This design comes from an exercise in tuning for small area and a short achievable clock period on the open sky130 flow, not from production work.
At most, simulation tests tie the RTL to the original design; equivalence was not proved.
The series may have gaps, and a smaller design here may also do less where the tests do not look.
Function not checked in runs 2 to 5: the RTL went through the layout flow alone.
Power and IR drop assume default switching activity.

## design/flow/config.mk

```make
export PLATFORM = sky130hd
export DESIGN_NAME = wallace_mul
export DESIGN_NICKNAME = wallace_mul
export VERILOG_FILES = /design/flow/design.v
export SDC_FILE = /design/flow/constraint.sdc
export NUM_CORES = 4
export LEC_CHECK = 0
export CAP_MARGIN = 20
export CORE_MARGIN = 2
export CORE_UTILIZATION = 40
export PLACE_DENSITY = 0.6
export SLEW_MARGIN = 20
```

## design/flow/constraint.sdc

```tcl
create_clock -name core_clock -period 4.4 [get_ports {clk}]
set_input_delay 0.8800 -clock core_clock [delete_from_list [all_inputs] [get_ports {clk}]]
set_output_delay 0.8800 -clock core_clock [all_outputs]
set_load 0.01 [all_outputs]
```

## design/flow/design.v

```verilog
module cla32(input [31:0]a, input [31:0]b,output [32:0]out);
wire [1:0]w[0:32], L1[0:31], L2[0:31], L3[0:31], L4[0:31],L5[0:31];
wire L6[31:0];
genvar q;
generate    for(q=0; q<=31; q=q+1) begin
                  current_status s(.a(a[q]),.b(b[q]),.t(w[q+1]));
            end
endgenerate
assign w[0] = 0;
generate    for(q=0;q<=30;q=q+1) begin
                  look_ahead l(.s(w[31-q]),.f(w[30-q]),.o(L1[q]));
            end
endgenerate
assign L1[31] = w[0];
generate    for(q=0;q<=29;q=q+1) begin
                  look_ahead l(.s(L1[q]),.f(L1[q+2]),.o(L2[q]));
            end
endgenerate
assign L2[30] = L1[30];
assign L2[31] = L1[31];
generate    for(q=0;q<=27;q=q+1) begin
                  look_ahead l(.s(L2[q]),.f(L2[q+4]),.o(L3[q]));
            end
endgenerate
assign {L3[28], L3[29], L3[30], L3[31]} = {L2[28], L2[29], L2[30], L2[31]};
generate    for(q=0;q<=23;q=q+1) begin
                  look_ahead l(.s(L3[q]),.f(L3[q+8]),.o(L4[q]));
            end
endgenerate
generate    for(q=24;q<=31;q=q+1) begin
                  assign L4[q] = L3[q];
            end
endgenerate
generate    for(q=0;q<=15;q=q+1) begin
                  look_ahead l(.s(L4[q]),.f(L4[q+16]),.o(L5[q]));
            end
endgenerate
generate    for(q=16;q<=31;q=q+1) begin
                  assign L5[q] = L4[q];
            end
endgenerate
generate    for(q=0;q<=31;q=q+1) begin
                  assign L6[q] = a[q] ^ b[q] ^ L5[31-q][0];
            end
endgenerate
generate    for(q=0;q<=31;q=q+1) begin
                  assign out[q] = L6[q];
            end
            assign out[32] = w[0];
endgenerate
endmodule
module current_status(input a,input b,output [1:0]t);
      assign {t[0],t[1]} = {a || b , a && b};
endmodule
module look_ahead(input [1:0]s, input [1:0]f,output [1:0]o);
      assign o[1] = (s[1] & s[0] & !f[1]) | (s[0] & f[1] & f[0]);
      assign o[0] = (s[1] & s[0] & !f[1] & !f[0]) | (f[0] & s[0]);
endmodule
module wallace_mul(input [15:0] a, input [15:0] b, output [32:0] out, input clk);
wire [30:0] m[0:15];
reg [30:0] m15_1,m15_2,m15_3;
reg [30:0] u[14:0];
reg [31:0] v[14:0];
reg [31:0] v10_1,v12_2,v12_1;
reg [31:0] temp;
reg [31:0] temp_v;
genvar q,k,i,j;
assign m[0] = b[0] == 0 ? 31'b0 : {15'b0,a};
assign m[1] = b[1] == 0 ? 31'b0 : {14'b0,a,1'b0};
assign m[2] = b[2] == 0 ? 31'b0 : {13'b0,a,2'b0};
assign m[3] = b[3] == 0 ? 31'b0 : {12'b0,a,3'b0};
assign m[4] = b[4] == 0 ? 31'b0 : {11'b0,a,4'b0};
assign m[5] = b[5] == 0 ? 31'b0 : {10'b0,a,5'b0};
assign m[6] = b[6] == 0 ? 31'b0 : {9'b0,a,6'b0};
assign m[7] = b[7] == 0 ? 31'b0 : {8'b0,a,7'b0};
assign m[8] = b[8] == 0 ? 31'b0 : {7'b0,a,8'b0};
assign m[9] = b[9] == 0 ? 31'b0 : {6'b0,a,9'b0};
assign m[10] = b[10] == 0 ? 31'b0 : {5'b0,a,10'b0};
assign m[11] = b[11] == 0 ? 31'b0 : {4'b0,a,11'b0};
assign m[12] = b[12] == 0 ? 31'b0 : {3'b0,a,12'b0};
assign m[13] = b[13] == 0 ? 31'b0 : {2'b0,a,13'b0};
assign m[14] = b[14] == 0 ? 31'b0 : {1'b0,a,14'b0};
assign m[15] = b[15] == 0 ? 31'b0 : {a,15'b0};
generate    for(q=0; q<=14; q=q+1) begin
                  always @ ( posedge clk )
                        v[q][0] <= 0;
            end
endgenerate
generate    for(k=0; k<=12; k=k+3) begin
                  for(q=0; q<=30; q=q+1) begin
                  always @ ( posedge clk ) begin
                        u[k][q] <= m[k][q] ^ m[k+1][q] ^ m[k+2][q];
                        v[k][q+1] <= m[k][q] && m[k+1][q] || m[k+2][q] && ( m[k][q] || m[k+1][q] );
                  end
                  end
            end
            always @ ( posedge clk )
                  m15_1 <= m[15];
            for(q=0; q<=30; q=q+1) begin
            always @ ( posedge clk ) begin
                        u[1][q] <= u[0][q] ^ v[0][q] ^ u[3][q];
                        v[1][q+1] <= u[0][q] && v[0][q] || u[3][q] && ( u[0][q] || v[0][q] );
            end
            end
            for(q=0; q<=30; q=q+1) begin
            always @ ( posedge clk ) begin
                        u[2][q] <= u[6][q] ^ v[6][q] ^ v[3][q];
                        v[2][q+1] <= u[6][q] && v[6][q] || v[3][q] && ( u[6][q] || v[6][q] );
            end
            end
            for(q=0; q<=30; q=q+1) begin
            always @ ( posedge clk ) begin
                  u[4][q] <= u[9][q] ^ v[9][q] ^ u[12][q];
                  v[4][q+1] <= u[9][q] && v[9][q] || u[12][q] && ( u[9][q] || v[9][q] );
            end
            end
            always @ ( posedge clk ) begin
                  m15_2 <= m15_1;
                  v12_1 <= v[12];
            end
            for(q=0; q<=30; q=q+1) begin
            always @ ( posedge clk ) begin
                  u[5][q] <= u[1][q] ^ v[1][q] ^ u[2][q];
                  v[5][q+1] <= u[1][q] && v[1][q] || u[2][q] && ( u[1][q] || v[1][q] );
            end
            end
            for(q=0; q<=30; q=q+1) begin
            always @ ( posedge clk ) begin
                  u[7][q] <= u[4][q] ^ v[4][q] ^ v[2][q];
                  v[7][q+1] <= u[4][q] && v[4][q] || v[2][q] && ( u[4][q] || v[4][q] );
            end
            end
            always @ ( posedge clk ) begin
                  m15_3 <= m15_2;
                  v12_2 <= v12_1;
            end
            for(q=0; q<=30; q=q+1) begin
            always @ ( posedge clk ) begin
                  u[8][q] <= u[5][q] ^ v[5][q] ^ u[7][q];
                  v[8][q+1] <= u[5][q] && v[5][q] || u[7][q] && ( u[5][q] || v[5][q] );
            end
            end
            for(q=0; q<=30; q=q+1) begin
            always @ ( posedge clk ) begin
                  u[10][q] <= m15_3[q] ^ v12_2[q] ^ v[7][q];
                  v[10][q+1] <= m15_3[q] && v12_2[q] || v[7][q] && ( m15_3[q] || v12_2[q] );
            end
            end
            for(q=0; q<=30; q=q+1) begin
            always @ ( posedge clk ) begin
                  u[11][q] <= u[8][q] ^ v[8][q] ^ u[10][q];
                  v[11][q+1] <= u[8][q] && v[8][q] || u[10][q] && ( u[8][q] || v[8][q] );
            end
            end
            always @ ( posedge clk )
                  v10_1 <= v[10];
            for(q=0; q<=30; q=q+1) begin
            always @ ( posedge clk ) begin
                  u[13][q] <= u[11][q] ^ v[11][q] ^ v10_1[q];
                  v[13][q+1] <= u[11][q] && v[11][q] || v10_1[q] && ( u[11][q] || v[11][q] );
            end
            end
endgenerate
always @ ( posedge clk ) begin
      temp <= {1'b0,u[13]};
      temp_v <= v[13];
end
cla32 object(.a(temp),.b(temp_v),.out(out));
endmodule
```

## design/flow/run.sh

```bash
#!/bin/bash
# synth_recipe.tcl (not shown) runs the flow's synth.tcl, then flattens the netlist and writes it again
# the make line also repeats each setting of config.mk as NAME=value (left out here)
make -C /OpenROAD-flow-scripts/flow DESIGN_CONFIG=/design/flow/config.mk WORK_HOME=/design/flow/orfs CLKGATE_MAP_FILE= SYNTH_SCRIPT=/design/flow/synth_recipe.tcl finish
```

==> run summary, run 1 <==
status=complete, no violations; clock buffer depth=3; worst-margin pin slew=0.8587 ns; Sw Pwr=5.452 mW; M1 wire length=19.63 mm; fin crit period=4.294 ns; complex-gate fraction of the synthesized area=3.748%; core box area=59130 um2; Hold Path Cell Cnt=0; share of cells above drive strength 1=9.007%; first-pass GRT wire length=67.25 mm; All-Layer GR Usage=13.74%; die area=61890 um2; critical path, cell by cell=inv_1, ha_1, or2_0, a221o_1, a221oi_4, o21ai_0, xnor2_1, clkdlybuf4s50_1; Critical Path Start Type=flip-flop; gpl congestion=0.8919; dpl hpwl=30.35 mm; worst r2r src=v[1][12]; adder-cell share of the synthesized area=22.55%; Logic pwr share=23.5%; CTS tree=yes; Top power group=registers; R2R setup slack=3.40 ns; hold_ws=0.3120 ns; Post-Synthesis Cells=1714; GRT Residual Overflow=0; largest family of logic cells by synthesized area=adder cells
==> run 1: how the worst max path moves through the flow <==
stage | depth (start not counted) | start | to
finish | 8 | temp[12] | out[13]
global route | 10 | temp_v[20] | out[30]
CTS | 9 | temp[8] | out[29]
detailed placement | 9 | temp[8] | out[29]
global placement | 9 | temp[8] | out[29]
floorplan | 11 | temp[11] | out[25]
==> run 1: registers in the layout, indices dropped and copies added (netlist names), 25 cells and up <==
register,cells
temp,31
temp_v,25
v,253
u,311
==> run 1: final cells by class <==
class                           count  area (um2)  area share, %
Clock buffer                       98        2017          7.298
Sequential cell                   716       14330          51.86
Timing Repair Buffer               67       671.9          2.431
Tap cell                          773       967.2          3.499
Inverter                           55       206.4         0.7470
Clock inverter                     24       264.0         0.9552
Multi-Input combinational cell    872        9178          33.21
==> run 1: cells in the mapped netlist, types with 3 or more instances <==
| cell | n | area share, % |
|---|---|---|
| a221oi_1 | 7 | 0.26 |
| nor2b_1 | 22 | 0.57 |
| nor3b_1 | 4 | 0.13 |
| o21ai_1 | 5 | 0.10 |
| o22ai_1 | 6 | 0.16 |
| a31oi_1 | 4 | 0.10 |
| nand3b_1 | 4 | 0.13 |
| nand4_1 | 4 | 0.10 |
| buf_4 | 33 | 1.0 |
| or2_2 | 5 | 0.13 |
| o31ai_1 | 3 | 0.094 |
| and3_1 | 3 | 0.078 |
| nand3_1 | 12 | 0.25 |
| a211oi_1 | 8 | 0.25 |
| and2_1 | 261 | 6.8 |
| inv_1 | 55 | 0.86 |
| o211ai_1 | 5 | 0.16 |
| ha_1 | 112 | 5.8 |
| xor2_1 | 9 | 0.33 |
| a21oi_1 | 28 | 0.58 |
| a21o_1 | 9 | 0.28 |
| mux2i_1 | 6 | 0.25 |
| fa_1 | 200 | 17 |
| nand2_1 | 8 | 0.13 |
| o221ai_1 | 3 | 0.11 |
| mux2_2 | 3 | 0.14 |
| xnor2_1 | 14 | 0.51 |
| nand2b_1 | 29 | 0.76 |
| clkbuf_1 | 35 | 0.55 |
| dfxtp_1 | 716 | 60 |
| o21ai_0 | 16 | 0.33 |
| nor2_1 | 35 | 0.55 |
==> run 1: repair_timing <==
action | CTS | global route
setup buffers | 0 | 3
pin swaps | 2 | 5
resized for setup | 14 | 27
hold buffers | 0 | 0
gates cloned | 0 | 0
endpoints found under the setup margin | 7 | 8
Figure 1. Met1 routing (run 1).
Supply wires on this layer in gray.
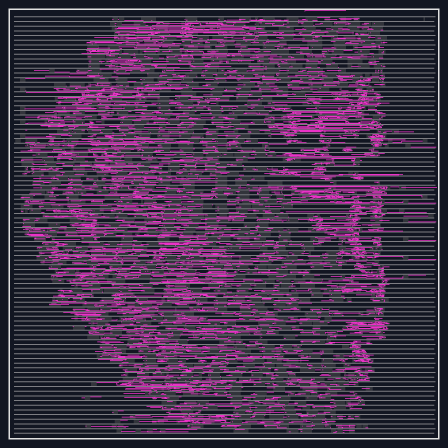
wire length on this layer	19600 um
longest straight run	69.0 um
GR Util met1: 18.38%
Routed Wire Length: 40.93 mm
via count: 11500

Figure 2. M2 wires (run 1).
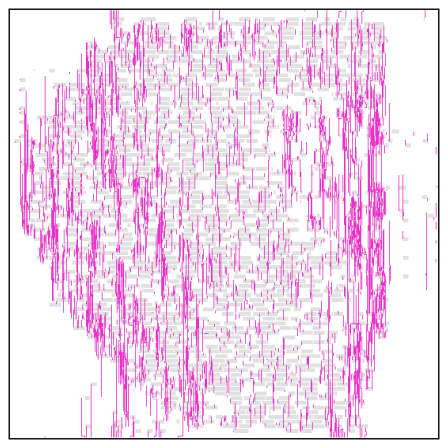
longest straight run	80.2 um
nets with wire on the layer	1743
share of all routed wire	46%
wire length on this layer	18800 um
main direction	vertical
met2 Track Usage GR: 22.26%

Figure 3. Met3 routing (run 1).
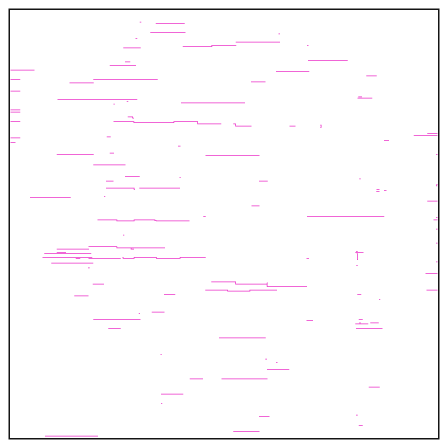
longest straight run	46.0 um
wire length on this layer	1350 um
share of all routed wire	3.3%
main direction	horizontal
M3 GR Usage: 2.487%

==> run 2: a larger rewrite; changed files in full <==
==> design/flow/design.v <==
module cla32(input [31:0] a, input [31:0] b, output [32:0] out);
  assign out = a + b;
endmodule
module wallace_mul(input [15:0] a, input [15:0] b, output [32:0] out, input clk);
  reg [15:0] ra1;
  wire [17:0] bx = {2'b00, b};
  wire [16:0] bl = {b, 1'b0};
  wire [7:0] e_neg, e_one, e_two;
  reg [7:0] rneg1;
  reg [7:0] rone1;
  reg [7:0] rtwo1;
  reg rb15_1;
  wire [17:0] ax = {1'b0, ra1, 1'b0};
  wire pp_0_0 = ((rone1[0] & ax[1]) | (rtwo1[0] & ax[0])) ^ rneg1[0];
  wire pp_0_1 = ((rone1[0] & ax[2]) | (rtwo1[0] & ax[1])) ^ rneg1[0];
  wire pp_0_2 = ((rone1[0] & ax[3]) | (rtwo1[0] & ax[2])) ^ rneg1[0];
  wire pp_0_3 = ((rone1[0] & ax[4]) | (rtwo1[0] & ax[3])) ^ rneg1[0];
  wire pp_0_4 = ((rone1[0] & ax[5]) | (rtwo1[0] & ax[4])) ^ rneg1[0];
  wire pp_0_5 = ((rone1[0] & ax[6]) | (rtwo1[0] & ax[5])) ^ rneg1[0];
  wire pp_0_6 = ((rone1[0] & ax[7]) | (rtwo1[0] & ax[6])) ^ rneg1[0];
  wire pp_0_7 = ((rone1[0] & ax[8]) | (rtwo1[0] & ax[7])) ^ rneg1[0];
  wire pp_0_8 = ((rone1[0] & ax[9]) | (rtwo1[0] & ax[8])) ^ rneg1[0];
  wire pp_0_9 = ((rone1[0] & ax[10]) | (rtwo1[0] & ax[9])) ^ rneg1[0];
  wire pp_0_10 = ((rone1[0] & ax[11]) | (rtwo1[0] & ax[10])) ^ rneg1[0];
  wire pp_0_11 = ((rone1[0] & ax[12]) | (rtwo1[0] & ax[11])) ^ rneg1[0];
  wire pp_0_12 = ((rone1[0] & ax[13]) | (rtwo1[0] & ax[12])) ^ rneg1[0];
  wire pp_0_13 = ((rone1[0] & ax[14]) | (rtwo1[0] & ax[13])) ^ rneg1[0];
  wire pp_0_14 = ((rone1[0] & ax[15]) | (rtwo1[0] & ax[14])) ^ rneg1[0];
  wire pp_0_15 = ((rone1[0] & ax[16]) | (rtwo1[0] & ax[15])) ^ rneg1[0];
  wire pp_0_16 = ((rone1[0] & ax[17]) | (rtwo1[0] & ax[16])) ^ rneg1[0];
  wire pp_1_0 = ((rone1[1] & ax[1]) | (rtwo1[1] & ax[0])) ^ rneg1[1];
  wire pp_1_1 = ((rone1[1] & ax[2]) | (rtwo1[1] & ax[1])) ^ rneg1[1];
  wire pp_1_2 = ((rone1[1] & ax[3]) | (rtwo1[1] & ax[2])) ^ rneg1[1];
  wire pp_1_3 = ((rone1[1] & ax[4]) | (rtwo1[1] & ax[3])) ^ rneg1[1];
  wire pp_1_4 = ((rone1[1] & ax[5]) | (rtwo1[1] & ax[4])) ^ rneg1[1];
  wire pp_1_5 = ((rone1[1] & ax[6]) | (rtwo1[1] & ax[5])) ^ rneg1[1];
  wire pp_1_6 = ((rone1[1] & ax[7]) | (rtwo1[1] & ax[6])) ^ rneg1[1];
  wire pp_1_7 = ((rone1[1] & ax[8]) | (rtwo1[1] & ax[7])) ^ rneg1[1];
  wire pp_1_8 = ((rone1[1] & ax[9]) | (rtwo1[1] & ax[8])) ^ rneg1[1];
  wire pp_1_9 = ((rone1[1] & ax[10]) | (rtwo1[1] & ax[9])) ^ rneg1[1];
  wire pp_1_10 = ((rone1[1] & ax[11]) | (rtwo1[1] & ax[10])) ^ rneg1[1];
  wire pp_1_11 = ((rone1[1] & ax[12]) | (rtwo1[1] & ax[11])) ^ rneg1[1];
  wire pp_1_12 = ((rone1[1] & ax[13]) | (rtwo1[1] & ax[12])) ^ rneg1[1];
  wire pp_1_13 = ((rone1[1] & ax[14]) | (rtwo1[1] & ax[13])) ^ rneg1[1];
  wire pp_1_14 = ((rone1[1] & ax[15]) | (rtwo1[1] & ax[14])) ^ rneg1[1];
  wire pp_1_15 = ((rone1[1] & ax[16]) | (rtwo1[1] & ax[15])) ^ rneg1[1];
  wire pp_1_16 = ((rone1[1] & ax[17]) | (rtwo1[1] & ax[16])) ^ rneg1[1];
  wire pp_2_0 = ((rone1[2] & ax[1]) | (rtwo1[2] & ax[0])) ^ rneg1[2];
  wire pp_2_1 = ((rone1[2] & ax[2]) | (rtwo1[2] & ax[1])) ^ rneg1[2];
  wire pp_2_2 = ((rone1[2] & ax[3]) | (rtwo1[2] & ax[2])) ^ rneg1[2];
  wire pp_2_3 = ((rone1[2] & ax[4]) | (rtwo1[2] & ax[3])) ^ rneg1[2];
  wire pp_2_4 = ((rone1[2] & ax[5]) | (rtwo1[2] & ax[4])) ^ rneg1[2];
  wire pp_2_5 = ((rone1[2] & ax[6]) | (rtwo1[2] & ax[5])) ^ rneg1[2];
  wire pp_2_6 = ((rone1[2] & ax[7]) | (rtwo1[2] & ax[6])) ^ rneg1[2];
  wire pp_2_7 = ((rone1[2] & ax[8]) | (rtwo1[2] & ax[7])) ^ rneg1[2];
  wire pp_2_8 = ((rone1[2] & ax[9]) | (rtwo1[2] & ax[8])) ^ rneg1[2];
  wire pp_2_9 = ((rone1[2] & ax[10]) | (rtwo1[2] & ax[9])) ^ rneg1[2];
  wire pp_2_10 = ((rone1[2] & ax[11]) | (rtwo1[2] & ax[10])) ^ rneg1[2];
  wire pp_2_11 = ((rone1[2] & ax[12]) | (rtwo1[2] & ax[11])) ^ rneg1[2];
  wire pp_2_12 = ((rone1[2] & ax[13]) | (rtwo1[2] & ax[12])) ^ rneg1[2];
  wire pp_2_13 = ((rone1[2] & ax[14]) | (rtwo1[2] & ax[13])) ^ rneg1[2];
  wire pp_2_14 = ((rone1[2] & ax[15]) | (rtwo1[2] & ax[14])) ^ rneg1[2];
  wire pp_2_15 = ((rone1[2] & ax[16]) | (rtwo1[2] & ax[15])) ^ rneg1[2];
  wire pp_2_16 = ((rone1[2] & ax[17]) | (rtwo1[2] & ax[16])) ^ rneg1[2];
  wire pp_3_0 = ((rone1[3] & ax[1]) | (rtwo1[3] & ax[0])) ^ rneg1[3];
  wire pp_3_1 = ((rone1[3] & ax[2]) | (rtwo1[3] & ax[1])) ^ rneg1[3];
  wire pp_3_2 = ((rone1[3] & ax[3]) | (rtwo1[3] & ax[2])) ^ rneg1[3];
  wire pp_3_3 = ((rone1[3] & ax[4]) | (rtwo1[3] & ax[3])) ^ rneg1[3];
  wire pp_3_4 = ((rone1[3] & ax[5]) | (rtwo1[3] & ax[4])) ^ rneg1[3];
  wire pp_3_5 = ((rone1[3] & ax[6]) | (rtwo1[3] & ax[5])) ^ rneg1[3];
  wire pp_3_6 = ((rone1[3] & ax[7]) | (rtwo1[3] & ax[6])) ^ rneg1[3];
  wire pp_3_7 = ((rone1[3] & ax[8]) | (rtwo1[3] & ax[7])) ^ rneg1[3];
  wire pp_3_8 = ((rone1[3] & ax[9]) | (rtwo1[3] & ax[8])) ^ rneg1[3];
  wire pp_3_9 = ((rone1[3] & ax[10]) | (rtwo1[3] & ax[9])) ^ rneg1[3];
  wire pp_3_10 = ((rone1[3] & ax[11]) | (rtwo1[3] & ax[10])) ^ rneg1[3];
  wire pp_3_11 = ((rone1[3] & ax[12]) | (rtwo1[3] & ax[11])) ^ rneg1[3];
  wire pp_3_12 = ((rone1[3] & ax[13]) | (rtwo1[3] & ax[12])) ^ rneg1[3];
  wire pp_3_13 = ((rone1[3] & ax[14]) | (rtwo1[3] & ax[13])) ^ rneg1[3];
  wire pp_3_14 = ((rone1[3] & ax[15]) | (rtwo1[3] & ax[14])) ^ rneg1[3];
  wire pp_3_15 = ((rone1[3] & ax[16]) | (rtwo1[3] & ax[15])) ^ rneg1[3];
  wire pp_3_16 = ((rone1[3] & ax[17]) | (rtwo1[3] & ax[16])) ^ rneg1[3];
  wire pp_4_0 = ((rone1[4] & ax[1]) | (rtwo1[4] & ax[0])) ^ rneg1[4];
  wire pp_4_1 = ((rone1[4] & ax[2]) | (rtwo1[4] & ax[1])) ^ rneg1[4];
  wire pp_4_2 = ((rone1[4] & ax[3]) | (rtwo1[4] & ax[2])) ^ rneg1[4];
  wire pp_4_3 = ((rone1[4] & ax[4]) | (rtwo1[4] & ax[3])) ^ rneg1[4];
  wire pp_4_4 = ((rone1[4] & ax[5]) | (rtwo1[4] & ax[4])) ^ rneg1[4];
  wire pp_4_5 = ((rone1[4] & ax[6]) | (rtwo1[4] & ax[5])) ^ rneg1[4];
  wire pp_4_6 = ((rone1[4] & ax[7]) | (rtwo1[4] & ax[6])) ^ rneg1[4];
  wire pp_4_7 = ((rone1[4] & ax[8]) | (rtwo1[4] & ax[7])) ^ rneg1[4];
  wire pp_4_8 = ((rone1[4] & ax[9]) | (rtwo1[4] & ax[8])) ^ rneg1[4];
  wire pp_4_9 = ((rone1[4] & ax[10]) | (rtwo1[4] & ax[9])) ^ rneg1[4];
  wire pp_4_10 = ((rone1[4] & ax[11]) | (rtwo1[4] & ax[10])) ^ rneg1[4];
  wire pp_4_11 = ((rone1[4] & ax[12]) | (rtwo1[4] & ax[11])) ^ rneg1[4];
  wire pp_4_12 = ((rone1[4] & ax[13]) | (rtwo1[4] & ax[12])) ^ rneg1[4];
  wire pp_4_13 = ((rone1[4] & ax[14]) | (rtwo1[4] & ax[13])) ^ rneg1[4];
  wire pp_4_14 = ((rone1[4] & ax[15]) | (rtwo1[4] & ax[14])) ^ rneg1[4];
  wire pp_4_15 = ((rone1[4] & ax[16]) | (rtwo1[4] & ax[15])) ^ rneg1[4];
  wire pp_4_16 = ((rone1[4] & ax[17]) | (rtwo1[4] & ax[16])) ^ rneg1[4];
  wire pp_5_0 = ((rone1[5] & ax[1]) | (rtwo1[5] & ax[0])) ^ rneg1[5];
  wire pp_5_1 = ((rone1[5] & ax[2]) | (rtwo1[5] & ax[1])) ^ rneg1[5];
  wire pp_5_2 = ((rone1[5] & ax[3]) | (rtwo1[5] & ax[2])) ^ rneg1[5];
  wire pp_5_3 = ((rone1[5] & ax[4]) | (rtwo1[5] & ax[3])) ^ rneg1[5];
  wire pp_5_4 = ((rone1[5] & ax[5]) | (rtwo1[5] & ax[4])) ^ rneg1[5];
  wire pp_5_5 = ((rone1[5] & ax[6]) | (rtwo1[5] & ax[5])) ^ rneg1[5];
  wire pp_5_6 = ((rone1[5] & ax[7]) | (rtwo1[5] & ax[6])) ^ rneg1[5];
  wire pp_5_7 = ((rone1[5] & ax[8]) | (rtwo1[5] & ax[7])) ^ rneg1[5];
  wire pp_5_8 = ((rone1[5] & ax[9]) | (rtwo1[5] & ax[8])) ^ rneg1[5];
  wire pp_5_9 = ((rone1[5] & ax[10]) | (rtwo1[5] & ax[9])) ^ rneg1[5];
  wire pp_5_10 = ((rone1[5] & ax[11]) | (rtwo1[5] & ax[10])) ^ rneg1[5];
  wire pp_5_11 = ((rone1[5] & ax[12]) | (rtwo1[5] & ax[11])) ^ rneg1[5];
  wire pp_5_12 = ((rone1[5] & ax[13]) | (rtwo1[5] & ax[12])) ^ rneg1[5];
  wire pp_5_13 = ((rone1[5] & ax[14]) | (rtwo1[5] & ax[13])) ^ rneg1[5];
  wire pp_5_14 = ((rone1[5] & ax[15]) | (rtwo1[5] & ax[14])) ^ rneg1[5];
  wire pp_5_15 = ((rone1[5] & ax[16]) | (rtwo1[5] & ax[15])) ^ rneg1[5];
  wire pp_5_16 = ((rone1[5] & ax[17]) | (rtwo1[5] & ax[16])) ^ rneg1[5];
  wire pp_6_0 = ((rone1[6] & ax[1]) | (rtwo1[6] & ax[0])) ^ rneg1[6];
  wire pp_6_1 = ((rone1[6] & ax[2]) | (rtwo1[6] & ax[1])) ^ rneg1[6];
  wire pp_6_2 = ((rone1[6] & ax[3]) | (rtwo1[6] & ax[2])) ^ rneg1[6];
  wire pp_6_3 = ((rone1[6] & ax[4]) | (rtwo1[6] & ax[3])) ^ rneg1[6];
  wire pp_6_4 = ((rone1[6] & ax[5]) | (rtwo1[6] & ax[4])) ^ rneg1[6];
  wire pp_6_5 = ((rone1[6] & ax[6]) | (rtwo1[6] & ax[5])) ^ rneg1[6];
  wire pp_6_6 = ((rone1[6] & ax[7]) | (rtwo1[6] & ax[6])) ^ rneg1[6];
  wire pp_6_7 = ((rone1[6] & ax[8]) | (rtwo1[6] & ax[7])) ^ rneg1[6];
  wire pp_6_8 = ((rone1[6] & ax[9]) | (rtwo1[6] & ax[8])) ^ rneg1[6];
  wire pp_6_9 = ((rone1[6] & ax[10]) | (rtwo1[6] & ax[9])) ^ rneg1[6];
  wire pp_6_10 = ((rone1[6] & ax[11]) | (rtwo1[6] & ax[10])) ^ rneg1[6];
  wire pp_6_11 = ((rone1[6] & ax[12]) | (rtwo1[6] & ax[11])) ^ rneg1[6];
  wire pp_6_12 = ((rone1[6] & ax[13]) | (rtwo1[6] & ax[12])) ^ rneg1[6];
  wire pp_6_13 = ((rone1[6] & ax[14]) | (rtwo1[6] & ax[13])) ^ rneg1[6];
  wire pp_6_14 = ((rone1[6] & ax[15]) | (rtwo1[6] & ax[14])) ^ rneg1[6];
  wire pp_6_15 = ((rone1[6] & ax[16]) | (rtwo1[6] & ax[15])) ^ rneg1[6];
  wire pp_6_16 = ((rone1[6] & ax[17]) | (rtwo1[6] & ax[16])) ^ rneg1[6];
  wire pp_7_0 = ((rone1[7] & ax[1]) | (rtwo1[7] & ax[0])) ^ rneg1[7];
  wire pp_7_1 = ((rone1[7] & ax[2]) | (rtwo1[7] & ax[1])) ^ rneg1[7];
  wire pp_7_2 = ((rone1[7] & ax[3]) | (rtwo1[7] & ax[2])) ^ rneg1[7];
  wire pp_7_3 = ((rone1[7] & ax[4]) | (rtwo1[7] & ax[3])) ^ rneg1[7];
  wire pp_7_4 = ((rone1[7] & ax[5]) | (rtwo1[7] & ax[4])) ^ rneg1[7];
  wire pp_7_5 = ((rone1[7] & ax[6]) | (rtwo1[7] & ax[5])) ^ rneg1[7];
  wire pp_7_6 = ((rone1[7] & ax[7]) | (rtwo1[7] & ax[6])) ^ rneg1[7];
  wire pp_7_7 = ((rone1[7] & ax[8]) | (rtwo1[7] & ax[7])) ^ rneg1[7];
  wire pp_7_8 = ((rone1[7] & ax[9]) | (rtwo1[7] & ax[8])) ^ rneg1[7];
  wire pp_7_9 = ((rone1[7] & ax[10]) | (rtwo1[7] & ax[9])) ^ rneg1[7];
  wire pp_7_10 = ((rone1[7] & ax[11]) | (rtwo1[7] & ax[10])) ^ rneg1[7];
  wire pp_7_11 = ((rone1[7] & ax[12]) | (rtwo1[7] & ax[11])) ^ rneg1[7];
  wire pp_7_12 = ((rone1[7] & ax[13]) | (rtwo1[7] & ax[12])) ^ rneg1[7];
  wire pp_7_13 = ((rone1[7] & ax[14]) | (rtwo1[7] & ax[13])) ^ rneg1[7];
  wire pp_7_14 = ((rone1[7] & ax[15]) | (rtwo1[7] & ax[14])) ^ rneg1[7];
  wire pp_7_15 = ((rone1[7] & ax[16]) | (rtwo1[7] & ax[15])) ^ rneg1[7];
  wire pp_7_16 = ((rone1[7] & ax[17]) | (rtwo1[7] & ax[16])) ^ rneg1[7];
  wire pp_8_0 = ra1[0] & rb15_1;
  wire pp_8_1 = ra1[1] & rb15_1;
  wire pp_8_2 = ra1[2] & rb15_1;
  wire pp_8_3 = ra1[3] & rb15_1;
  wire pp_8_4 = ra1[4] & rb15_1;
  wire pp_8_5 = ra1[5] & rb15_1;
  wire pp_8_6 = ra1[6] & rb15_1;
  wire pp_8_7 = ra1[7] & rb15_1;
  wire pp_8_8 = ra1[8] & rb15_1;
  wire pp_8_9 = ra1[9] & rb15_1;
  wire pp_8_10 = ra1[10] & rb15_1;
  wire pp_8_11 = ra1[11] & rb15_1;
  wire pp_8_12 = ra1[12] & rb15_1;
  wire pp_8_13 = ra1[13] & rb15_1;
  wire pp_8_14 = ra1[14] & rb15_1;
  wire pp_8_15 = ra1[15] & rb15_1;
  wire s1, c1;
  wire s2, c2;
  wire s3, c3;
  wire s4, c4;
  wire s5, c5;
  wire s6, c6;
  wire s7, c7;
  wire s8, c8;
  wire s9, c9;
  wire s10, c10;
  wire s11, c11;
  wire s12, c12;
  wire s13, c13;
  wire s14, c14;
  wire s15, c15;
  wire s16, c16;
  wire s17, c17;
  wire s18, c18;
  wire s19, c19;
  wire s20, c20;
  wire s21, c21;
  wire s22, c22;
  wire s23, c23;
  wire s24, c24;
  wire s25, c25;
  wire s26, c26;
  wire s27, c27;
  wire s28, c28;
  wire s29, c29;
  wire s30, c30;
  wire s31, c31;
  wire s32, c32;
  wire s33, c33;
  wire s34, c34;
  wire s35, c35;
  wire s36, c36;
  wire s37, c37;
  wire s38, c38;
  wire s39, c39;
  wire s40, c40;
  wire s41, c41;
  wire s42, c42;
  wire s43, c43;
  wire s44, c44;
  wire s45, c45;
  wire s46, c46;
  wire s47, c47;
  wire s48, c48;
  wire s49, c49;
  wire s50, c50;
  wire s51, c51;
  wire s52, c52;
  wire s53, c53;
  wire s54, c54;
  wire s55, c55;
  wire s56, c56;
  wire s57, c57;
  wire s58, c58;
  wire s59, c59;
  wire s60, c60;
  wire s61, c61;
  wire s62, c62;
  wire s63, c63;
  wire s64, c64;
  wire s65, c65;
  wire s66, c66;
  wire s67, c67;
  wire s68, c68;
  wire s69, c69;
  wire s70, c70;
  wire s71, c71;
  wire s72, c72;
  wire s73, c73;
  wire s74, c74;
  wire s75, c75;
  wire s76, c76;
  wire s77, c77;
  wire s78, c78;
  wire s79, c79;
  wire s80, c80;
  wire s81, c81;
  wire s82, c82;
  wire s83, c83;
  wire s84, c84;
  wire s85, c85;
  wire s86, c86;
  wire s87, c87;
  reg q2_pp_0_0;
  reg q2_rneg1_0;
  reg q2_pp_0_1;
  reg q2_s1;
  reg q2_s52;
  reg q2_c52;
  reg q2_s2;
  reg q2_rneg1_2;
  reg q2_c2;
  reg q2_s3;
  reg q2_s53;
  reg q2_rneg1_3;
  reg q2_c53;
  reg q2_s54;
  reg q2_c54;
  reg q2_s55;
  reg q2_c55;
  reg q2_s56;
  reg q2_pp_3_3;
  reg q2_pp_4_1;
  reg q2_c56;
  reg q2_s57;
  reg q2_rneg1_5;
  reg q2_c57;
  reg q2_s58;
  reg q2_s12;
  reg q2_c58;
  reg q2_s59;
  reg q2_s60;
  reg q2_c59;
  reg q2_c60;
  reg q2_s61;
  reg q2_s62;
  reg q2_c61;
  reg q2_c62;
  reg q2_s63;
  reg q2_s64;
  reg q2_c63;
  reg q2_c64;
  reg q2_s65;
  reg q2_s66;
  reg q2_c65;
  reg q2_c66;
  reg q2_s67;
  reg q2_s68;
  reg q2_c67;
  reg q2_c68;
  reg q2_s69;
  reg q2_s70;
  reg q2_c69;
  reg q2_c70;
  reg q2_s71;
  reg q2_s72;
  reg q2_c71;
  reg q2_c72;
  reg q2_s73;
  reg q2_s74;
  reg q2_c73;
  reg q2_c74;
  reg q2_s75;
  reg q2_s76;
  reg q2_c75;
  reg q2_c76;
  reg q2_s77;
  reg q2_s78;
  reg q2_c77;
  reg q2_c78;
  reg q2_s79;
  reg q2_s80;
  reg q2_c79;
  reg q2_c80;
  reg q2_s81;
  reg q2_s43;
  reg q2_c81;
  reg q2_s82;
  reg q2_s45;
  reg q2_c82;
  reg q2_s83;
  reg q2_pp_7_11;
  reg q2_pp_8_9;
  reg q2_c83;
  reg q2_s84;
  reg q2_pp_8_10;
  reg q2_c84;
  reg q2_s85;
  reg q2_c85;
  reg q2_s86;
  reg q2_c86;
  reg q2_c49;
  reg q2_s50;
  reg q2_c50;
  reg q2_s51;
  reg q2_s87;
  wire s88, c88;
  wire s89, c89;
  wire s90, c90;
  wire s91, c91;
  wire s92, c92;
  wire s93, c93;
  wire s94, c94;
  wire s95, c95;
  wire s96, c96;
  wire s97, c97;
  wire s98, c98;
  wire s99, c99;
  wire s100, c100;
  wire s101, c101;
  wire s102, c102;
  wire s103, c103;
  wire s104, c104;
  wire s105, c105;
  wire s106, c106;
  wire s107, c107;
  wire s108, c108;
  wire s109, c109;
  wire s110, c110;
  wire s111, c111;
  wire s112, c112;
  wire s113, c113;
  wire s114, c114;
  wire s115, c115;
  wire s116, c116;
  wire s117, c117;
  wire s118, c118;
  wire s119, c119;
  wire s120, c120;
  wire s121, c121;
  wire s122, c122;
  wire s123, c123;
  wire s124, c124;
  wire s125, c125;
  wire s126, c126;
  wire s127, c127;
  wire s128, c128;
  wire s129, c129;
  wire s130, c130;
  wire s131, c131;
  wire s132, c132;
  reg q3_q2_pp_0_0;
  reg q3_q2_rneg1_0;
  reg q3_q2_pp_0_1;
  reg q3_q2_s1;
  reg q3_q2_s52;
  reg q3_s88;
  reg q3_s108;
  reg q3_c108;
  reg q3_s109;
  reg q3_c109;
  reg q3_s110;
  reg q3_c110;
  reg q3_s111;
  reg q3_c111;
  reg q3_s112;
  reg q3_c112;
  reg q3_s113;
  reg q3_c113;
  reg q3_s114;
  reg q3_c114;
  reg q3_s115;
  reg q3_c115;
  reg q3_s116;
  reg q3_c116;
  reg q3_s117;
  reg q3_c117;
  reg q3_s118;
  reg q3_c118;
  reg q3_s119;
  reg q3_c119;
  reg q3_s120;
  reg q3_c120;
  reg q3_s121;
  reg q3_c121;
  reg q3_s122;
  reg q3_c122;
  reg q3_s123;
  reg q3_c123;
  reg q3_s124;
  reg q3_c124;
  reg q3_s125;
  reg q3_c125;
  reg q3_s126;
  reg q3_c126;
  reg q3_s127;
  reg q3_c127;
  reg q3_s128;
  reg q3_c128;
  reg q3_s129;
  reg q3_c129;
  reg q3_s130;
  reg q3_c130;
  reg q3_s131;
  reg q3_c131;
  reg q3_s107;
  reg q3_s132;
  reg q3_c132;
  reg q3_q2_s87;
  wire [31:0] fx = {q3_c132, q3_s132, q3_c131, q3_c130, q3_c129, q3_c128, q3_c127, q3_c126, q3_c125, q3_c124, q3_c123, q3_c122, q3_c121, q3_c120, q3_c119, q3_c118, q3_c117, q3_c116, q3_c115, q3_c114, q3_c113, q3_c112, q3_c111, q3_c110, q3_c109, q3_c108, q3_s108, q3_s88, q3_q2_s52, q3_q2_s1, q3_q2_pp_0_1, q3_q2_pp_0_0};
  wire [31:0] fy = {q3_q2_s87, 1'b0, q3_s107, q3_s131, q3_s130, q3_s129, q3_s128, q3_s127, q3_s126, q3_s125, q3_s124, q3_s123, q3_s122, q3_s121, q3_s120, q3_s119, q3_s118, q3_s117, q3_s116, q3_s115, q3_s114, q3_s113, q3_s112, q3_s111, q3_s110, q3_s109, 1'b0, 1'b0, 1'b0, 1'b0, 1'b0, q3_q2_rneg1_0};
  wire [32:0] fs;
  reg [31:0] p4;
  reg [31:0] p5;
  reg [31:0] p6;
  reg [31:0] p7;
  always @(posedge clk) ra1 <= a;
  assign e_neg[0] = bx[1];
  assign e_one[0] = bx[0] ^ bl[0];
  assign e_two[0] = (bx[1] & ~bx[0] & ~bl[0]) | (~bx[1] & bx[0] & bl[0]);
  assign e_neg[1] = bx[3];
  assign e_one[1] = bx[2] ^ bl[2];
  assign e_two[1] = (bx[3] & ~bx[2] & ~bl[2]) | (~bx[3] & bx[2] & bl[2]);
  assign e_neg[2] = bx[5];
  assign e_one[2] = bx[4] ^ bl[4];
  assign e_two[2] = (bx[5] & ~bx[4] & ~bl[4]) | (~bx[5] & bx[4] & bl[4]);
  assign e_neg[3] = bx[7];
  assign e_one[3] = bx[6] ^ bl[6];
  assign e_two[3] = (bx[7] & ~bx[6] & ~bl[6]) | (~bx[7] & bx[6] & bl[6]);
  assign e_neg[4] = bx[9];
  assign e_one[4] = bx[8] ^ bl[8];
  assign e_two[4] = (bx[9] & ~bx[8] & ~bl[8]) | (~bx[9] & bx[8] & bl[8]);
  assign e_neg[5] = bx[11];
  assign e_one[5] = bx[10] ^ bl[10];
  assign e_two[5] = (bx[11] & ~bx[10] & ~bl[10]) | (~bx[11] & bx[10] & bl[10]);
  assign e_neg[6] = bx[13];
  assign e_one[6] = bx[12] ^ bl[12];
  assign e_two[6] = (bx[13] & ~bx[12] & ~bl[12]) | (~bx[13] & bx[12] & bl[12]);
  assign e_neg[7] = bx[15];
  assign e_one[7] = bx[14] ^ bl[14];
  assign e_two[7] = (bx[15] & ~bx[14] & ~bl[14]) | (~bx[15] & bx[14] & bl[14]);
  always @(posedge clk) rneg1 <= e_neg;
  always @(posedge clk) rone1 <= e_one;
  always @(posedge clk) rtwo1 <= e_two;
  always @(posedge clk) rb15_1 <= b[15];
  csa_fa u_s1(.x(pp_0_2), .y(pp_1_0), .z(rneg1[1]), .s(s1), .c(c1));
  csa_fa u_s2(.x(pp_0_4), .y(pp_1_2), .z(pp_2_0), .s(s2), .c(c2));
  csa_fa u_s3(.x(pp_0_5), .y(pp_1_3), .z(pp_2_1), .s(s3), .c(c3));
  csa_fa u_s4(.x(pp_0_6), .y(pp_1_4), .z(pp_2_2), .s(s4), .c(c4));
  csa_fa u_s5(.x(pp_0_7), .y(pp_1_5), .z(pp_2_3), .s(s5), .c(c5));
  csa_fa u_s6(.x(pp_0_8), .y(pp_1_6), .z(pp_2_4), .s(s6), .c(c6));
  csa_fa u_s7(.x(pp_3_2), .y(pp_4_0), .z(rneg1[4]), .s(s7), .c(c7));
  csa_fa u_s8(.x(pp_0_9), .y(pp_1_7), .z(pp_2_5), .s(s8), .c(c8));
  csa_fa u_s9(.x(pp_0_10), .y(pp_1_8), .z(pp_2_6), .s(s9), .c(c9));
  csa_fa u_s10(.x(pp_3_4), .y(pp_4_2), .z(pp_5_0), .s(s10), .c(c10));
  csa_fa u_s11(.x(pp_0_11), .y(pp_1_9), .z(pp_2_7), .s(s11), .c(c11));
  csa_fa u_s12(.x(pp_3_5), .y(pp_4_3), .z(pp_5_1), .s(s12), .c(c12));
  csa_fa u_s13(.x(pp_0_12), .y(pp_1_10), .z(pp_2_8), .s(s13), .c(c13));
  csa_fa u_s14(.x(pp_3_6), .y(pp_4_4), .z(pp_5_2), .s(s14), .c(c14));
  csa_fa u_s15(.x(pp_0_13), .y(pp_1_11), .z(pp_2_9), .s(s15), .c(c15));
  csa_fa u_s16(.x(pp_3_7), .y(pp_4_5), .z(pp_5_3), .s(s16), .c(c16));
  csa_fa u_s17(.x(pp_0_14), .y(pp_1_12), .z(pp_2_10), .s(s17), .c(c17));
  csa_fa u_s18(.x(pp_3_8), .y(pp_4_6), .z(pp_5_4), .s(s18), .c(c18));
  csa_fa u_s19(.x(pp_6_2), .y(pp_7_0), .z(rneg1[7]), .s(s19), .c(c19));
  csa_fa u_s20(.x(pp_0_15), .y(pp_1_13), .z(pp_2_11), .s(s20), .c(c20));
  csa_fa u_s21(.x(pp_3_9), .y(pp_4_7), .z(pp_5_5), .s(s21), .c(c21));
  csa_ha u_s22(.x(pp_6_3), .y(pp_7_1), .s(s22), .c(c22));
  csa_fa u_s23(.x(pp_0_16), .y(pp_1_14), .z(pp_2_12), .s(s23), .c(c23));
  csa_fa u_s24(.x(pp_3_10), .y(pp_4_8), .z(pp_5_6), .s(s24), .c(c24));
  csa_fa u_s25(.x(pp_6_4), .y(pp_7_2), .z(pp_8_0), .s(s25), .c(c25));
  csa_fa u_s26(.x(rneg1[0]), .y(pp_1_15), .z(pp_2_13), .s(s26), .c(c26));
  csa_fa u_s27(.x(pp_3_11), .y(pp_4_9), .z(pp_5_7), .s(s27), .c(c27));
  csa_fa u_s28(.x(pp_6_5), .y(pp_7_3), .z(pp_8_1), .s(s28), .c(c28));
  csa_fa u_s29(.x(rneg1[0]), .y(pp_1_16), .z(pp_2_14), .s(s29), .c(c29));
  csa_fa u_s30(.x(pp_3_12), .y(pp_4_10), .z(pp_5_8), .s(s30), .c(c30));
  csa_fa u_s31(.x(pp_6_6), .y(pp_7_4), .z(pp_8_2), .s(s31), .c(c31));
  csa_fa u_s32(.x(~rneg1[0]), .y(~rneg1[1]), .z(pp_2_15), .s(s32), .c(c32));
  csa_fa u_s33(.x(pp_3_13), .y(pp_4_11), .z(pp_5_9), .s(s33), .c(c33));
  csa_fa u_s34(.x(pp_6_7), .y(pp_7_5), .z(pp_8_3), .s(s34), .c(c34));
  assign s35 = ~(pp_2_16 ^ pp_3_14);
  assign c35 = pp_2_16 | pp_3_14;
  csa_fa u_s36(.x(pp_4_12), .y(pp_5_10), .z(pp_6_8), .s(s36), .c(c36));
  csa_ha u_s37(.x(pp_7_6), .y(pp_8_4), .s(s37), .c(c37));
  csa_fa u_s38(.x(~rneg1[2]), .y(pp_3_15), .z(pp_4_13), .s(s38), .c(c38));
  csa_fa u_s39(.x(pp_5_11), .y(pp_6_9), .z(pp_7_7), .s(s39), .c(c39));
  assign s40 = ~(pp_3_16 ^ pp_4_14);
  assign c40 = pp_3_16 | pp_4_14;
  csa_fa u_s41(.x(pp_5_12), .y(pp_6_10), .z(pp_7_8), .s(s41), .c(c41));
  csa_fa u_s42(.x(~rneg1[3]), .y(pp_4_15), .z(pp_5_13), .s(s42), .c(c42));
  csa_fa u_s43(.x(pp_6_11), .y(pp_7_9), .z(pp_8_7), .s(s43), .c(c43));
  assign s44 = ~(pp_4_16 ^ pp_5_14);
  assign c44 = pp_4_16 | pp_5_14;
  csa_fa u_s45(.x(pp_6_12), .y(pp_7_10), .z(pp_8_8), .s(s45), .c(c45));
  csa_fa u_s46(.x(~rneg1[4]), .y(pp_5_15), .z(pp_6_13), .s(s46), .c(c46));
  assign s47 = ~(pp_5_16 ^ pp_6_14);
  assign c47 = pp_5_16 | pp_6_14;
  csa_fa u_s48(.x(~rneg1[5]), .y(pp_6_15), .z(pp_7_13), .s(s48), .c(c48));
  assign s49 = ~(pp_6_16 ^ pp_7_14);
  assign c49 = pp_6_16 | pp_7_14;
  csa_fa u_s50(.x(~rneg1[6]), .y(pp_7_15), .z(pp_8_13), .s(s50), .c(c50));
  assign s51 = ~(pp_7_16 ^ pp_8_14);
  assign c51 = pp_7_16 | pp_8_14;
  csa_fa u_s52(.x(c1), .y(pp_0_3), .z(pp_1_1), .s(s52), .c(c52));
  csa_fa u_s53(.x(c3), .y(s4), .z(pp_3_0), .s(s53), .c(c53));
  csa_fa u_s54(.x(c4), .y(s5), .z(pp_3_1), .s(s54), .c(c54));
  csa_fa u_s55(.x(c5), .y(s6), .z(s7), .s(s55), .c(c55));
  csa_fa u_s56(.x(c6), .y(c7), .z(s8), .s(s56), .c(c56));
  csa_fa u_s57(.x(c8), .y(s9), .z(s10), .s(s57), .c(c57));
  csa_fa u_s58(.x(c9), .y(c10), .z(s11), .s(s58), .c(c58));
  csa_fa u_s59(.x(c11), .y(c12), .z(s13), .s(s59), .c(c59));
  csa_fa u_s60(.x(s14), .y(pp_6_0), .z(rneg1[6]), .s(s60), .c(c60));
  csa_fa u_s61(.x(c13), .y(c14), .z(s15), .s(s61), .c(c61));
  csa_ha u_s62(.x(s16), .y(pp_6_1), .s(s62), .c(c62));
  csa_fa u_s63(.x(c15), .y(c16), .z(s17), .s(s63), .c(c63));
  csa_ha u_s64(.x(s18), .y(s19), .s(s64), .c(c64));
  csa_fa u_s65(.x(c17), .y(c18), .z(c19), .s(s65), .c(c65));
  csa_fa u_s66(.x(s20), .y(s21), .z(s22), .s(s66), .c(c66));
  csa_fa u_s67(.x(c20), .y(c21), .z(c22), .s(s67), .c(c67));
  csa_fa u_s68(.x(s23), .y(s24), .z(s25), .s(s68), .c(c68));
  csa_fa u_s69(.x(c23), .y(c24), .z(c25), .s(s69), .c(c69));
  csa_fa u_s70(.x(s26), .y(s27), .z(s28), .s(s70), .c(c70));
  csa_fa u_s71(.x(c26), .y(c27), .z(c28), .s(s71), .c(c71));
  csa_fa u_s72(.x(s29), .y(s30), .z(s31), .s(s72), .c(c72));
  csa_fa u_s73(.x(c29), .y(c30), .z(c31), .s(s73), .c(c73));
  csa_fa u_s74(.x(s32), .y(s33), .z(s34), .s(s74), .c(c74));
  csa_fa u_s75(.x(c32), .y(c33), .z(c34), .s(s75), .c(c75));
  csa_fa u_s76(.x(s35), .y(s36), .z(s37), .s(s76), .c(c76));
  csa_fa u_s77(.x(c35), .y(c36), .z(c37), .s(s77), .c(c77));
  csa_fa u_s78(.x(s38), .y(s39), .z(pp_8_5), .s(s78), .c(c78));
  csa_fa u_s79(.x(c38), .y(c39), .z(s40), .s(s79), .c(c79));
  csa_ha u_s80(.x(s41), .y(pp_8_6), .s(s80), .c(c80));
  csa_fa u_s81(.x(c40), .y(c41), .z(s42), .s(s81), .c(c81));
  csa_fa u_s82(.x(c42), .y(c43), .z(s44), .s(s82), .c(c82));
  csa_fa u_s83(.x(c44), .y(c45), .z(s46), .s(s83), .c(c83));
  csa_fa u_s84(.x(c46), .y(s47), .z(pp_7_12), .s(s84), .c(c84));
  csa_fa u_s85(.x(c47), .y(s48), .z(pp_8_11), .s(s85), .c(c85));
  csa_fa u_s86(.x(c48), .y(s49), .z(pp_8_12), .s(s86), .c(c86));
  csa_fa u_s87(.x(c51), .y(~rneg1[7]), .z(pp_8_15), .s(s87), .c(c87));
  always @(posedge clk) q2_pp_0_0 <= pp_0_0;
  always @(posedge clk) q2_rneg1_0 <= rneg1[0];
  always @(posedge clk) q2_pp_0_1 <= pp_0_1;
  always @(posedge clk) q2_s1 <= s1;
  always @(posedge clk) q2_s52 <= s52;
  always @(posedge clk) q2_c52 <= c52;
  always @(posedge clk) q2_s2 <= s2;
  always @(posedge clk) q2_rneg1_2 <= rneg1[2];
  always @(posedge clk) q2_c2 <= c2;
  always @(posedge clk) q2_s3 <= s3;
  always @(posedge clk) q2_s53 <= s53;
  always @(posedge clk) q2_rneg1_3 <= rneg1[3];
  always @(posedge clk) q2_c53 <= c53;
  always @(posedge clk) q2_s54 <= s54;
  always @(posedge clk) q2_c54 <= c54;
  always @(posedge clk) q2_s55 <= s55;
  always @(posedge clk) q2_c55 <= c55;
  always @(posedge clk) q2_s56 <= s56;
  always @(posedge clk) q2_pp_3_3 <= pp_3_3;
  always @(posedge clk) q2_pp_4_1 <= pp_4_1;
  always @(posedge clk) q2_c56 <= c56;
  always @(posedge clk) q2_s57 <= s57;
  always @(posedge clk) q2_rneg1_5 <= rneg1[5];
  always @(posedge clk) q2_c57 <= c57;
  always @(posedge clk) q2_s58 <= s58;
  always @(posedge clk) q2_s12 <= s12;
  always @(posedge clk) q2_c58 <= c58;
  always @(posedge clk) q2_s59 <= s59;
  always @(posedge clk) q2_s60 <= s60;
  always @(posedge clk) q2_c59 <= c59;
  always @(posedge clk) q2_c60 <= c60;
  always @(posedge clk) q2_s61 <= s61;
  always @(posedge clk) q2_s62 <= s62;
  always @(posedge clk) q2_c61 <= c61;
  always @(posedge clk) q2_c62 <= c62;
  always @(posedge clk) q2_s63 <= s63;
  always @(posedge clk) q2_s64 <= s64;
  always @(posedge clk) q2_c63 <= c63;
  always @(posedge clk) q2_c64 <= c64;
  always @(posedge clk) q2_s65 <= s65;
  always @(posedge clk) q2_s66 <= s66;
  always @(posedge clk) q2_c65 <= c65;
  always @(posedge clk) q2_c66 <= c66;
  always @(posedge clk) q2_s67 <= s67;
  always @(posedge clk) q2_s68 <= s68;
  always @(posedge clk) q2_c67 <= c67;
  always @(posedge clk) q2_c68 <= c68;
  always @(posedge clk) q2_s69 <= s69;
  always @(posedge clk) q2_s70 <= s70;
  always @(posedge clk) q2_c69 <= c69;
  always @(posedge clk) q2_c70 <= c70;
  always @(posedge clk) q2_s71 <= s71;
  always @(posedge clk) q2_s72 <= s72;
  always @(posedge clk) q2_c71 <= c71;
  always @(posedge clk) q2_c72 <= c72;
  always @(posedge clk) q2_s73 <= s73;
  always @(posedge clk) q2_s74 <= s74;
  always @(posedge clk) q2_c73 <= c73;
  always @(posedge clk) q2_c74 <= c74;
  always @(posedge clk) q2_s75 <= s75;
  always @(posedge clk) q2_s76 <= s76;
  always @(posedge clk) q2_c75 <= c75;
  always @(posedge clk) q2_c76 <= c76;
  always @(posedge clk) q2_s77 <= s77;
  always @(posedge clk) q2_s78 <= s78;
  always @(posedge clk) q2_c77 <= c77;
  always @(posedge clk) q2_c78 <= c78;
  always @(posedge clk) q2_s79 <= s79;
  always @(posedge clk) q2_s80 <= s80;
  always @(posedge clk) q2_c79 <= c79;
  always @(posedge clk) q2_c80 <= c80;
  always @(posedge clk) q2_s81 <= s81;
  always @(posedge clk) q2_s43 <= s43;
  always @(posedge clk) q2_c81 <= c81;
  always @(posedge clk) q2_s82 <= s82;
  always @(posedge clk) q2_s45 <= s45;
  always @(posedge clk) q2_c82 <= c82;
  always @(posedge clk) q2_s83 <= s83;
  always @(posedge clk) q2_pp_7_11 <= pp_7_11;
  always @(posedge clk) q2_pp_8_9 <= pp_8_9;
  always @(posedge clk) q2_c83 <= c83;
  always @(posedge clk) q2_s84 <= s84;
  always @(posedge clk) q2_pp_8_10 <= pp_8_10;
  always @(posedge clk) q2_c84 <= c84;
  always @(posedge clk) q2_s85 <= s85;
  always @(posedge clk) q2_c85 <= c85;
  always @(posedge clk) q2_s86 <= s86;
  always @(posedge clk) q2_c86 <= c86;
  always @(posedge clk) q2_c49 <= c49;
  always @(posedge clk) q2_s50 <= s50;
  always @(posedge clk) q2_c50 <= c50;
  always @(posedge clk) q2_s51 <= s51;
  always @(posedge clk) q2_s87 <= s87;
  csa_fa u_s88(.x(q2_c52), .y(q2_s2), .z(q2_rneg1_2), .s(s88), .c(c88));
  csa_fa u_s89(.x(q2_c55), .y(q2_s56), .z(q2_pp_3_3), .s(s89), .c(c89));
  csa_fa u_s90(.x(q2_c56), .y(q2_s57), .z(q2_rneg1_5), .s(s90), .c(c90));
  csa_fa u_s91(.x(q2_c57), .y(q2_s58), .z(q2_s12), .s(s91), .c(c91));
  csa_fa u_s92(.x(q2_c58), .y(q2_s59), .z(q2_s60), .s(s92), .c(c92));
  csa_fa u_s93(.x(q2_c59), .y(q2_c60), .z(q2_s61), .s(s93), .c(c93));
  csa_fa u_s94(.x(q2_c61), .y(q2_c62), .z(q2_s63), .s(s94), .c(c94));
  csa_fa u_s95(.x(q2_c63), .y(q2_c64), .z(q2_s65), .s(s95), .c(c95));
  csa_fa u_s96(.x(q2_c65), .y(q2_c66), .z(q2_s67), .s(s96), .c(c96));
  csa_fa u_s97(.x(q2_c67), .y(q2_c68), .z(q2_s69), .s(s97), .c(c97));
  csa_fa u_s98(.x(q2_c69), .y(q2_c70), .z(q2_s71), .s(s98), .c(c98));
  csa_fa u_s99(.x(q2_c71), .y(q2_c72), .z(q2_s73), .s(s99), .c(c99));
  csa_fa u_s100(.x(q2_c73), .y(q2_c74), .z(q2_s75), .s(s100), .c(c100));
  csa_fa u_s101(.x(q2_c75), .y(q2_c76), .z(q2_s77), .s(s101), .c(c101));
  csa_fa u_s102(.x(q2_c77), .y(q2_c78), .z(q2_s79), .s(s102), .c(c102));
  csa_fa u_s103(.x(q2_c79), .y(q2_c80), .z(q2_s81), .s(s103), .c(c103));
  csa_fa u_s104(.x(q2_c81), .y(q2_s82), .z(q2_s45), .s(s104), .c(c104));
  csa_fa u_s105(.x(q2_c82), .y(q2_s83), .z(q2_pp_7_11), .s(s105), .c(c105));
  csa_fa u_s106(.x(q2_c83), .y(q2_s84), .z(q2_pp_8_10), .s(s106), .c(c106));
  csa_fa u_s107(.x(q2_c86), .y(q2_c49), .z(q2_s50), .s(s107), .c(c107));
  csa_fa u_s108(.x(c88), .y(q2_c2), .z(q2_s3), .s(s108), .c(c108));
  csa_ha u_s109(.x(q2_s53), .y(q2_rneg1_3), .s(s109), .c(c109));
  csa_ha u_s110(.x(q2_c53), .y(q2_s54), .s(s110), .c(c110));
  csa_ha u_s111(.x(q2_c54), .y(q2_s55), .s(s111), .c(c111));
  csa_ha u_s112(.x(s89), .y(q2_pp_4_1), .s(s112), .c(c112));
  csa_ha u_s113(.x(c89), .y(s90), .s(s113), .c(c113));
  csa_ha u_s114(.x(c90), .y(s91), .s(s114), .c(c114));
  csa_ha u_s115(.x(c91), .y(s92), .s(s115), .c(c115));
  csa_fa u_s116(.x(c92), .y(s93), .z(q2_s62), .s(s116), .c(c116));
  csa_fa u_s117(.x(c93), .y(s94), .z(q2_s64), .s(s117), .c(c117));
  csa_fa u_s118(.x(c94), .y(s95), .z(q2_s66), .s(s118), .c(c118));
  csa_fa u_s119(.x(c95), .y(s96), .z(q2_s68), .s(s119), .c(c119));
  csa_fa u_s120(.x(c96), .y(s97), .z(q2_s70), .s(s120), .c(c120));
  csa_fa u_s121(.x(c97), .y(s98), .z(q2_s72), .s(s121), .c(c121));
  csa_fa u_s122(.x(c98), .y(s99), .z(q2_s74), .s(s122), .c(c122));
  csa_fa u_s123(.x(c99), .y(s100), .z(q2_s76), .s(s123), .c(c123));
  csa_fa u_s124(.x(c100), .y(s101), .z(q2_s78), .s(s124), .c(c124));
  csa_fa u_s125(.x(c101), .y(s102), .z(q2_s80), .s(s125), .c(c125));
  csa_fa u_s126(.x(c102), .y(s103), .z(q2_s43), .s(s126), .c(c126));
  csa_ha u_s127(.x(c103), .y(s104), .s(s127), .c(c127));
  csa_fa u_s128(.x(c104), .y(s105), .z(q2_pp_8_9), .s(s128), .c(c128));
  csa_ha u_s129(.x(c105), .y(s106), .s(s129), .c(c129));
  csa_fa u_s130(.x(c106), .y(q2_c84), .z(q2_s85), .s(s130), .c(c130));
  csa_ha u_s131(.x(q2_c85), .y(q2_s86), .s(s131), .c(c131));
  csa_fa u_s132(.x(c107), .y(q2_c50), .z(q2_s51), .s(s132), .c(c132));
  always @(posedge clk) q3_q2_pp_0_0 <= q2_pp_0_0;
  always @(posedge clk) q3_q2_rneg1_0 <= q2_rneg1_0;
  always @(posedge clk) q3_q2_pp_0_1 <= q2_pp_0_1;
  always @(posedge clk) q3_q2_s1 <= q2_s1;
  always @(posedge clk) q3_q2_s52 <= q2_s52;
  always @(posedge clk) q3_s88 <= s88;
  always @(posedge clk) q3_s108 <= s108;
  always @(posedge clk) q3_c108 <= c108;
  always @(posedge clk) q3_s109 <= s109;
  always @(posedge clk) q3_c109 <= c109;
  always @(posedge clk) q3_s110 <= s110;
  always @(posedge clk) q3_c110 <= c110;
  always @(posedge clk) q3_s111 <= s111;
  always @(posedge clk) q3_c111 <= c111;
  always @(posedge clk) q3_s112 <= s112;
  always @(posedge clk) q3_c112 <= c112;
  always @(posedge clk) q3_s113 <= s113;
  always @(posedge clk) q3_c113 <= c113;
  always @(posedge clk) q3_s114 <= s114;
  always @(posedge clk) q3_c114 <= c114;
  always @(posedge clk) q3_s115 <= s115;
  always @(posedge clk) q3_c115 <= c115;
  always @(posedge clk) q3_s116 <= s116;
  always @(posedge clk) q3_c116 <= c116;
  always @(posedge clk) q3_s117 <= s117;
  always @(posedge clk) q3_c117 <= c117;
  always @(posedge clk) q3_s118 <= s118;
  always @(posedge clk) q3_c118 <= c118;
  always @(posedge clk) q3_s119 <= s119;
  always @(posedge clk) q3_c119 <= c119;
  always @(posedge clk) q3_s120 <= s120;
  always @(posedge clk) q3_c120 <= c120;
  always @(posedge clk) q3_s121 <= s121;
  always @(posedge clk) q3_c121 <= c121;
  always @(posedge clk) q3_s122 <= s122;
  always @(posedge clk) q3_c122 <= c122;
  always @(posedge clk) q3_s123 <= s123;
  always @(posedge clk) q3_c123 <= c123;
  always @(posedge clk) q3_s124 <= s124;
  always @(posedge clk) q3_c124 <= c124;
  always @(posedge clk) q3_s125 <= s125;
  always @(posedge clk) q3_c125 <= c125;
  always @(posedge clk) q3_s126 <= s126;
  always @(posedge clk) q3_c126 <= c126;
  always @(posedge clk) q3_s127 <= s127;
  always @(posedge clk) q3_c127 <= c127;
  always @(posedge clk) q3_s128 <= s128;
  always @(posedge clk) q3_c128 <= c128;
  always @(posedge clk) q3_s129 <= s129;
  always @(posedge clk) q3_c129 <= c129;
  always @(posedge clk) q3_s130 <= s130;
  always @(posedge clk) q3_c130 <= c130;
  always @(posedge clk) q3_s131 <= s131;
  always @(posedge clk) q3_c131 <= c131;
  always @(posedge clk) q3_s107 <= s107;
  always @(posedge clk) q3_s132 <= s132;
  always @(posedge clk) q3_c132 <= c132;
  always @(posedge clk) q3_q2_s87 <= q2_s87;
  cla32 u_cla(.a(fx), .b(fy), .out(fs));
  always @(posedge clk) p4 <= fs[31:0];
  always @(posedge clk) p5 <= p4;
  always @(posedge clk) p6 <= p5;
  always @(posedge clk) p7 <= p6;
  assign out = {1'b0, p7};
endmodule
module csa_fa(input x, input y, input z, output s, output c);
  assign s = x ^ y ^ z;
  assign c = (x & y) | (x & z) | (y & z);
endmodule
module csa_ha(input x, input y, output s, output c);
  assign s = x ^ y;
  assign c = x & y;
endmodule
==> design/flow/config.mk <==
export PLATFORM = sky130hd
export DESIGN_NAME = wallace_mul
export DESIGN_NICKNAME = wallace_mul
export VERILOG_FILES = /design/flow/design.v
export SDC_FILE = /design/flow/constraint.sdc
export NUM_CORES = 4
export LEC_CHECK = 0
export CAP_MARGIN = 20
export CORE_MARGIN = 2
export CORE_UTILIZATION = 40
export PLACE_DENSITY = 0.6
export SLEW_MARGIN = 20
export SYNTH_HIERARCHICAL = 1
export SYNTH_MINIMUM_KEEP_SIZE = 0
Figure 4. Pin placement (run 2).
Pins as bars across the die edge, other pins in gray.
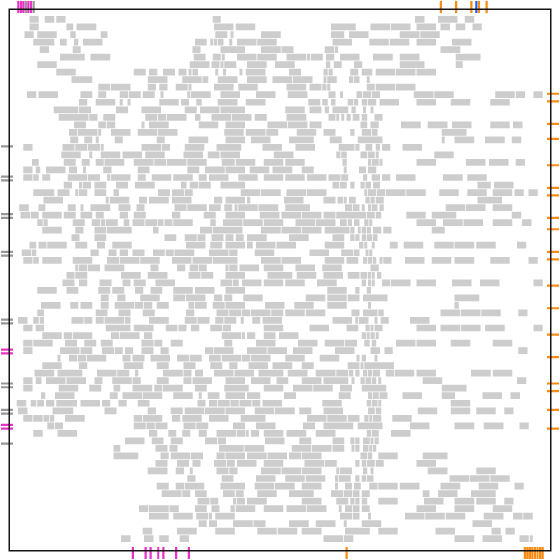
color	port	pins	direction	edge
orange	`out`	33	output	19 right, 9 bottom, 5 top
blue	`clk`	1	input	top
magenta	`a`	16	input	7 bottom, 5 top, 4 left
all pins by edge	19 right, 18 left, 16 bottom, 13 top
Die Span Y: 195.2 um
Die X: 195.2 um
IO buf count: 64

Figure 5. Met3 routing (run 2).
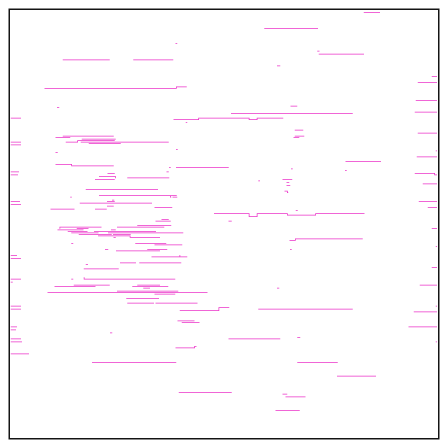
longest straight run	72.7 um
main direction	horizontal
M3 GR Usage: 3.661%
Routed Wire Length: 28.53 mm
via count: 7839

==> run 2 against run 1 <==
Combinational power shrank 6.3%. Global-route usage grew 1.6 points. Sequential share of layout area shrank 12 points. Synthesized area shrank 39%. Synthesized cell count shrank 35%. Critical path type is now reg -> reg. Flip-flop and latch count shrank 397. Via count shrank 32%. Register-to-register slack lost 1.7 ns. Die area shrank 38%. Clock-buffer cell count shrank 52. Largest power group unchanged. Sequential power shrank 45%.
==> run summary, run 2 <==
status=complete, no violations (unchanged); fin crit period=2.734 ns (was 4.294 ns); GRT Residual Overflow=0 (unchanged); cell internal pwr=8.133 mW (was 13.56 mW); core box area=36260 um2 (was 59130 um2); hold crit path type=reg -> reg (unchanged); largest net degree at the start of global routing=34 (was 17); syn avg cell area=13.03 um2 (was 13.98 um2); Critical Path Start Type=flip-flop (unchanged); die area=38100 um2 (was 61890 um2); CP max FO=16 (was 6); endpoints failing hold=0 (unchanged); Post-CTS Hold Fix Bufs=0 (unchanged); n_diodes=0 (unchanged); Cell Area, Synth=14620 um2 (was 23970 um2); CTS tree=yes (unchanged); dpl hpwl=19.58 mm (was 30.35 mm); CTS Buf Count=35 (was 68); most frequent cells in the layout=dfxtp_1, xnor2_1, a22oi_2 (was dfxtp_1, and2_1, fa_1); hold_ws=0.3232 ns (was 0.3120 ns); Synth warnings=7 (was 4); footprint of the multi-input gates=7254 um2 (was 9178 um2); Place WS=1.723 ns (was 0.3895 ns); placed cells=1573 (was 2480); pwr/cell area=744.1 nW/um2 (was 687.9 nW/um2); critical path type=reg -> reg (was reg -> out); final setup vio count=0 (unchanged); share of cells above drive strength 1=16.65% (was 9.007%); max-cap viol count=0 (unchanged); P_leak=6.218 nW (was 11.71 nW); worst-margin pin slew=1.186 ns (was 0.8587 ns); Reg area=6392 um2 (was 14330 um2); final antenna-violating net count=0 (unchanged); most common cell after layout, fill and taps aside=dfxtp_1 (unchanged); peak supply drop=0.2832 mV (was 0.2806 mV); Post-Synthesis Cells=1122 (was 1714); fin crit share=62.13% (was 97.59%); worst skew pair latency=0.52 ns (was 0.59 ns); clk slew on worst S/H paths=0.06 ns (about the same); Setup crit end kind=flip-flop (was output port); clock buffer depth=3 (unchanged); fill count=3340 (was 5124); setup slack after layout=1.666 ns (was 0.1061 ns); non-filler cells in the finished layout=1633 (was 2605); 1st-pass router iterations=5 (was 4); RSZ-0062 raised after global routing=false (was true); setup bufs post-CTS=0 (unchanged); Sw Pwr=3.943 mW (was 5.452 mW); gpl congestion=0.8578 (was 0.8919); fmax=365.8 MHz (was 232.9 MHz); first-pass GRT wire length=46.11 mm (was 67.25 mm); Net Sw Frac=32.65% (was 28.68%); initial core utilization=40.32% (was 40.53%); # H-tree levels=2 (was 3); Logic pwr share=34.7% (was 23.5%); WP data arrival=3.12 ns (was 3.41 ns); Post-CTS Resized=0 (was 14)
Figure 6. M2 wires (run 2).
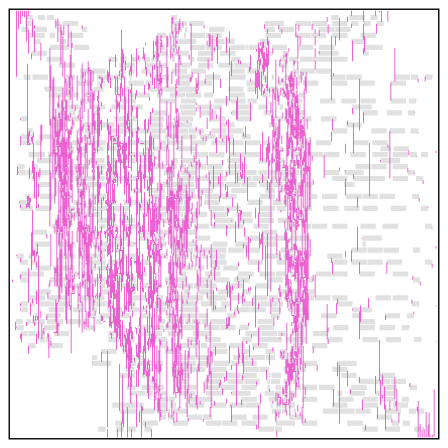
share of all routed wire	43%
wire length on this layer	12400 um
met2 Track Usage GR: 22.94%

Figure 7. Congestion heat map (run 2).
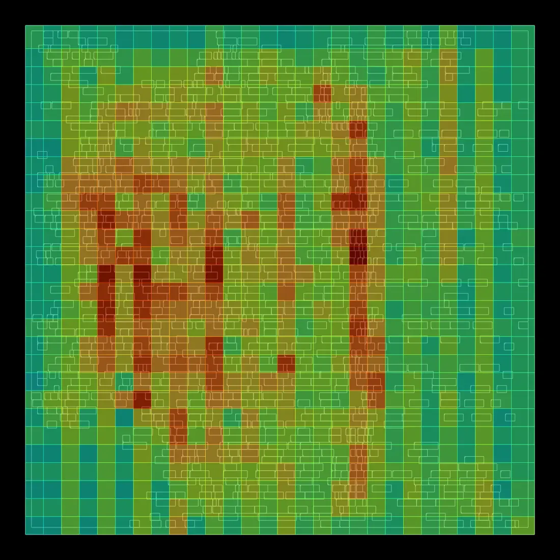
post-DR wirelength/cell: 17.47 um
GR Util met1: 21.59%
All-Layer GR Usage: 15.33%
Finished Core Util: 44.76%

## run 2: per-layer routing
layer	track usage, %	routed length (um)	vias to the layer above	share of wire (%)
met1	21.59	13580	3738	48
met4	5.570	806	0	2.8
li1	-	-	3806	-
met2	22.94	12370	243	43
met5	0	0	-	0
met3	3.661	1772	52	6.2
## run 2: worst paths after layout
kind | start | to | slack, ns | depth (start not counted)
setup / recovery | rone1[3] | q2_s72 | 1.67 | 4
hold / removal | p5[25] | p6[25] | 0.32 | 0
setup reg to reg | rone1[3] | q2_s72 | 1.67 | 4
hold reg to reg | p5[25] | p6[25] | 0.32 | 0
## run 2: cell type report
class,instances,area share (%)
inverter,29,0.6708
timing repair buffer,66,4.040
clock buffer,46,6.284
tap,468,3.608
sequential,319,39.39
clock inverter,14,1.303
multi-input combinational,691,44.70
## run 2: worst max-delay path, stage by stage, from the launching register on
cell and delay (ns):
dfxtp_1 1.07, a22oi_2 0.19, xnor2_1 0.34, fa_1 0.52
fa_1 0.48
## run 2: stage by stage
stage	power (mW)	cell area, um2	utilization [%]
after floorplan	7.769	14650	-
after global placement	8.974	14990	41.34
after detailed placement	9.094	14990	41.35
after CTS	12.23	16220	44.74
after global routing	13.07	16230	44.76
final	12.08	16230	44.76
## run 2: power by group through the flow
stage | Sequential, mW | Combinational [mW] | Clock (mW)
4_1_cts | 4.83 | 4.23 | 3.17
3_5_place_dp | 4.88 | 4.21 | 0
3_3_place_gp | 4.87 | 4.11 | 0
2_1_floorplan | 4.64 | 3.13 | 0
6_report | 4.81 | 4.19 | 3.08
5_1_grt | 4.94 | 4.82 | 3.31
==> run 3, diff against run 2 <==
--- a/design/flow/config.mk
+++ b/design/flow/config.mk
@@ -10,4 +10,5 @@
 export CORE_UTILIZATION = 40
 export PLACE_DENSITY = 0.6
+export SETUP_SLACK_MARGIN = 2.5
 export SLEW_MARGIN = 20
 export SYNTH_HIERARCHICAL = 1
Figure 8. Congestion heat map (run 3).
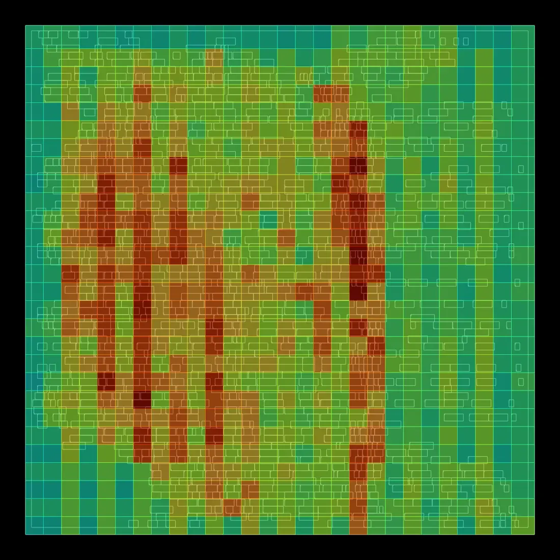
met2 Track Usage GR: 27.61%
GR Util met1: 22.03%
Finished Core Util: 52.70%

Figure 9. M2 wires (run 3).
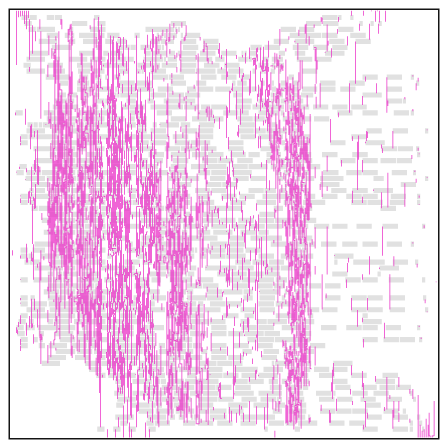
longest straight run	81.0 um
wire length on this layer	14900 um
nets with wire on the layer	1214
Routed Wire Length: 32.31 mm
via count: 8681

==> run 3 against run 2 <==
Still clean. Total power grew 9.3%. Sequential power shrank 2%. Die area is the same. Combinational power grew 29%. Synthesized cell count is the same. Final cell count grew 10%. Critical path depth grew 5. Global-route usage grew 1.6 points. Non-clock buffer count grew 166. Clock power is essentially flat. Largest cell class unchanged. Largest power group is now combinational cells. Highest routed layer unchanged.
==> run summary, run 3 <==
status=complete, no violations (unchanged); most common cell after layout, fill and taps aside=dfxtp_1 (unchanged); pwr/cell area=690.8 nW/um2 (was 744.1 nW/um2); worst-margin pin slew=0.5505 ns (was 1.186 ns); endpoints failing hold=0 (unchanged); clock buffer depth=3 (unchanged); # H-tree levels=2 (unchanged); share of cells above drive strength 1=43.42% (was 16.65%); max-cap viol count=0 (unchanged); CP max stage delay=0.35 ns (was 1.07 ns); Setup crit end kind=flip-flop (unchanged); P_leak=7.623 nW (was 6.218 nW); hold crit path type=reg -> reg (unchanged); initial core utilization=40.32% (unchanged); GR peak layer=met2 (unchanged); Net Sw Frac=33.19% (was 32.65%); critical path's top delay family=compound AO/OA/AOI/OAI gates (was flip-flops); Critical Path Start Type=flip-flop (unchanged); M3 GR Usage=3.230% (was 3.661%); critical path type=reg -> reg (unchanged); n_diodes=0 (unchanged); most frequent cells in the layout=dfxtp_1, a22oi_2, xnor2_1 (was dfxtp_1, xnor2_1, a22oi_2); CTS Buf Count=35 (unchanged); Iter 0 DRT Violations=428 (was 483); IO buf count=64 (unchanged); 1st-pass router iterations=5 (unchanged); Logic pwr share=40.9% (was 34.7%); hold_ws=0.3224 ns (was 0.3232 ns); syn avg cell area=13.03 um2 (unchanged); Synth warnings=7 (unchanged); fin crit period=2.333 ns (was 2.734 ns); Die X=195.2 um (unchanged); CTS tree=yes (unchanged); gpl congestion=0.8526 (was 0.8578); GRT Residual Overflow=0 (unchanged); CP max FO=2 (was 16); Cell Area, Synth=14620 um2 (unchanged); RSZ-0062 raised after global routing=true (was false); fmax=428.7 MHz (was 365.8 MHz); critical path, cell by cell=ha_4, fa_2, a211oi_2, o211ai_1, nand4_1, a21oi_2, o32a_1, buf_4, xor2_1 (was a22oi_2, xnor2_1, fa_1, fa_1); WP data arrival=2.72 ns (was 3.12 ns); peak supply drop=0.3164 mV (was 0.2832 mV); Post-Synthesis Cells=1122 (unchanged); All-Layer GR Usage=16.96% (was 15.33%); antenna violations before repair=0 (unchanged); post-DR wirelength/cell=17.98 um (was 17.47 um); final setup vio count=0 (unchanged); Post-CTS Hold Fix Bufs=0 (unchanged); final antenna-violating net count=0 (unchanged); core box area=36260 um2 (unchanged); cell internal pwr=8.819 mW (was 8.133 mW); CP bufs+invs=1 (was 0); largest net degree at the start of global routing=34 (unchanged); Die Span Y=195.2 um (unchanged); first-pass GRT wire length=50.54 mm (was 46.11 mm); fin crit share=53.02% (was 62.13%); critical path's slowest cell=fa_2 (was dfxtp_1); dpl hpwl=19.23 mm (was 19.58 mm)
Figure 10. Met1 routing (run 3).
Supply wires on this layer in gray.
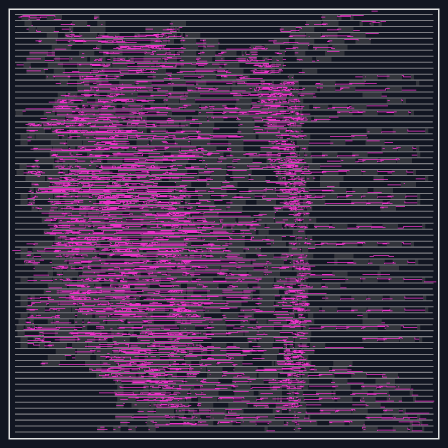
longest straight run	54.3 um
share of all routed wire	45%
wire length on this layer	14500 um
main direction	horizontal

Figure 11. The whole layout, all layers (run 3).
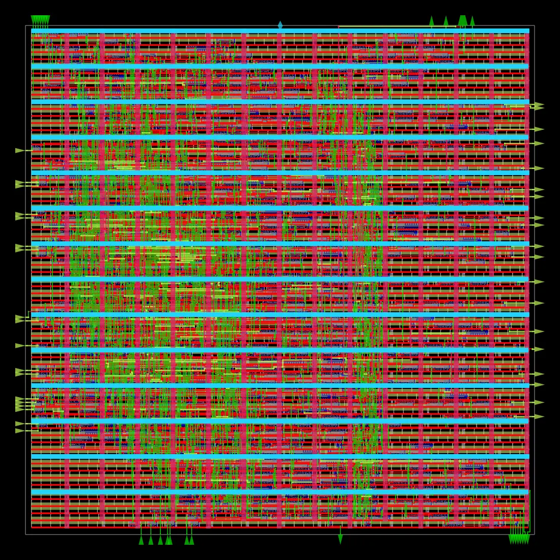
final design instance area without fill: 19110 um2
non-filler cells in the finished layout: 1797
die area: 38100 um2

## run 3: area by class of cell
cell class	instances	area (um2)
clock inverter	15	249.0
fill	3034	17150
tap	468	585.6
sequential	319	6535
timing repair buffer	232	2479
multi-input combinational	691	8165
inverter	29	108.9
clock buffer	43	987.2
## run 3: through the flow
stage / cell area, um2 / setup WS (ns) / instances / power (mW)
after floorplan: 14750 / 2.479 / 1129 / 7.816
after global routing: 19110 / 2.014 / 1797 / 14.18
final: 19110 / 2.067 / 1797 / 13.20
after global placement: 15020 / 1.674 / 1573 / 9.002
after detailed placement: 15020 / 1.707 / 1573 / 9.099
after CTS: 18410 / 2.013 / 1773 / 13.05
## run 3: power by group through the flow
| stage | clock [mW] | combinational [mW] | sequential (mW) |
|---|---|---|---|
| 2_1_floorplan | 0 | 3.17 | 4.64 |
| 3_3_place_gp | 0 | 4.13 | 4.87 |
| 3_5_place_dp | 0 | 4.22 | 4.88 |
| 4_1_cts | 3.18 | 5.13 | 4.74 |
| 5_1_grt | 3.30 | 6.04 | 4.84 |
| 6_report | 3.09 | 5.40 | 4.71 |
## run 3: layer usage
| layer | share of wire, % | wire length, um |
|---|---|---|
| met1 | 45 | 14460 |
| met2 | 46 | 14950 |
| met3 | 5.5 | 1767 |
| met4 | 3.5 | 1136 |
| met5 | 0 | 0 |
## run 3: timing repair
action / CTS / global route
cloned: 1 / 0
gates resized for setup: 314 / 93
endpoints found under the setup margin: 133 / 80
pin swaps: 83 / 96
setup buffers: 141 / 24
## run 3: worst paths after layout
check | start | end | slack (ns) | cells past startpoint
worst max register to register | q3_q2_pp_0_0 | p4[26] | 2.07 | 9
worst min register to register | p5[11] | p6[11] | 0.32 | 0
worst max-delay path | q3_q2_pp_0_0 | p4[26] | 2.07 | 9
worst min-delay path | p5[11] | p6[11] | 0.32 | 0
==> run 4, diff against run 3 <==
--- a/design/flow/design.v
+++ b/design/flow/design.v
@@ -389,31 +389,8 @@
   wire s131, c131;
   wire s132, c132;
-  reg q3_q2_pp_0_0;
-  reg q3_q2_rneg1_0;
-  reg q3_q2_pp_0_1;
-  reg q3_q2_s1;
-  reg q3_q2_s52;
-  reg q3_s88;
-  reg q3_s108;
-  reg q3_c108;
-  reg q3_s109;
-  reg q3_c109;
-  reg q3_s110;
-  reg q3_c110;
-  reg q3_s111;
-  reg q3_c111;
-  reg q3_s112;
-  reg q3_c112;
-  reg q3_s113;
-  reg q3_c113;
-  reg q3_s114;
-  reg q3_c114;
-  reg q3_s115;
-  reg q3_c115;
-  reg q3_s116;
-  reg q3_c116;
-  reg q3_s117;
-  reg q3_c117;
-  reg q3_s118;
+  wire [15:0] lx = {c117, c116, c115, c114, c113, c112, c111, c110, c109, c108, s108, s88, q2_s52, q2_s1, q2_pp_0_1, q2_pp_0_0};
+  wire [15:0] ly = {s118, s117, s116, s115, s114, s113, s112, s111, s110, s109, 1'b0, 1'b0, 1'b0, 1'b0, 1'b0, q2_rneg1_0};
+  wire [16:0] lsum = lx + ly;
+  reg [16:0] lo3;
   reg q3_c118;
   reg q3_s119;
@@ -447,7 +424,8 @@
   reg q3_c132;
   reg q3_q2_s87;
-  wire [31:0] fx = {q3_c132, q3_s132, q3_c131, q3_c130, q3_c129, q3_c128, q3_c127, q3_c126, q3_c125, q3_c124, q3_c123, q3_c122, q3_c121, q3_c120, q3_c119, q3_c118, q3_c117, q3_c116, q3_c115, q3_c114, q3_c113, q3_c112, q3_c111, q3_c110, q3_c109, q3_c108, q3_s108, q3_s88, q3_q2_s52, q3_q2_s1, q3_q2_pp_0_1, q3_q2_pp_0_0};
-  wire [31:0] fy = {q3_q2_s87, 1'b0, q3_s107, q3_s131, q3_s130, q3_s129, q3_s128, q3_s127, q3_s126, q3_s125, q3_s124, q3_s123, q3_s122, q3_s121, q3_s120, q3_s119, q3_s118, q3_s117, q3_s116, q3_s115, q3_s114, q3_s113, q3_s112, q3_s111, q3_s110, q3_s109, 1'b0, 1'b0, 1'b0, 1'b0, 1'b0, q3_q2_rneg1_0};
-  wire [32:0] fs;
+  wire [15:0] hx = {q3_c132, q3_s132, q3_c131, q3_c130, q3_c129, q3_c128, q3_c127, q3_c126, q3_c125, q3_c124, q3_c123, q3_c122, q3_c121, q3_c120, q3_c119, q3_c118};
+  wire [15:0] hy = {q3_q2_s87, 1'b0, q3_s107, q3_s131, q3_s130, q3_s129, q3_s128, q3_s127, q3_s126, q3_s125, q3_s124, q3_s123, q3_s122, q3_s121, q3_s120, q3_s119};
+  wire [15:0] hsum = hx + hy + lo3[16];
+  wire [32:0] fs = {1'b0, hsum, lo3[15:0]};
   reg [31:0] p4;
   reg [31:0] p5;
@@ -714,31 +692,5 @@
   csa_ha u_s131(.x(q2_c85), .y(q2_s86), .s(s131), .c(c131));
   csa_fa u_s132(.x(c107), .y(q2_c50), .z(q2_s51), .s(s132), .c(c132));
-  always @(posedge clk) q3_q2_pp_0_0 <= q2_pp_0_0;
-  always @(posedge clk) q3_q2_rneg1_0 <= q2_rneg1_0;
-  always @(posedge clk) q3_q2_pp_0_1 <= q2_pp_0_1;
-  always @(posedge clk) q3_q2_s1 <= q2_s1;
-  always @(posedge clk) q3_q2_s52 <= q2_s52;
-  always @(posedge clk) q3_s88 <= s88;
-  always @(posedge clk) q3_s108 <= s108;
-  always @(posedge clk) q3_c108 <= c108;
-  always @(posedge clk) q3_s109 <= s109;
-  always @(posedge clk) q3_c109 <= c109;
-  always @(posedge clk) q3_s110 <= s110;
-  always @(posedge clk) q3_c110 <= c110;
-  always @(posedge clk) q3_s111 <= s111;
-  always @(posedge clk) q3_c111 <= c111;
-  always @(posedge clk) q3_s112 <= s112;
-  always @(posedge clk) q3_c112 <= c112;
-  always @(posedge clk) q3_s113 <= s113;
-  always @(posedge clk) q3_c113 <= c113;
-  always @(posedge clk) q3_s114 <= s114;
-  always @(posedge clk) q3_c114 <= c114;
-  always @(posedge clk) q3_s115 <= s115;
-  always @(posedge clk) q3_c115 <= c115;
-  always @(posedge clk) q3_s116 <= s116;
-  always @(posedge clk) q3_c116 <= c116;
-  always @(posedge clk) q3_s117 <= s117;
-  always @(posedge clk) q3_c117 <= c117;
-  always @(posedge clk) q3_s118 <= s118;
+  always @(posedge clk) lo3 <= lsum;
   always @(posedge clk) q3_c118 <= c118;
   always @(posedge clk) q3_s119 <= s119;
@@ -772,5 +724,4 @@
   always @(posedge clk) q3_c132 <= c132;
   always @(posedge clk) q3_q2_s87 <= q2_s87;
-  cla32 u_cla(.a(fx), .b(fy), .out(fs));
   always @(posedge clk) p4 <= fs[31:0];
   always @(posedge clk) p5 <= p4;
--- a/design/flow/config.mk
+++ b/design/flow/config.mk
@@ -10,5 +10,5 @@
 export CORE_UTILIZATION = 40
 export PLACE_DENSITY = 0.6
-export SETUP_SLACK_MARGIN = 2.5
+export SETUP_SLACK_MARGIN = 2.3
 export SLEW_MARGIN = 20
 export SYNTH_HIERARCHICAL = 1
Figure 12. Congestion heat map (run 4).
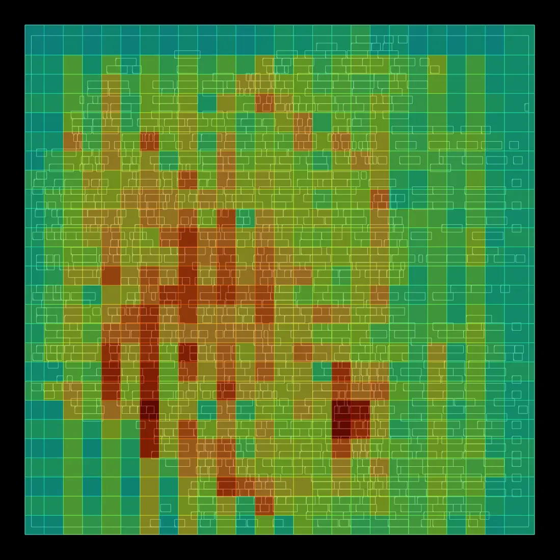
All-Layer GR Usage: 14.86%
Finished Core Util: 48.24%

Figure 13. M2 wires (run 4).
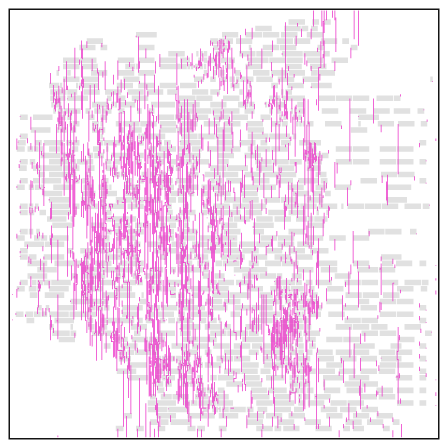
share of all routed wire	42%
wire length on this layer	10100 um
nets with wire on the layer	981
met2 Track Usage GR: 21.80%
via count: 7369
Routed Wire Length: 24.07 mm

Figure 14. Met1 routing (run 4).
Supply wires on this layer in gray.
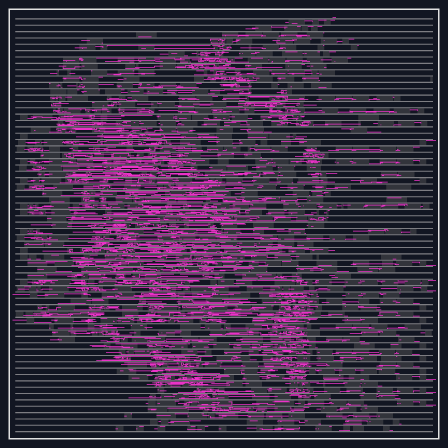
nets with wire on the layer	1143
main direction	horizontal
longest straight run	44.2 um
GR Util met1: 22.11%

Figure 15. Met3 routing (run 4).
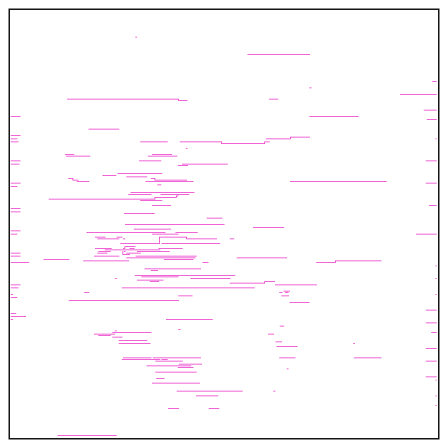
wire length on this layer	1730 um
share of all routed wire	7.2%
main direction	horizontal
M3 GR Usage: 2.899%

==> run 4 against run 3 <==
Clock power fell by 12%. Fmax fell by 10%. Sequential share of layout area is 7.3 points higher. Combinational power down 0.7%. Flip-flop and latch count is 10 lower. Core utilization fell by 4.5 points. Die area down 12%. Clock-buffer cell count is 7 higher. Via count down 15%. Still clean on timing, DRC and antenna. Sequential power is 2% lower. Hold slack got worse by 0.0025 ns. Register-to-register slack got worse by 0.27 ns.
==> run summary, run 4 <==
status=complete, no violations (unchanged); WP data arrival=3.00 ns (was 2.72 ns); gpl congestion=0.8311 (was 0.8526); Die X=183.3 um (was 195.2 um); CTS tree=yes (unchanged); pwr/cell area=831.5 nW/um2 (was 690.8 nW/um2); Die Span Y=183.3 um (was 195.2 um); Setup crit end kind=flip-flop (unchanged); peak supply drop=0.5518 mV (was 0.3164 mV); CP max stage delay=0.58 ns (was 0.35 ns); initial core utilization=40.66% (was 40.32%); Iter 0 DRT Violations=574 (was 428); critical path's slowest cell=fa_1 (was fa_2); CP max FO=4 (was 2); final setup vio count=0 (unchanged); n_diodes=0 (unchanged); P_leak=5.947 nW (was 7.623 nW); fill count=2794 (was 3034); fin crit share=59.09% (was 53.02%); RSZ-0062 raised after global routing=true (unchanged); critical path, cell by cell=fa_1, ha_4, ha_4, a2111oi_4, o21ai_2, a221oi_2, o21ai_1, a21o_1 (was ha_4, fa_2, a211oi_2, o211ai_1, nand4_1, a21oi_2, o32a_1, buf_4, xor2_1); fmax=384.6 MHz (was 428.7 MHz); largest net degree at the start of global routing=22 (was 34); Critical Path Start Type=flip-flop (unchanged); Yosys top cell by area=dfxtp_1; clk slew on worst S/H paths=0.06 ns (about the same); fin crit period=2.600 ns (was 2.333 ns); core box area=31640 um2 (was 36260 um2); final antenna-violating net count=0 (unchanged); most frequent cells in the layout=dfxtp_1, xnor2_1, a22oi_1 (was dfxtp_1, a22oi_2, xnor2_1); post-DR wirelength/cell=16.10 um (was 17.98 um); worst skew pair latency=0.50 ns (was 0.51 ns); Synth warnings=7 (unchanged); hold_ws=0.3199 ns (was 0.3224 ns); Cell Area, Synth=12860 um2 (was 14620 um2); Final Power=12.69 mW (was 13.20 mW); first-pass GRT wire length=39.85 mm (was 50.54 mm); most instantiated library cell after synthesis=dfxtp_1; syn avg cell area=12.36 um2 (was 13.03 um2); antenna violations before repair=0 (unchanged); Synth area leaders=dfxtp_1, fa_1, xnor2_1; hold crit path type=reg -> reg (unchanged); endpoints failing hold=0 (unchanged); Post-CTS Hold Fix Bufs=0 (unchanged); CP most frequent cell=ha_4
## run 4: power by group
group | switching, mW | total (mW) | internal, mW
logic | 2.66 | 5.36 | 2.71
registers | 0.525 | 4.60 | 4.07
clock network | 1.07 | 2.73 | 1.66
total | 4.25 | 12.7 | 8.44
## run 4: through the flow
stage	area, um2	setup slack, ns	std cells	util, %
4_1_cts	15100	1.965	1493	47.72
6_report	15260	1.800	1495	48.24
3_5_place_dp	13760	1.846	1425	43.50
3_3_place_gp	13760	1.855	1425	43.50
5_1_grt	15260	1.738	1495	48.24
2_1_floorplan	12980	1.990	1041	-
## run 4: worst paths after layout
path,cells past startpoint,start,end,slack (ns)
setup / recovery,8,q2_c55,lo3[16],1.80
hold / removal,0,p4[24],p5[24],0.32
setup reg to reg,8,q2_c55,lo3[16],1.80
hold reg to reg,0,p4[24],p5[24],0.32
## run 4: cell type report
class                   instances  area, um2  share of cell area, %
well taps                     402      503.0                  3.296
clock inverters                 9      98.84                 0.6476
inverters                      27      101.3                 0.6640
flip-flops and latches        309       6330                  41.47
repair buffers                 77      713.2                  4.673
clock buffers                  50       1011                  6.624
multi-input cells             621       6505                  42.62
## run 4: cells by family after synthesis
family          share of synthesized area (%)
xor+xnor                                11.44
simple gates                            4.163
compound gates                          10.74
fa+ha+maj                               22.06
flops                                   48.09
mux                                    0.1556
buf+inv                                 3.327
other cells                           0.02915
## run 4: critical path, delay by kind of cell, from the launching register on
| kind | cells | cell delay (ns) |
|---|---|---|
| DFF | 1 | 0.32 |
| AOI/OAI and AO/OA | 5 | 1.11 |
| adders and majority gates | 3 | 1.08 |
## run 4: Yosys stat by module, one instance, submodules excluded
module,copies in the design,cells,flip-flops and latches,cell area (um2)
wallace_mul,1,915,309,10450
csa_ha,15,1,0,12.51
csa_fa,111,1,0,20.02
## run 4: timing repair
item | in CTS | in global routing
pin swaps | 17 | 10
setup buffers | 9 | 2
resized for setup | 106 | 47
setup endpoints to repair | 112 | 54
## run 4: metal layers
metal | track usage [%] | part of all wire, % | vias up
met3 | 2.899 | 7.2 | 40
met4 | 4.544 | 2.2 | 0
met2 | 21.80 | 42 | 271
met5 | 0 | 0 | -
met1 | 22.11 | 49 | 3524
li1 | - | - | 3534
==> run 5: too many edits to list; what changed since run 4 <==
design/flow/design.v: 739 -> 912 lines; modules unchanged: 3
  wallace_mul: edited, 728 -> 901 lines
--- a/design/flow/config.mk
+++ b/design/flow/config.mk
@@ -9,6 +9,9 @@
 export CORE_MARGIN = 2
 export CORE_UTILIZATION = 40
+export CTS_BUF_LIST = sky130_fd_sc_hd__clkbuf_16
+export CTS_CLUSTER_DIAMETER = 80
+export CTS_CLUSTER_SIZE = 30
 export PLACE_DENSITY = 0.6
-export SETUP_SLACK_MARGIN = 2.3
+export SETUP_SLACK_MARGIN = 2.5
 export SLEW_MARGIN = 20
 export SYNTH_HIERARCHICAL = 1
Figure 16. Pin placement (run 5).
Pins as bars across the die edge, other pins in gray.
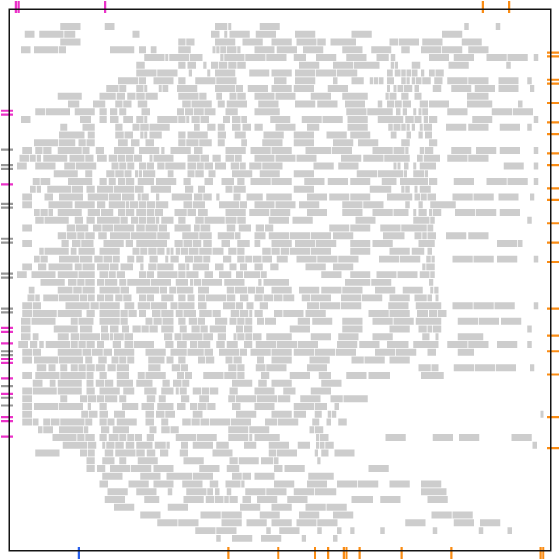
color	port	pins	direction	edge
orange	`out`	33	output	20 right, 11 bottom, 2 top
magenta	`a`	16	input	13 left, 3 top
blue	`clk`	1	input	bottom
all pins by edge	29 left, 20 right, 12 bottom, 5 top
Die Span Y: 189.4 um
Die X: 189.4 um

Figure 17. Met3 routing (run 5).
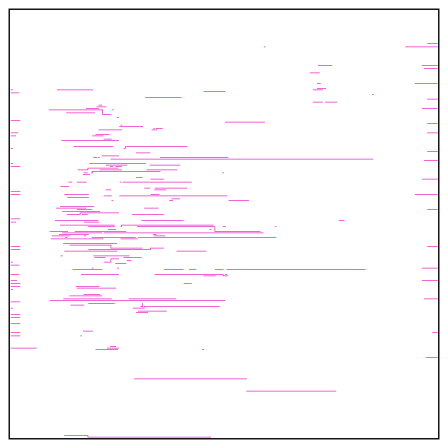
nets with wire on the layer	144
main direction	horizontal
share of all routed wire	7.3%
wire length on this layer	2190 um
M3 GR Usage: 2.743%
via count: 8597
Routed Wire Length: 30.17 mm

Figure 18. Met1 routing (run 5).
Supply wires on this layer in gray.
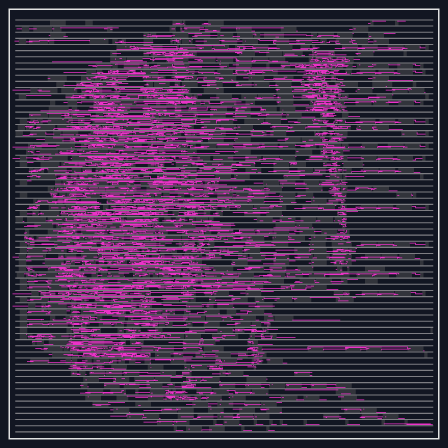
share of all routed wire	46%
wire length on this layer	14000 um
main direction	horizontal
GR Util met1: 21.62%

Figure 19. The whole layout, all layers (run 5).
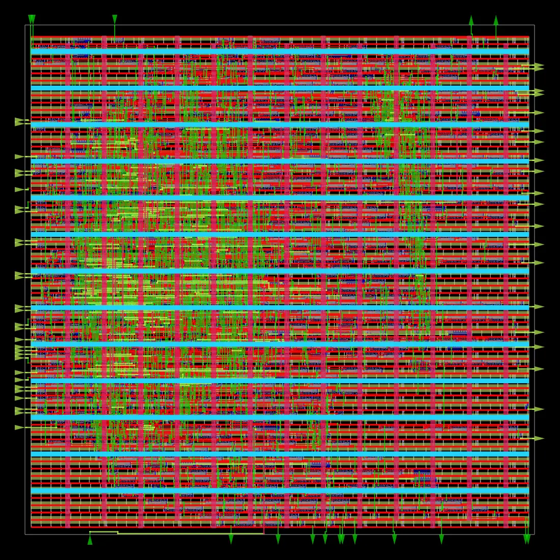
num rows: 67
die area: 35850 um2
Finished Core Util: 51.23%
I/O pin count: 66
non-filler cells in the finished layout: 1756

==> run 5 against run 4 <==
Critical path depth is 2 lower. Synthesized area is 6.8% higher. Clock-buffer cell count fell by 33. Clock power decreased by 35%. Core utilization increased by 3.0 points. Hold slack better by 0.0073 ns. Register-to-register slack improved by 0.62 ns. Routed wire length rose by 25%. Via count rose by 17%. Total power shrank 13%. Clock skew is 0.0019 ns lower. Sequential power rose by 9.1%. Largest cell class unchanged.
==> run summary, run 5 <==
status=complete, no violations (unchanged); adder-cell share of the synthesized area=17.17% (was 22.06%); GRT Residual Overflow=0 (unchanged); # H-tree levels=1 (was 2); Synth area leaders=dfxtp_1, xnor2_1, fa_1 (was dfxtp_1, fa_1, xnor2_1); largest family of logic cells by synthesized area=adder cells (unchanged); first-pass GRT wire length=43.50 mm (was 39.85 mm); fin crit share=45.10% (was 59.09%); CTS root buf=clkbuf_16 (unchanged); critical path type=reg -> reg (unchanged); mux cell area share after synthesis=0.2458% (was 0.1556%); hold crit path type=reg -> reg (unchanged); Synth top area share=49.39% (was 48.09%); Iter 0 DRT Violations=615 (was 574); Post-Synth Simple-Gate Area=3.742% (was 4.163%); most frequent cells in the layout=dfxtp_1, xnor2_1, buf_4 (was dfxtp_1, xnor2_1, a22oi_1); 1st-pass router iterations=5 (unchanged); antenna violations before repair=0 (unchanged); RSZ-0062 raised after global routing=true (unchanged); fin crit period=1.984 ns (was 2.600 ns); final design instance area without fill=17260 um2 (was 15260 um2); core box area=33700 um2 (was 31640 um2); CP max FO=7 (was 4); dpl hpwl=17.83 mm (was 16.28 mm); critical path, cell by cell=buf_4, a22oi_1, xnor2_1, xnor2_1, xnor2_1, fa_1 (was fa_1, ha_4, ha_4, a2111oi_4, o21ai_2, a221oi_2, o21ai_1, a21o_1); n_diodes=0 (unchanged); endpoints failing hold=0 (unchanged); post-place instance area=14570 um2 (was 13760 um2); Commonest cells post-synth=dfxtp_1, xnor2_1, a22oi_1 (unchanged); complex-gate fraction of the synthesized area=9.733% (was 10.74%); initial core utilization=40.78% (was 40.66%); syn avg cell area=11.92 um2 (was 12.36 um2); CP max stage delay=0.46 ns (was 0.58 ns); critical path's slowest cell=fa_1 (unchanged); gpl congestion=0.8136 (was 0.8311); Post-Synthesis Cells=1153 (was 1041); worst skew pair latency=0.51 ns (was 0.50 ns); largest registers=p5 (32), p6 (32), p7 (32); CP bufs+invs=1 (was 0); All-Layer GR Usage=15.11% (was 14.86%); IO buf count=64 (unchanged); largest net degree at the start of global routing=31 (was 22); most common cell after layout, fill and taps aside=dfxtp_1 (unchanged); Post-CTS Hold Fix Bufs=0 (unchanged); most instantiated library cell after synthesis=dfxtp_1 (unchanged); max-cap viol count=0 (unchanged); pwr/cell area=639.6 nW/um2 (was 831.5 nW/um2); number of global-route vias before repair=8016 (was 7392); CP most frequent cell=xnor2_1 (was ha_4); final antenna-violating net count=0 (unchanged); Yosys top cell by area=dfxtp_1 (unchanged); fmax=503.9 MHz (was 384.6 MHz); critical path's top delay family=XOR/XNOR gates (was compound AO/OA/AOI/OAI gates); P_leak=6.748 nW (was 5.947 nW); clk slew on worst S/H paths=0.10 ns (was 0.06 ns); peak supply drop=0.3227 mV (was 0.5518 mV); post-DR wirelength/cell=17.18 um (was 16.10 um); share of cells above drive strength 1=29.51% (was 13.91%); WP data arrival=2.39 ns (was 3.00 ns)
run 5: repair_timing:
item	CTS	global route
resized for setup	224	155
pin swaps	4	109
setup endpoints to repair	112	52
setup buffers	16	134
run 5: area by class of cell:
type	instances	area [um2]	area share, %
Inverter	24	90.09	0.5218
Clock inverter	9	108.9	0.6305
Tap cell	448	560.5	3.247
Multi-Input combinational cell	702	7163	41.49
Timing Repair Buffer	217	1971	11.41
Sequential cell	339	6945	40.23
Clock buffer	17	425.4	2.464
run 5: kinds of logic (layout without fill, tap and decap cells):
| kind of cell | Yosys count | after routing |
|---|---|---|
| mux | 3 | 3 |
| buf+inv | 112 | 267 |
| flops | 339 | 339 |
| fa+ha+maj | 155 | 155 |
| compound gates | 189 | 189 |
| other cells | 1 | 1 |
| simple gates | 101 | 101 |
| xor+xnor | 253 | 253 |
run 5: Yosys stat by module (local to each module, per instance):
module / flops+latches / area, um2
csa_fa: 0 / 20.02
wallace_mul: 339 / 12190
csa_ha: 0 / 12.51
run 5: path summary, 6_finish.rpt:
check	cells after the start	slack, ns	to	from
hold reg to reg	0	0.33	q4_q3_s119	q3_s119
setup reg to reg	6	2.42	q2_s61	ra1[13]
setup / recovery	6	2.42	q2_s61	ra1[13]
hold / removal	0	0.33	q4_q3_s119	q3_s119
run 5: per-layer routing:
metal / share of wire [%] / wire length, um / vias to the layer above / GRT usage, %
met3: 7.3 / 2190 / 53 / 2.743
met2: 44 / 13280 / 325 / 23.15
met5: 0 / 0 / - / 0
li1: - / - / 4133 / -
met4: 2.2 / 673 / 0 / 4.741
met1: 46 / 14020 / 4086 / 21.62
run 5: where the power goes:
group | internal, mW | switching (mW) | total, mW
Combinational | 2.13 | 2.13 | 4.26
Clock | 0.750 | 1.01 | 1.77
Sequential | 4.44 | 0.577 | 5.02
Total | 7.32 | 3.72 | 11.0
run 5: through the flow:
stage | worst slack, ns | power (mW) | instances
5_1_grt | 2.369 | 11.91 | 1756
3_3_place_gp | 1.996 | 8.718 | 1580
4_1_cts | 2.494 | 10.63 | 1622
2_1_floorplan | 2.505 | 7.615 | 1153
6_report | 2.416 | 11.04 | 1756
3_5_place_dp | 1.903 | 8.841 | 1580
==> run 6: too many edits to list; what changed since run 5 <==
design/flow/design.v: 912 -> 967 lines; modules unchanged: 3
  wallace_mul: edited, 901 -> 956 lines
--- a/design/flow/config.mk
+++ b/design/flow/config.mk
@@ -9,7 +9,4 @@
 export CORE_MARGIN = 2
 export CORE_UTILIZATION = 40
-export CTS_BUF_LIST = sky130_fd_sc_hd__clkbuf_16
-export CTS_CLUSTER_DIAMETER = 80
-export CTS_CLUSTER_SIZE = 30
 export PLACE_DENSITY = 0.6
 export SETUP_SLACK_MARGIN = 2.5
Figure 20. Met1 routing (run 6).
Supply wires on this layer in gray.
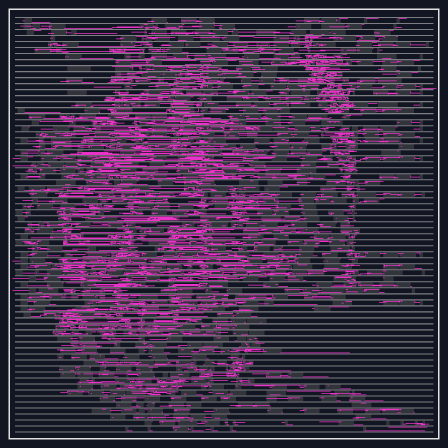
wire length on this layer	13500 um
share of all routed wire	49%
main direction	horizontal
via count: 7967
GR Util met1: 21.05%

Figure 21. Met3 routing (run 6).
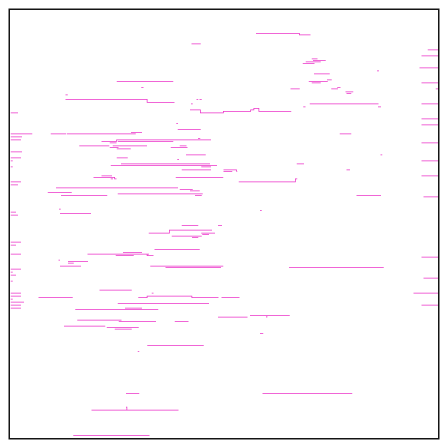
longest straight run	55.0 um
share of all routed wire	6.0%
Routed Wire Length: 27.40 mm
M3 GR Usage: 2.940%

Figure 22. Pin placement (run 6).
Pins as bars across the die edge, other pins in gray.
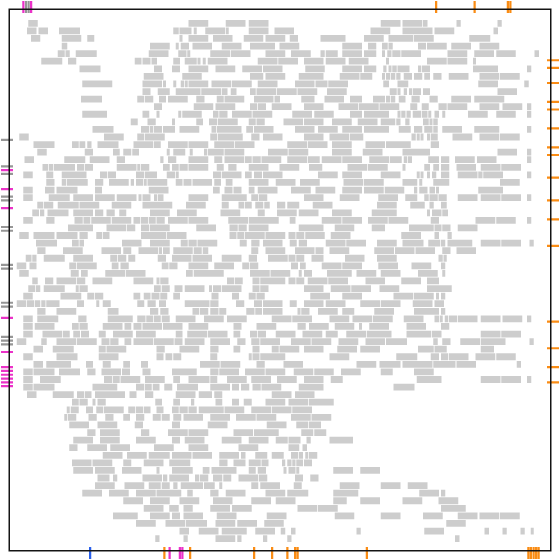
color	port	pins	direction	edge
blue	`clk`	1	input	bottom
orange	`out`	33	output	16 right, 13 bottom, 4 top
magenta	`a`	16	input	11 left, 3 bottom, 2 top
Die Span Y: 193.8 um
Die X: 193.8 um

Figure 23. M2 wires (run 6).
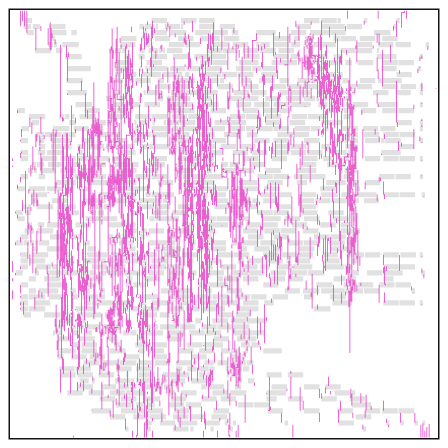
main direction	vertical
nets with wire on the layer	1058
share of all routed wire	43%
longest straight run	56.1 um
wire length on this layer	11700 um
met2 Track Usage GR: 21.69%

==> run 6 against run 5 <==
Still clean on timing, DRC and antenna. Routed wire length shrank 9.2%. Core utilization shrank 3.8 points. Clock skew up 0.0018 ns. Total power rose by 18%. Hold slack got worse by 0.0041 ns. Register-to-register slack gained 0.097 ns. Critical path type unchanged. Largest cell class is now sequential cells. Largest power group unchanged.
==> run summary, run 6 <==
post-DR wirelength/cell=16.73 um (was 17.18 um); endpoints failing hold=0 (unchanged); critical path type=reg -> reg (unchanged); Synth area leaders=dfxtp_1, fa_1, xnor2_1 (was dfxtp_1, xnor2_1, fa_1); final antenna-violating net count=0 (unchanged); CP max FO=3 (was 7); final design instance area without fill=16860 um2 (was 17260 um2); most instantiated library cell after synthesis=dfxtp_1 (unchanged); non-filler cells in the finished layout=1638 (was 1756); gpl congestion=0.7800 (was 0.8136); syn avg cell area=12.86 um2 (was 11.92 um2); Place WS=2.336 ns (was 1.903 ns); Iter 0 DRT Violations=608 (was 615); Hold Path Cell Cnt=0 (unchanged); number of global-route vias before repair=8196 (was 8016); status=complete, no violations (unchanged); All-Layer GR Usage=14.55% (was 15.11%); most frequent cells in the layout=dfxtp_1, xnor2_1, a22oi_1 (was dfxtp_1, xnor2_1, buf_4); 1st-pass router iterations=5 (unchanged); critical path's slowest cell=dfxtp_2 (was fa_1); CTS tree=yes (unchanged); fin crit share=42.89% (was 45.10%); core box area=35570 um2 (was 33700 um2); max-cap viol count=0 (unchanged); Cell Area, Synth=14410 um2 (was 13740 um2); largest registers=p5 (32), p6 (32), p7 (32) (unchanged); GRT Residual Overflow=0 (unchanged); Post-Synthesis Cells=1121 (was 1153); clock buffer depth=3 (unchanged); IO buf count=64 (unchanged); Critical Path Start Type=flip-flop (unchanged); setup slack after layout=2.513 ns (was 2.416 ns); num rows=69 (was 67); largest net degree at the start of global routing=34 (was 31); I/O pin count=66 (unchanged); Synth top area share=53.89% (was 49.39%); CTS root buf=clkbuf_16 (unchanged)
[run 6: report_power, final]
group / total [mW] / internal (mW) / switching [mW]
combinational: 3.68 / 1.78 / 1.90
clock: 3.68 / 2.31 / 1.37
sequential: 5.62 / 4.94 / 0.679
total: 13.0 / 9.03 / 3.95
[run 6: routing by layer]
metal | track usage, % | up-vias | part of all wire, %
li1 | - | 3767 | -
met1 | 21.05 | 3902 | 49
met2 | 21.69 | 249 | 43
met3 | 2.940 | 49 | 6.0
met4 | 5.107 | 0 | 2.2
met5 | 0 | - | 0
[run 6: cell type report]
| class | instances | area share, % |
|---|---|---|
| sequential | 388 | 46.41 |
| timing repair buffer | 70 | 3.118 |
| tap | 461 | 3.422 |
| clock inverter | 22 | 2.071 |
| multi-input combinational | 620 | 37.68 |
| clock buffer | 52 | 6.740 |
| inverter | 25 | 0.5567 |
[run 6: modules after synthesis, one instance, submodules excluded]
module / cells / copies in the design / flops+latches / area [um2]
wallace_mul: 995 / 1 / 388 / 12000
csa_fa: 1 / 111 / 0 / 20.02
csa_ha: 1 / 15 / 0 / 12.51
[run 6: path summary, 6_finish.rpt]
check                             start         to  slack [ns]
worst max-delay path            q4_c114     p5[30]        2.51
worst min-delay path             q3_s87  q4_q3_s87        0.32
worst max register to register  q4_c114     p5[30]        2.51
worst min register to register   q3_s87  q4_q3_s87        0.32
[run 6: critical path: cells and delay by family, from the launching register on]
| family | cells | cell delay (ns) |
|---|---|---|
| compound gates | 3 | 0.55 |
| simple gates | 2 | 0.46 |
| flops | 1 | 0.33 |
| xor+xnor | 1 | 0.16 |
| fa+ha+maj | 1 | 0.29 |
[run 6: cells by family (layout without fill, tap and decap cells)]
kind of cell	count (synthesis)	after routing	share of synthesized area, %
xor gates and xnor gates	173	173	10.51
other	1	1	0.02602
buffers and inverters	113	169	3.073
and+or+nand+nor	99	99	3.533
DFF	388	388	53.89
AOI/OAI and AO/OA	188	188	9.324
adders and majority gates	159	159	19.64
[run 6: what timing repair did]
action	CTS	global route
resized for setup	159	48
setup endpoints to repair	91	62
pin swaps	9	11
gates cloned	0	0
endpoints found under the hold margin	0	0
buffers inserted	3	1
Figure 24. The whole layout, all layers (run 6).
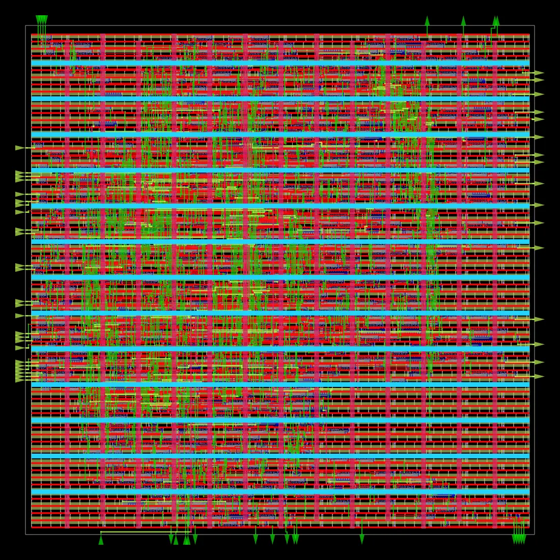

==> run 7, diff against run 6 <==
--- a/design/flow/config.mk
+++ b/design/flow/config.mk
@@ -9,4 +9,7 @@
 export CORE_MARGIN = 2
 export CORE_UTILIZATION = 40
+export CTS_BUF_LIST = sky130_fd_sc_hd__clkbuf_8
+export CTS_CLUSTER_DIAMETER = 50
+export CTS_CLUSTER_SIZE = 16
 export PLACE_DENSITY = 0.6
 export SETUP_SLACK_MARGIN = 2.5
Figure 25. The whole layout, all layers (run 7).
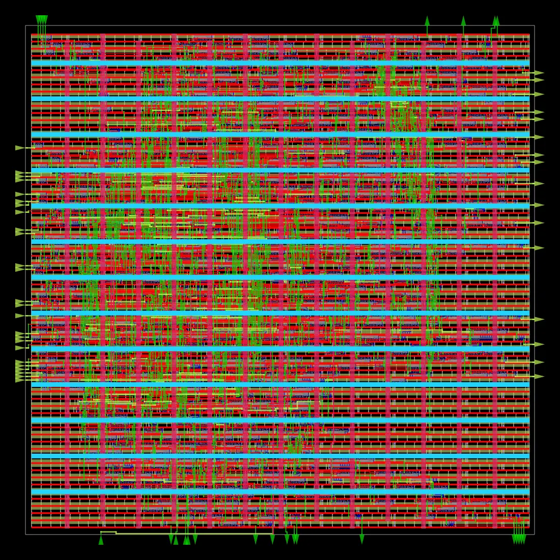
non-filler cells in the finished layout: 1620
Routed Wire Length: 27.24 mm

Figure 26. Pin placement (run 7).
Pins as bars across the die edge, other pins in gray.
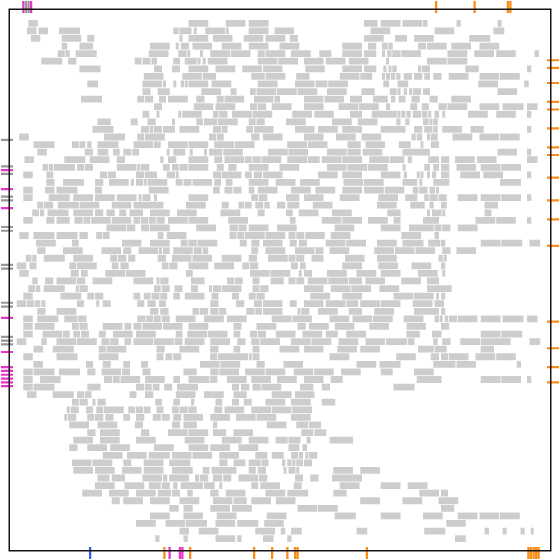
color	port	pins	direction	edge
blue	`clk`	1	input	bottom
magenta	`a`	16	input	11 left, 3 bottom, 2 top
orange	`out`	33	output	16 right, 13 bottom, 4 top

==> run 7 against run 6 <==
Worst setup slack better by 0.0057 ns. Via count shrank 1.9%. Clock skew grew 0.010 ns. Critical path type unchanged. Die area did not move. Combinational power increased by 3%. Clock-buffer cell count fell by 15. Still clean. Highest routed layer unchanged. First-iteration DRC count shrank 11%. Final cell count decreased by 1.1%.
==> run summary, run 7 <==
worst r2r src=q3_c88 (was q4_c114); Clock power frac=19.2% (was 28.4%); Post-Synthesis Cells=1121 (unchanged); CTS root buf=clkbuf_8 (was clkbuf_16); Place WS=2.336 ns (unchanged); antenna violations before repair=0 (unchanged); critical path type=reg -> reg (unchanged); CP max FO=3 (unchanged); mux cell area share after synthesis=0% (unchanged); largest net degree at the start of global routing=34 (unchanged); num rows=69 (unchanged); clock buffer depth=3 (unchanged); Cell Area, Synth=14410 um2 (unchanged); Synth warnings=7 (unchanged); Iter 0 DRT Violations=542 (was 608); WP data arrival=2.36 ns (was 2.31 ns); final setup vio count=0 (unchanged); IO buf count=64 (unchanged); Post-Synth Simple-Gate Area=3.533% (unchanged); M1 wire length=13.35 mm (was 13.46 mm); cell internal pwr=7.843 mW (was 9.030 mW); GR peak layer=met2 (unchanged); n_diodes=0 (unchanged); Worst Setup SP=q3_c88 (was q4_c114); Finished Core Util=45.58% (was 47.39%); CTS tree=yes (unchanged); final design instance area without fill=16210 um2 (was 16860 um2); Commonest cells post-synth=dfxtp_1, xnor2_1, a22oi_1 (unchanged); peak supply drop=0.3485 mV (was 0.3275 mV); status=complete, no violations (unchanged); syn avg cell area=12.86 um2 (unchanged); Die X=193.8 um (unchanged); Net Sw Frac=32.63% (was 30.42%); fmax=531.4 MHz (was 529.8 MHz); fin crit share=42.77% (was 42.89%); CP bufs+invs=0 (unchanged); Post-CTS Hold Fix Bufs=0 (unchanged); setup slack after layout=2.518 ns (was 2.513 ns); P_leak=6.292 nW (was 6.655 nW); largest registers=p5 (32), p6 (32), p7 (32) (unchanged); worst skew pair latency=0.57 ns (was 0.54 ns); Flop pwr share=48.4% (was 43.3%); first-pass GRT wire length=43.75 mm (was 44.08 mm); GRT Residual Overflow=0 (unchanged); Logic pwr share=32.4% (was 28.4%); critical path, cell by cell=fa_2, ha_4, a41o_1, a21oi_2, o21ai_1, a21oi_1, xnor2_1 (was ha_1, a21o_1, and4_2, o21ba_2, nor2_2, o211ai_1, xor2_1); hold_ws=0.3225 ns (was 0.3231 ns); Yosys top cell by area=dfxtp_1 (unchanged); share of cells above drive strength 1=15.44% (was 15.72%); fin crit period=1.882 ns (was 1.887 ns); metal2 WL=11.54 mm (was 11.68 mm); Worst setup endpoint=lo4[11] (was p5[30])
Figure 27. Met3 routing (run 7).
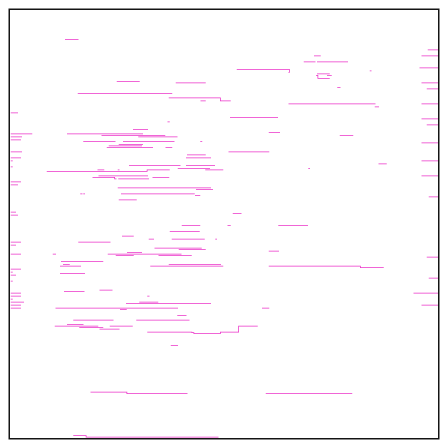
wire length on this layer	1660 um
main direction	horizontal
M3 GR Usage: 2.679%
via count: 7819

Figure 28. Congestion heat map (run 7).
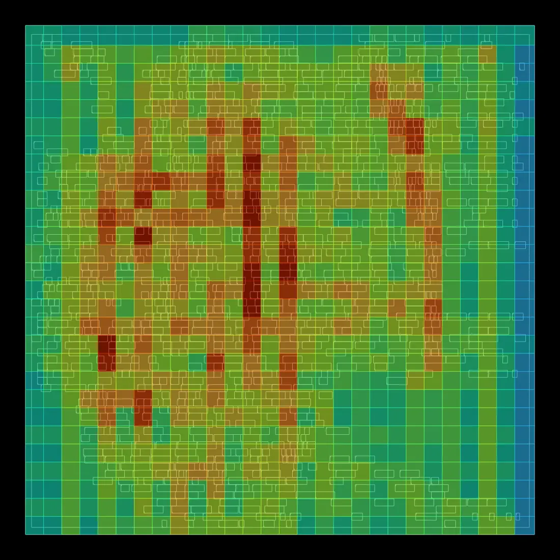
All-Layer GR Usage: 14.45%
met2 Track Usage GR: 21.52%

[run 7: cell count changes in the layout (fill, tap and decap cells not counted), moves of 2 or more]
| cell | before | now |
|---|---|---|
| buf_6 | 0 | 10 |
| bufinv_16 | 8 | 4 |
| dfxtp_1 | 345 | 338 |
| clkinvlp_4 | 1 | 9 |
| dfxtp_2 | 42 | 49 |
| clkbuf_8 | 9 | 37 |
| buf_2 | 32 | 22 |
| ha_1 | 38 | 36 |
| clkinv_2 | 9 | 1 |
| clkbuf_16 | 40 | 0 |
| clkbuf_1 | 3 | 0 |
[run 7: repair_timing]
item	4_1_cts	5_1_grt
endpoints found under the hold margin	0	0
setup endpoints to repair	99	93
gates cloned	0	0
pin swaps	10	13
gates resized for setup	165	65
setup buffers	3	1
[run 7: worst min path at each step]
stage	from	endpoint	slack, ns	cells after the start
after global placement	p6[31]	p7[31]	0.31	0
final	q2_pp_0_0	q3_q2_pp_0_0	0.32	0
after detailed placement	p6[12]	p7[12]	0.31	0
after global routing	q3_s87	q4_q3_s87	0.32	0
after CTS	q3_s87	q4_q3_s87	0.31	0
after floorplan	lo4[0]	p5[0]	0.31	0
[run 7: layout make-up]
cell class	count	area (um2)
multi-input cells	620	6376
repair buffers	70	588.1
well taps	461	576.8
inverters	25	93.84
fillers	3256	19360
flip-flops and latches	388	7833
clock inverters	19	236.5
clock buffers	37	509.2
[run 7: kinds of logic (layout without fill, tap and decap cells)]
family	Yosys count	after routing
simple gates	99	99
xor+xnor	173	173
fa+ha+maj	159	159
compound gates	188	188
flops	388	388
other cells	1	1
buf+inv	113	151
[run 7: power by group through the flow]
stage               combinational [mW]  clock [mW]  sequential [mW]
floorplan                         2.50           0             5.45
finish                            3.78        2.23             5.63
global route                      4.28        2.47             5.78
detailed placement                3.60           0             5.67
global placement                  3.53           0             5.64
CTS                               3.58        2.33             5.60
[run 7: worst reg2reg max path, stage by stage (launching register included)]
cell and delay [ns]:
dfxtp_2 0.33, fa_2 0.41, ha_4 0.24, a41o_1 0.27
a21oi_2 0.16, o21ai_1 0.08, a21oi_1 0.17, xnor2_1 0.14
[run 7: per-module statistics from Yosys, one instance, submodules excluded]
module,flip-flops and latches,cell area (um2),cells
csa_fa,0,20.02,1
wallace_mul,388,12000,995
csa_ha,0,12.51,1

==> layout pictures side by side <==
Pin placement.
Pins as bars across the die edge, other pins in gray.
(a)
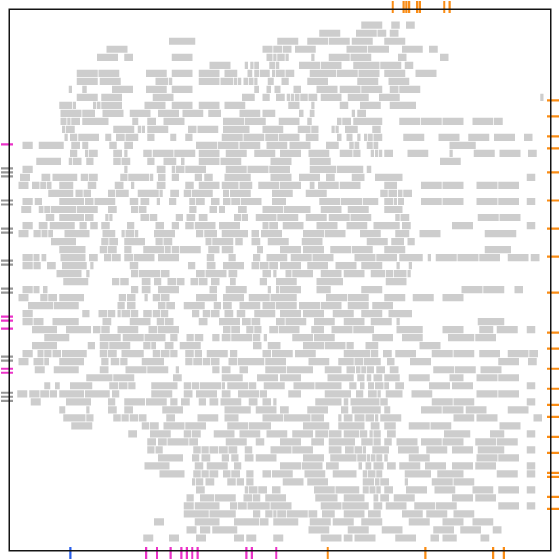
(b)
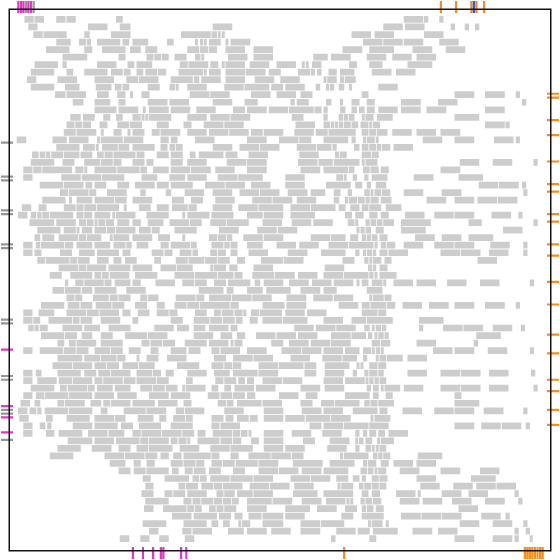
(c)
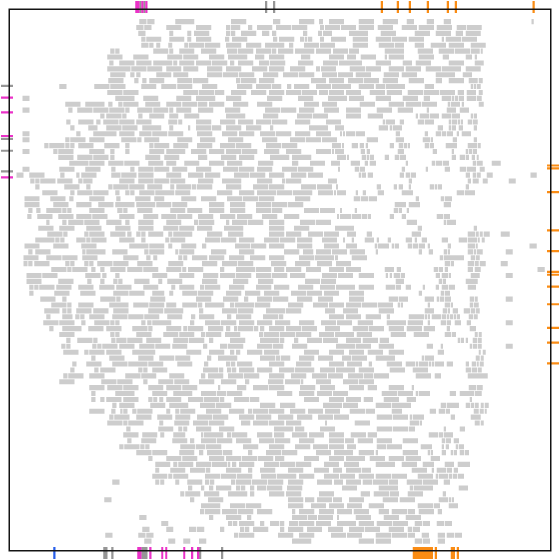
Run 4 is (a).
Run 3 is (b).
Run 1 is (c).

Key to (b):
color	port	pins	direction	edge
orange	`out`	33	output	19 right, 9 bottom, 5 top
magenta	`a`	16	input	7 bottom, 5 top, 4 left
blue	`clk`	1	input	top
all pins by edge	19 right, 18 left, 16 bottom, 13 top


==> gallery <==
The whole layout, all layers.
shot_01.png
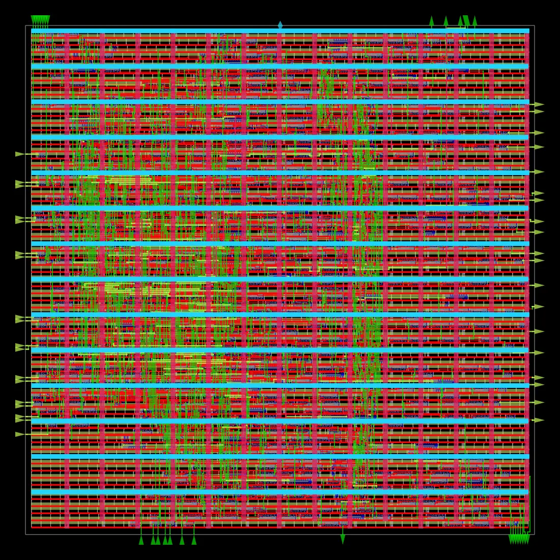
shot_02.png
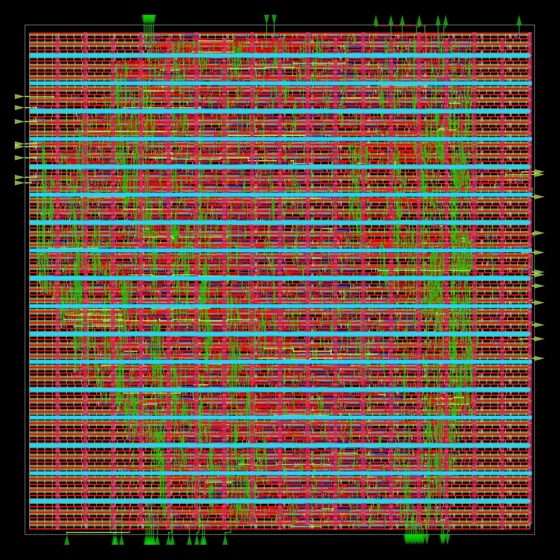
shot_01.png comes from run 2.
shot_02.png comes from run 1.
Of these, most cells: shot_02.png

-- afterwards: timing with drivers on the ports --
Ports are ideal in the flow. The routed layouts listed here were re-timed in OpenROAD. Step 1 assumes that a clkbuf_16 drives the clock port and a buf_2 every other input. Step 2 moves the port delays by t, midway between the first and last clock arrival at a register: inputs arrive t later, outputs are due t later. That takes back most of the time a late clock gives input paths. a / b / c = no drivers / after step 1 / after step 2; a / b = the first two.
| run | t (ns) | setup WS [ns] | worst register clock-pin slew, ns |
|---|---|---|---|
| run 1 | 0.631 | 0.106 / 0.050 / 0.681 | 0.06 / 0.06 |
| run 2 | 0.557 | 1.666 / 1.666 / 1.666 | 0.06 / 0.06 |
| run 3 | 0.558 | 2.067 / 2.067 / 2.067 | 0.06 / 0.06 |
| run 4 | 0.546 | 1.800 / 1.800 / 1.800 | 0.06 / 0.06 |
| run 5 | 0.552 | 2.416 / 2.416 / 2.416 | 0.10 / 0.10 |
| run 6 | 0.581 | 2.513 / 2.506 / 2.513 | 0.06 / 0.06 |
| run 7 | 0.599 | 2.518 / 2.480 / 2.518 | 0.10 / 0.10 |
After both steps every run listed still meets setup and hold.
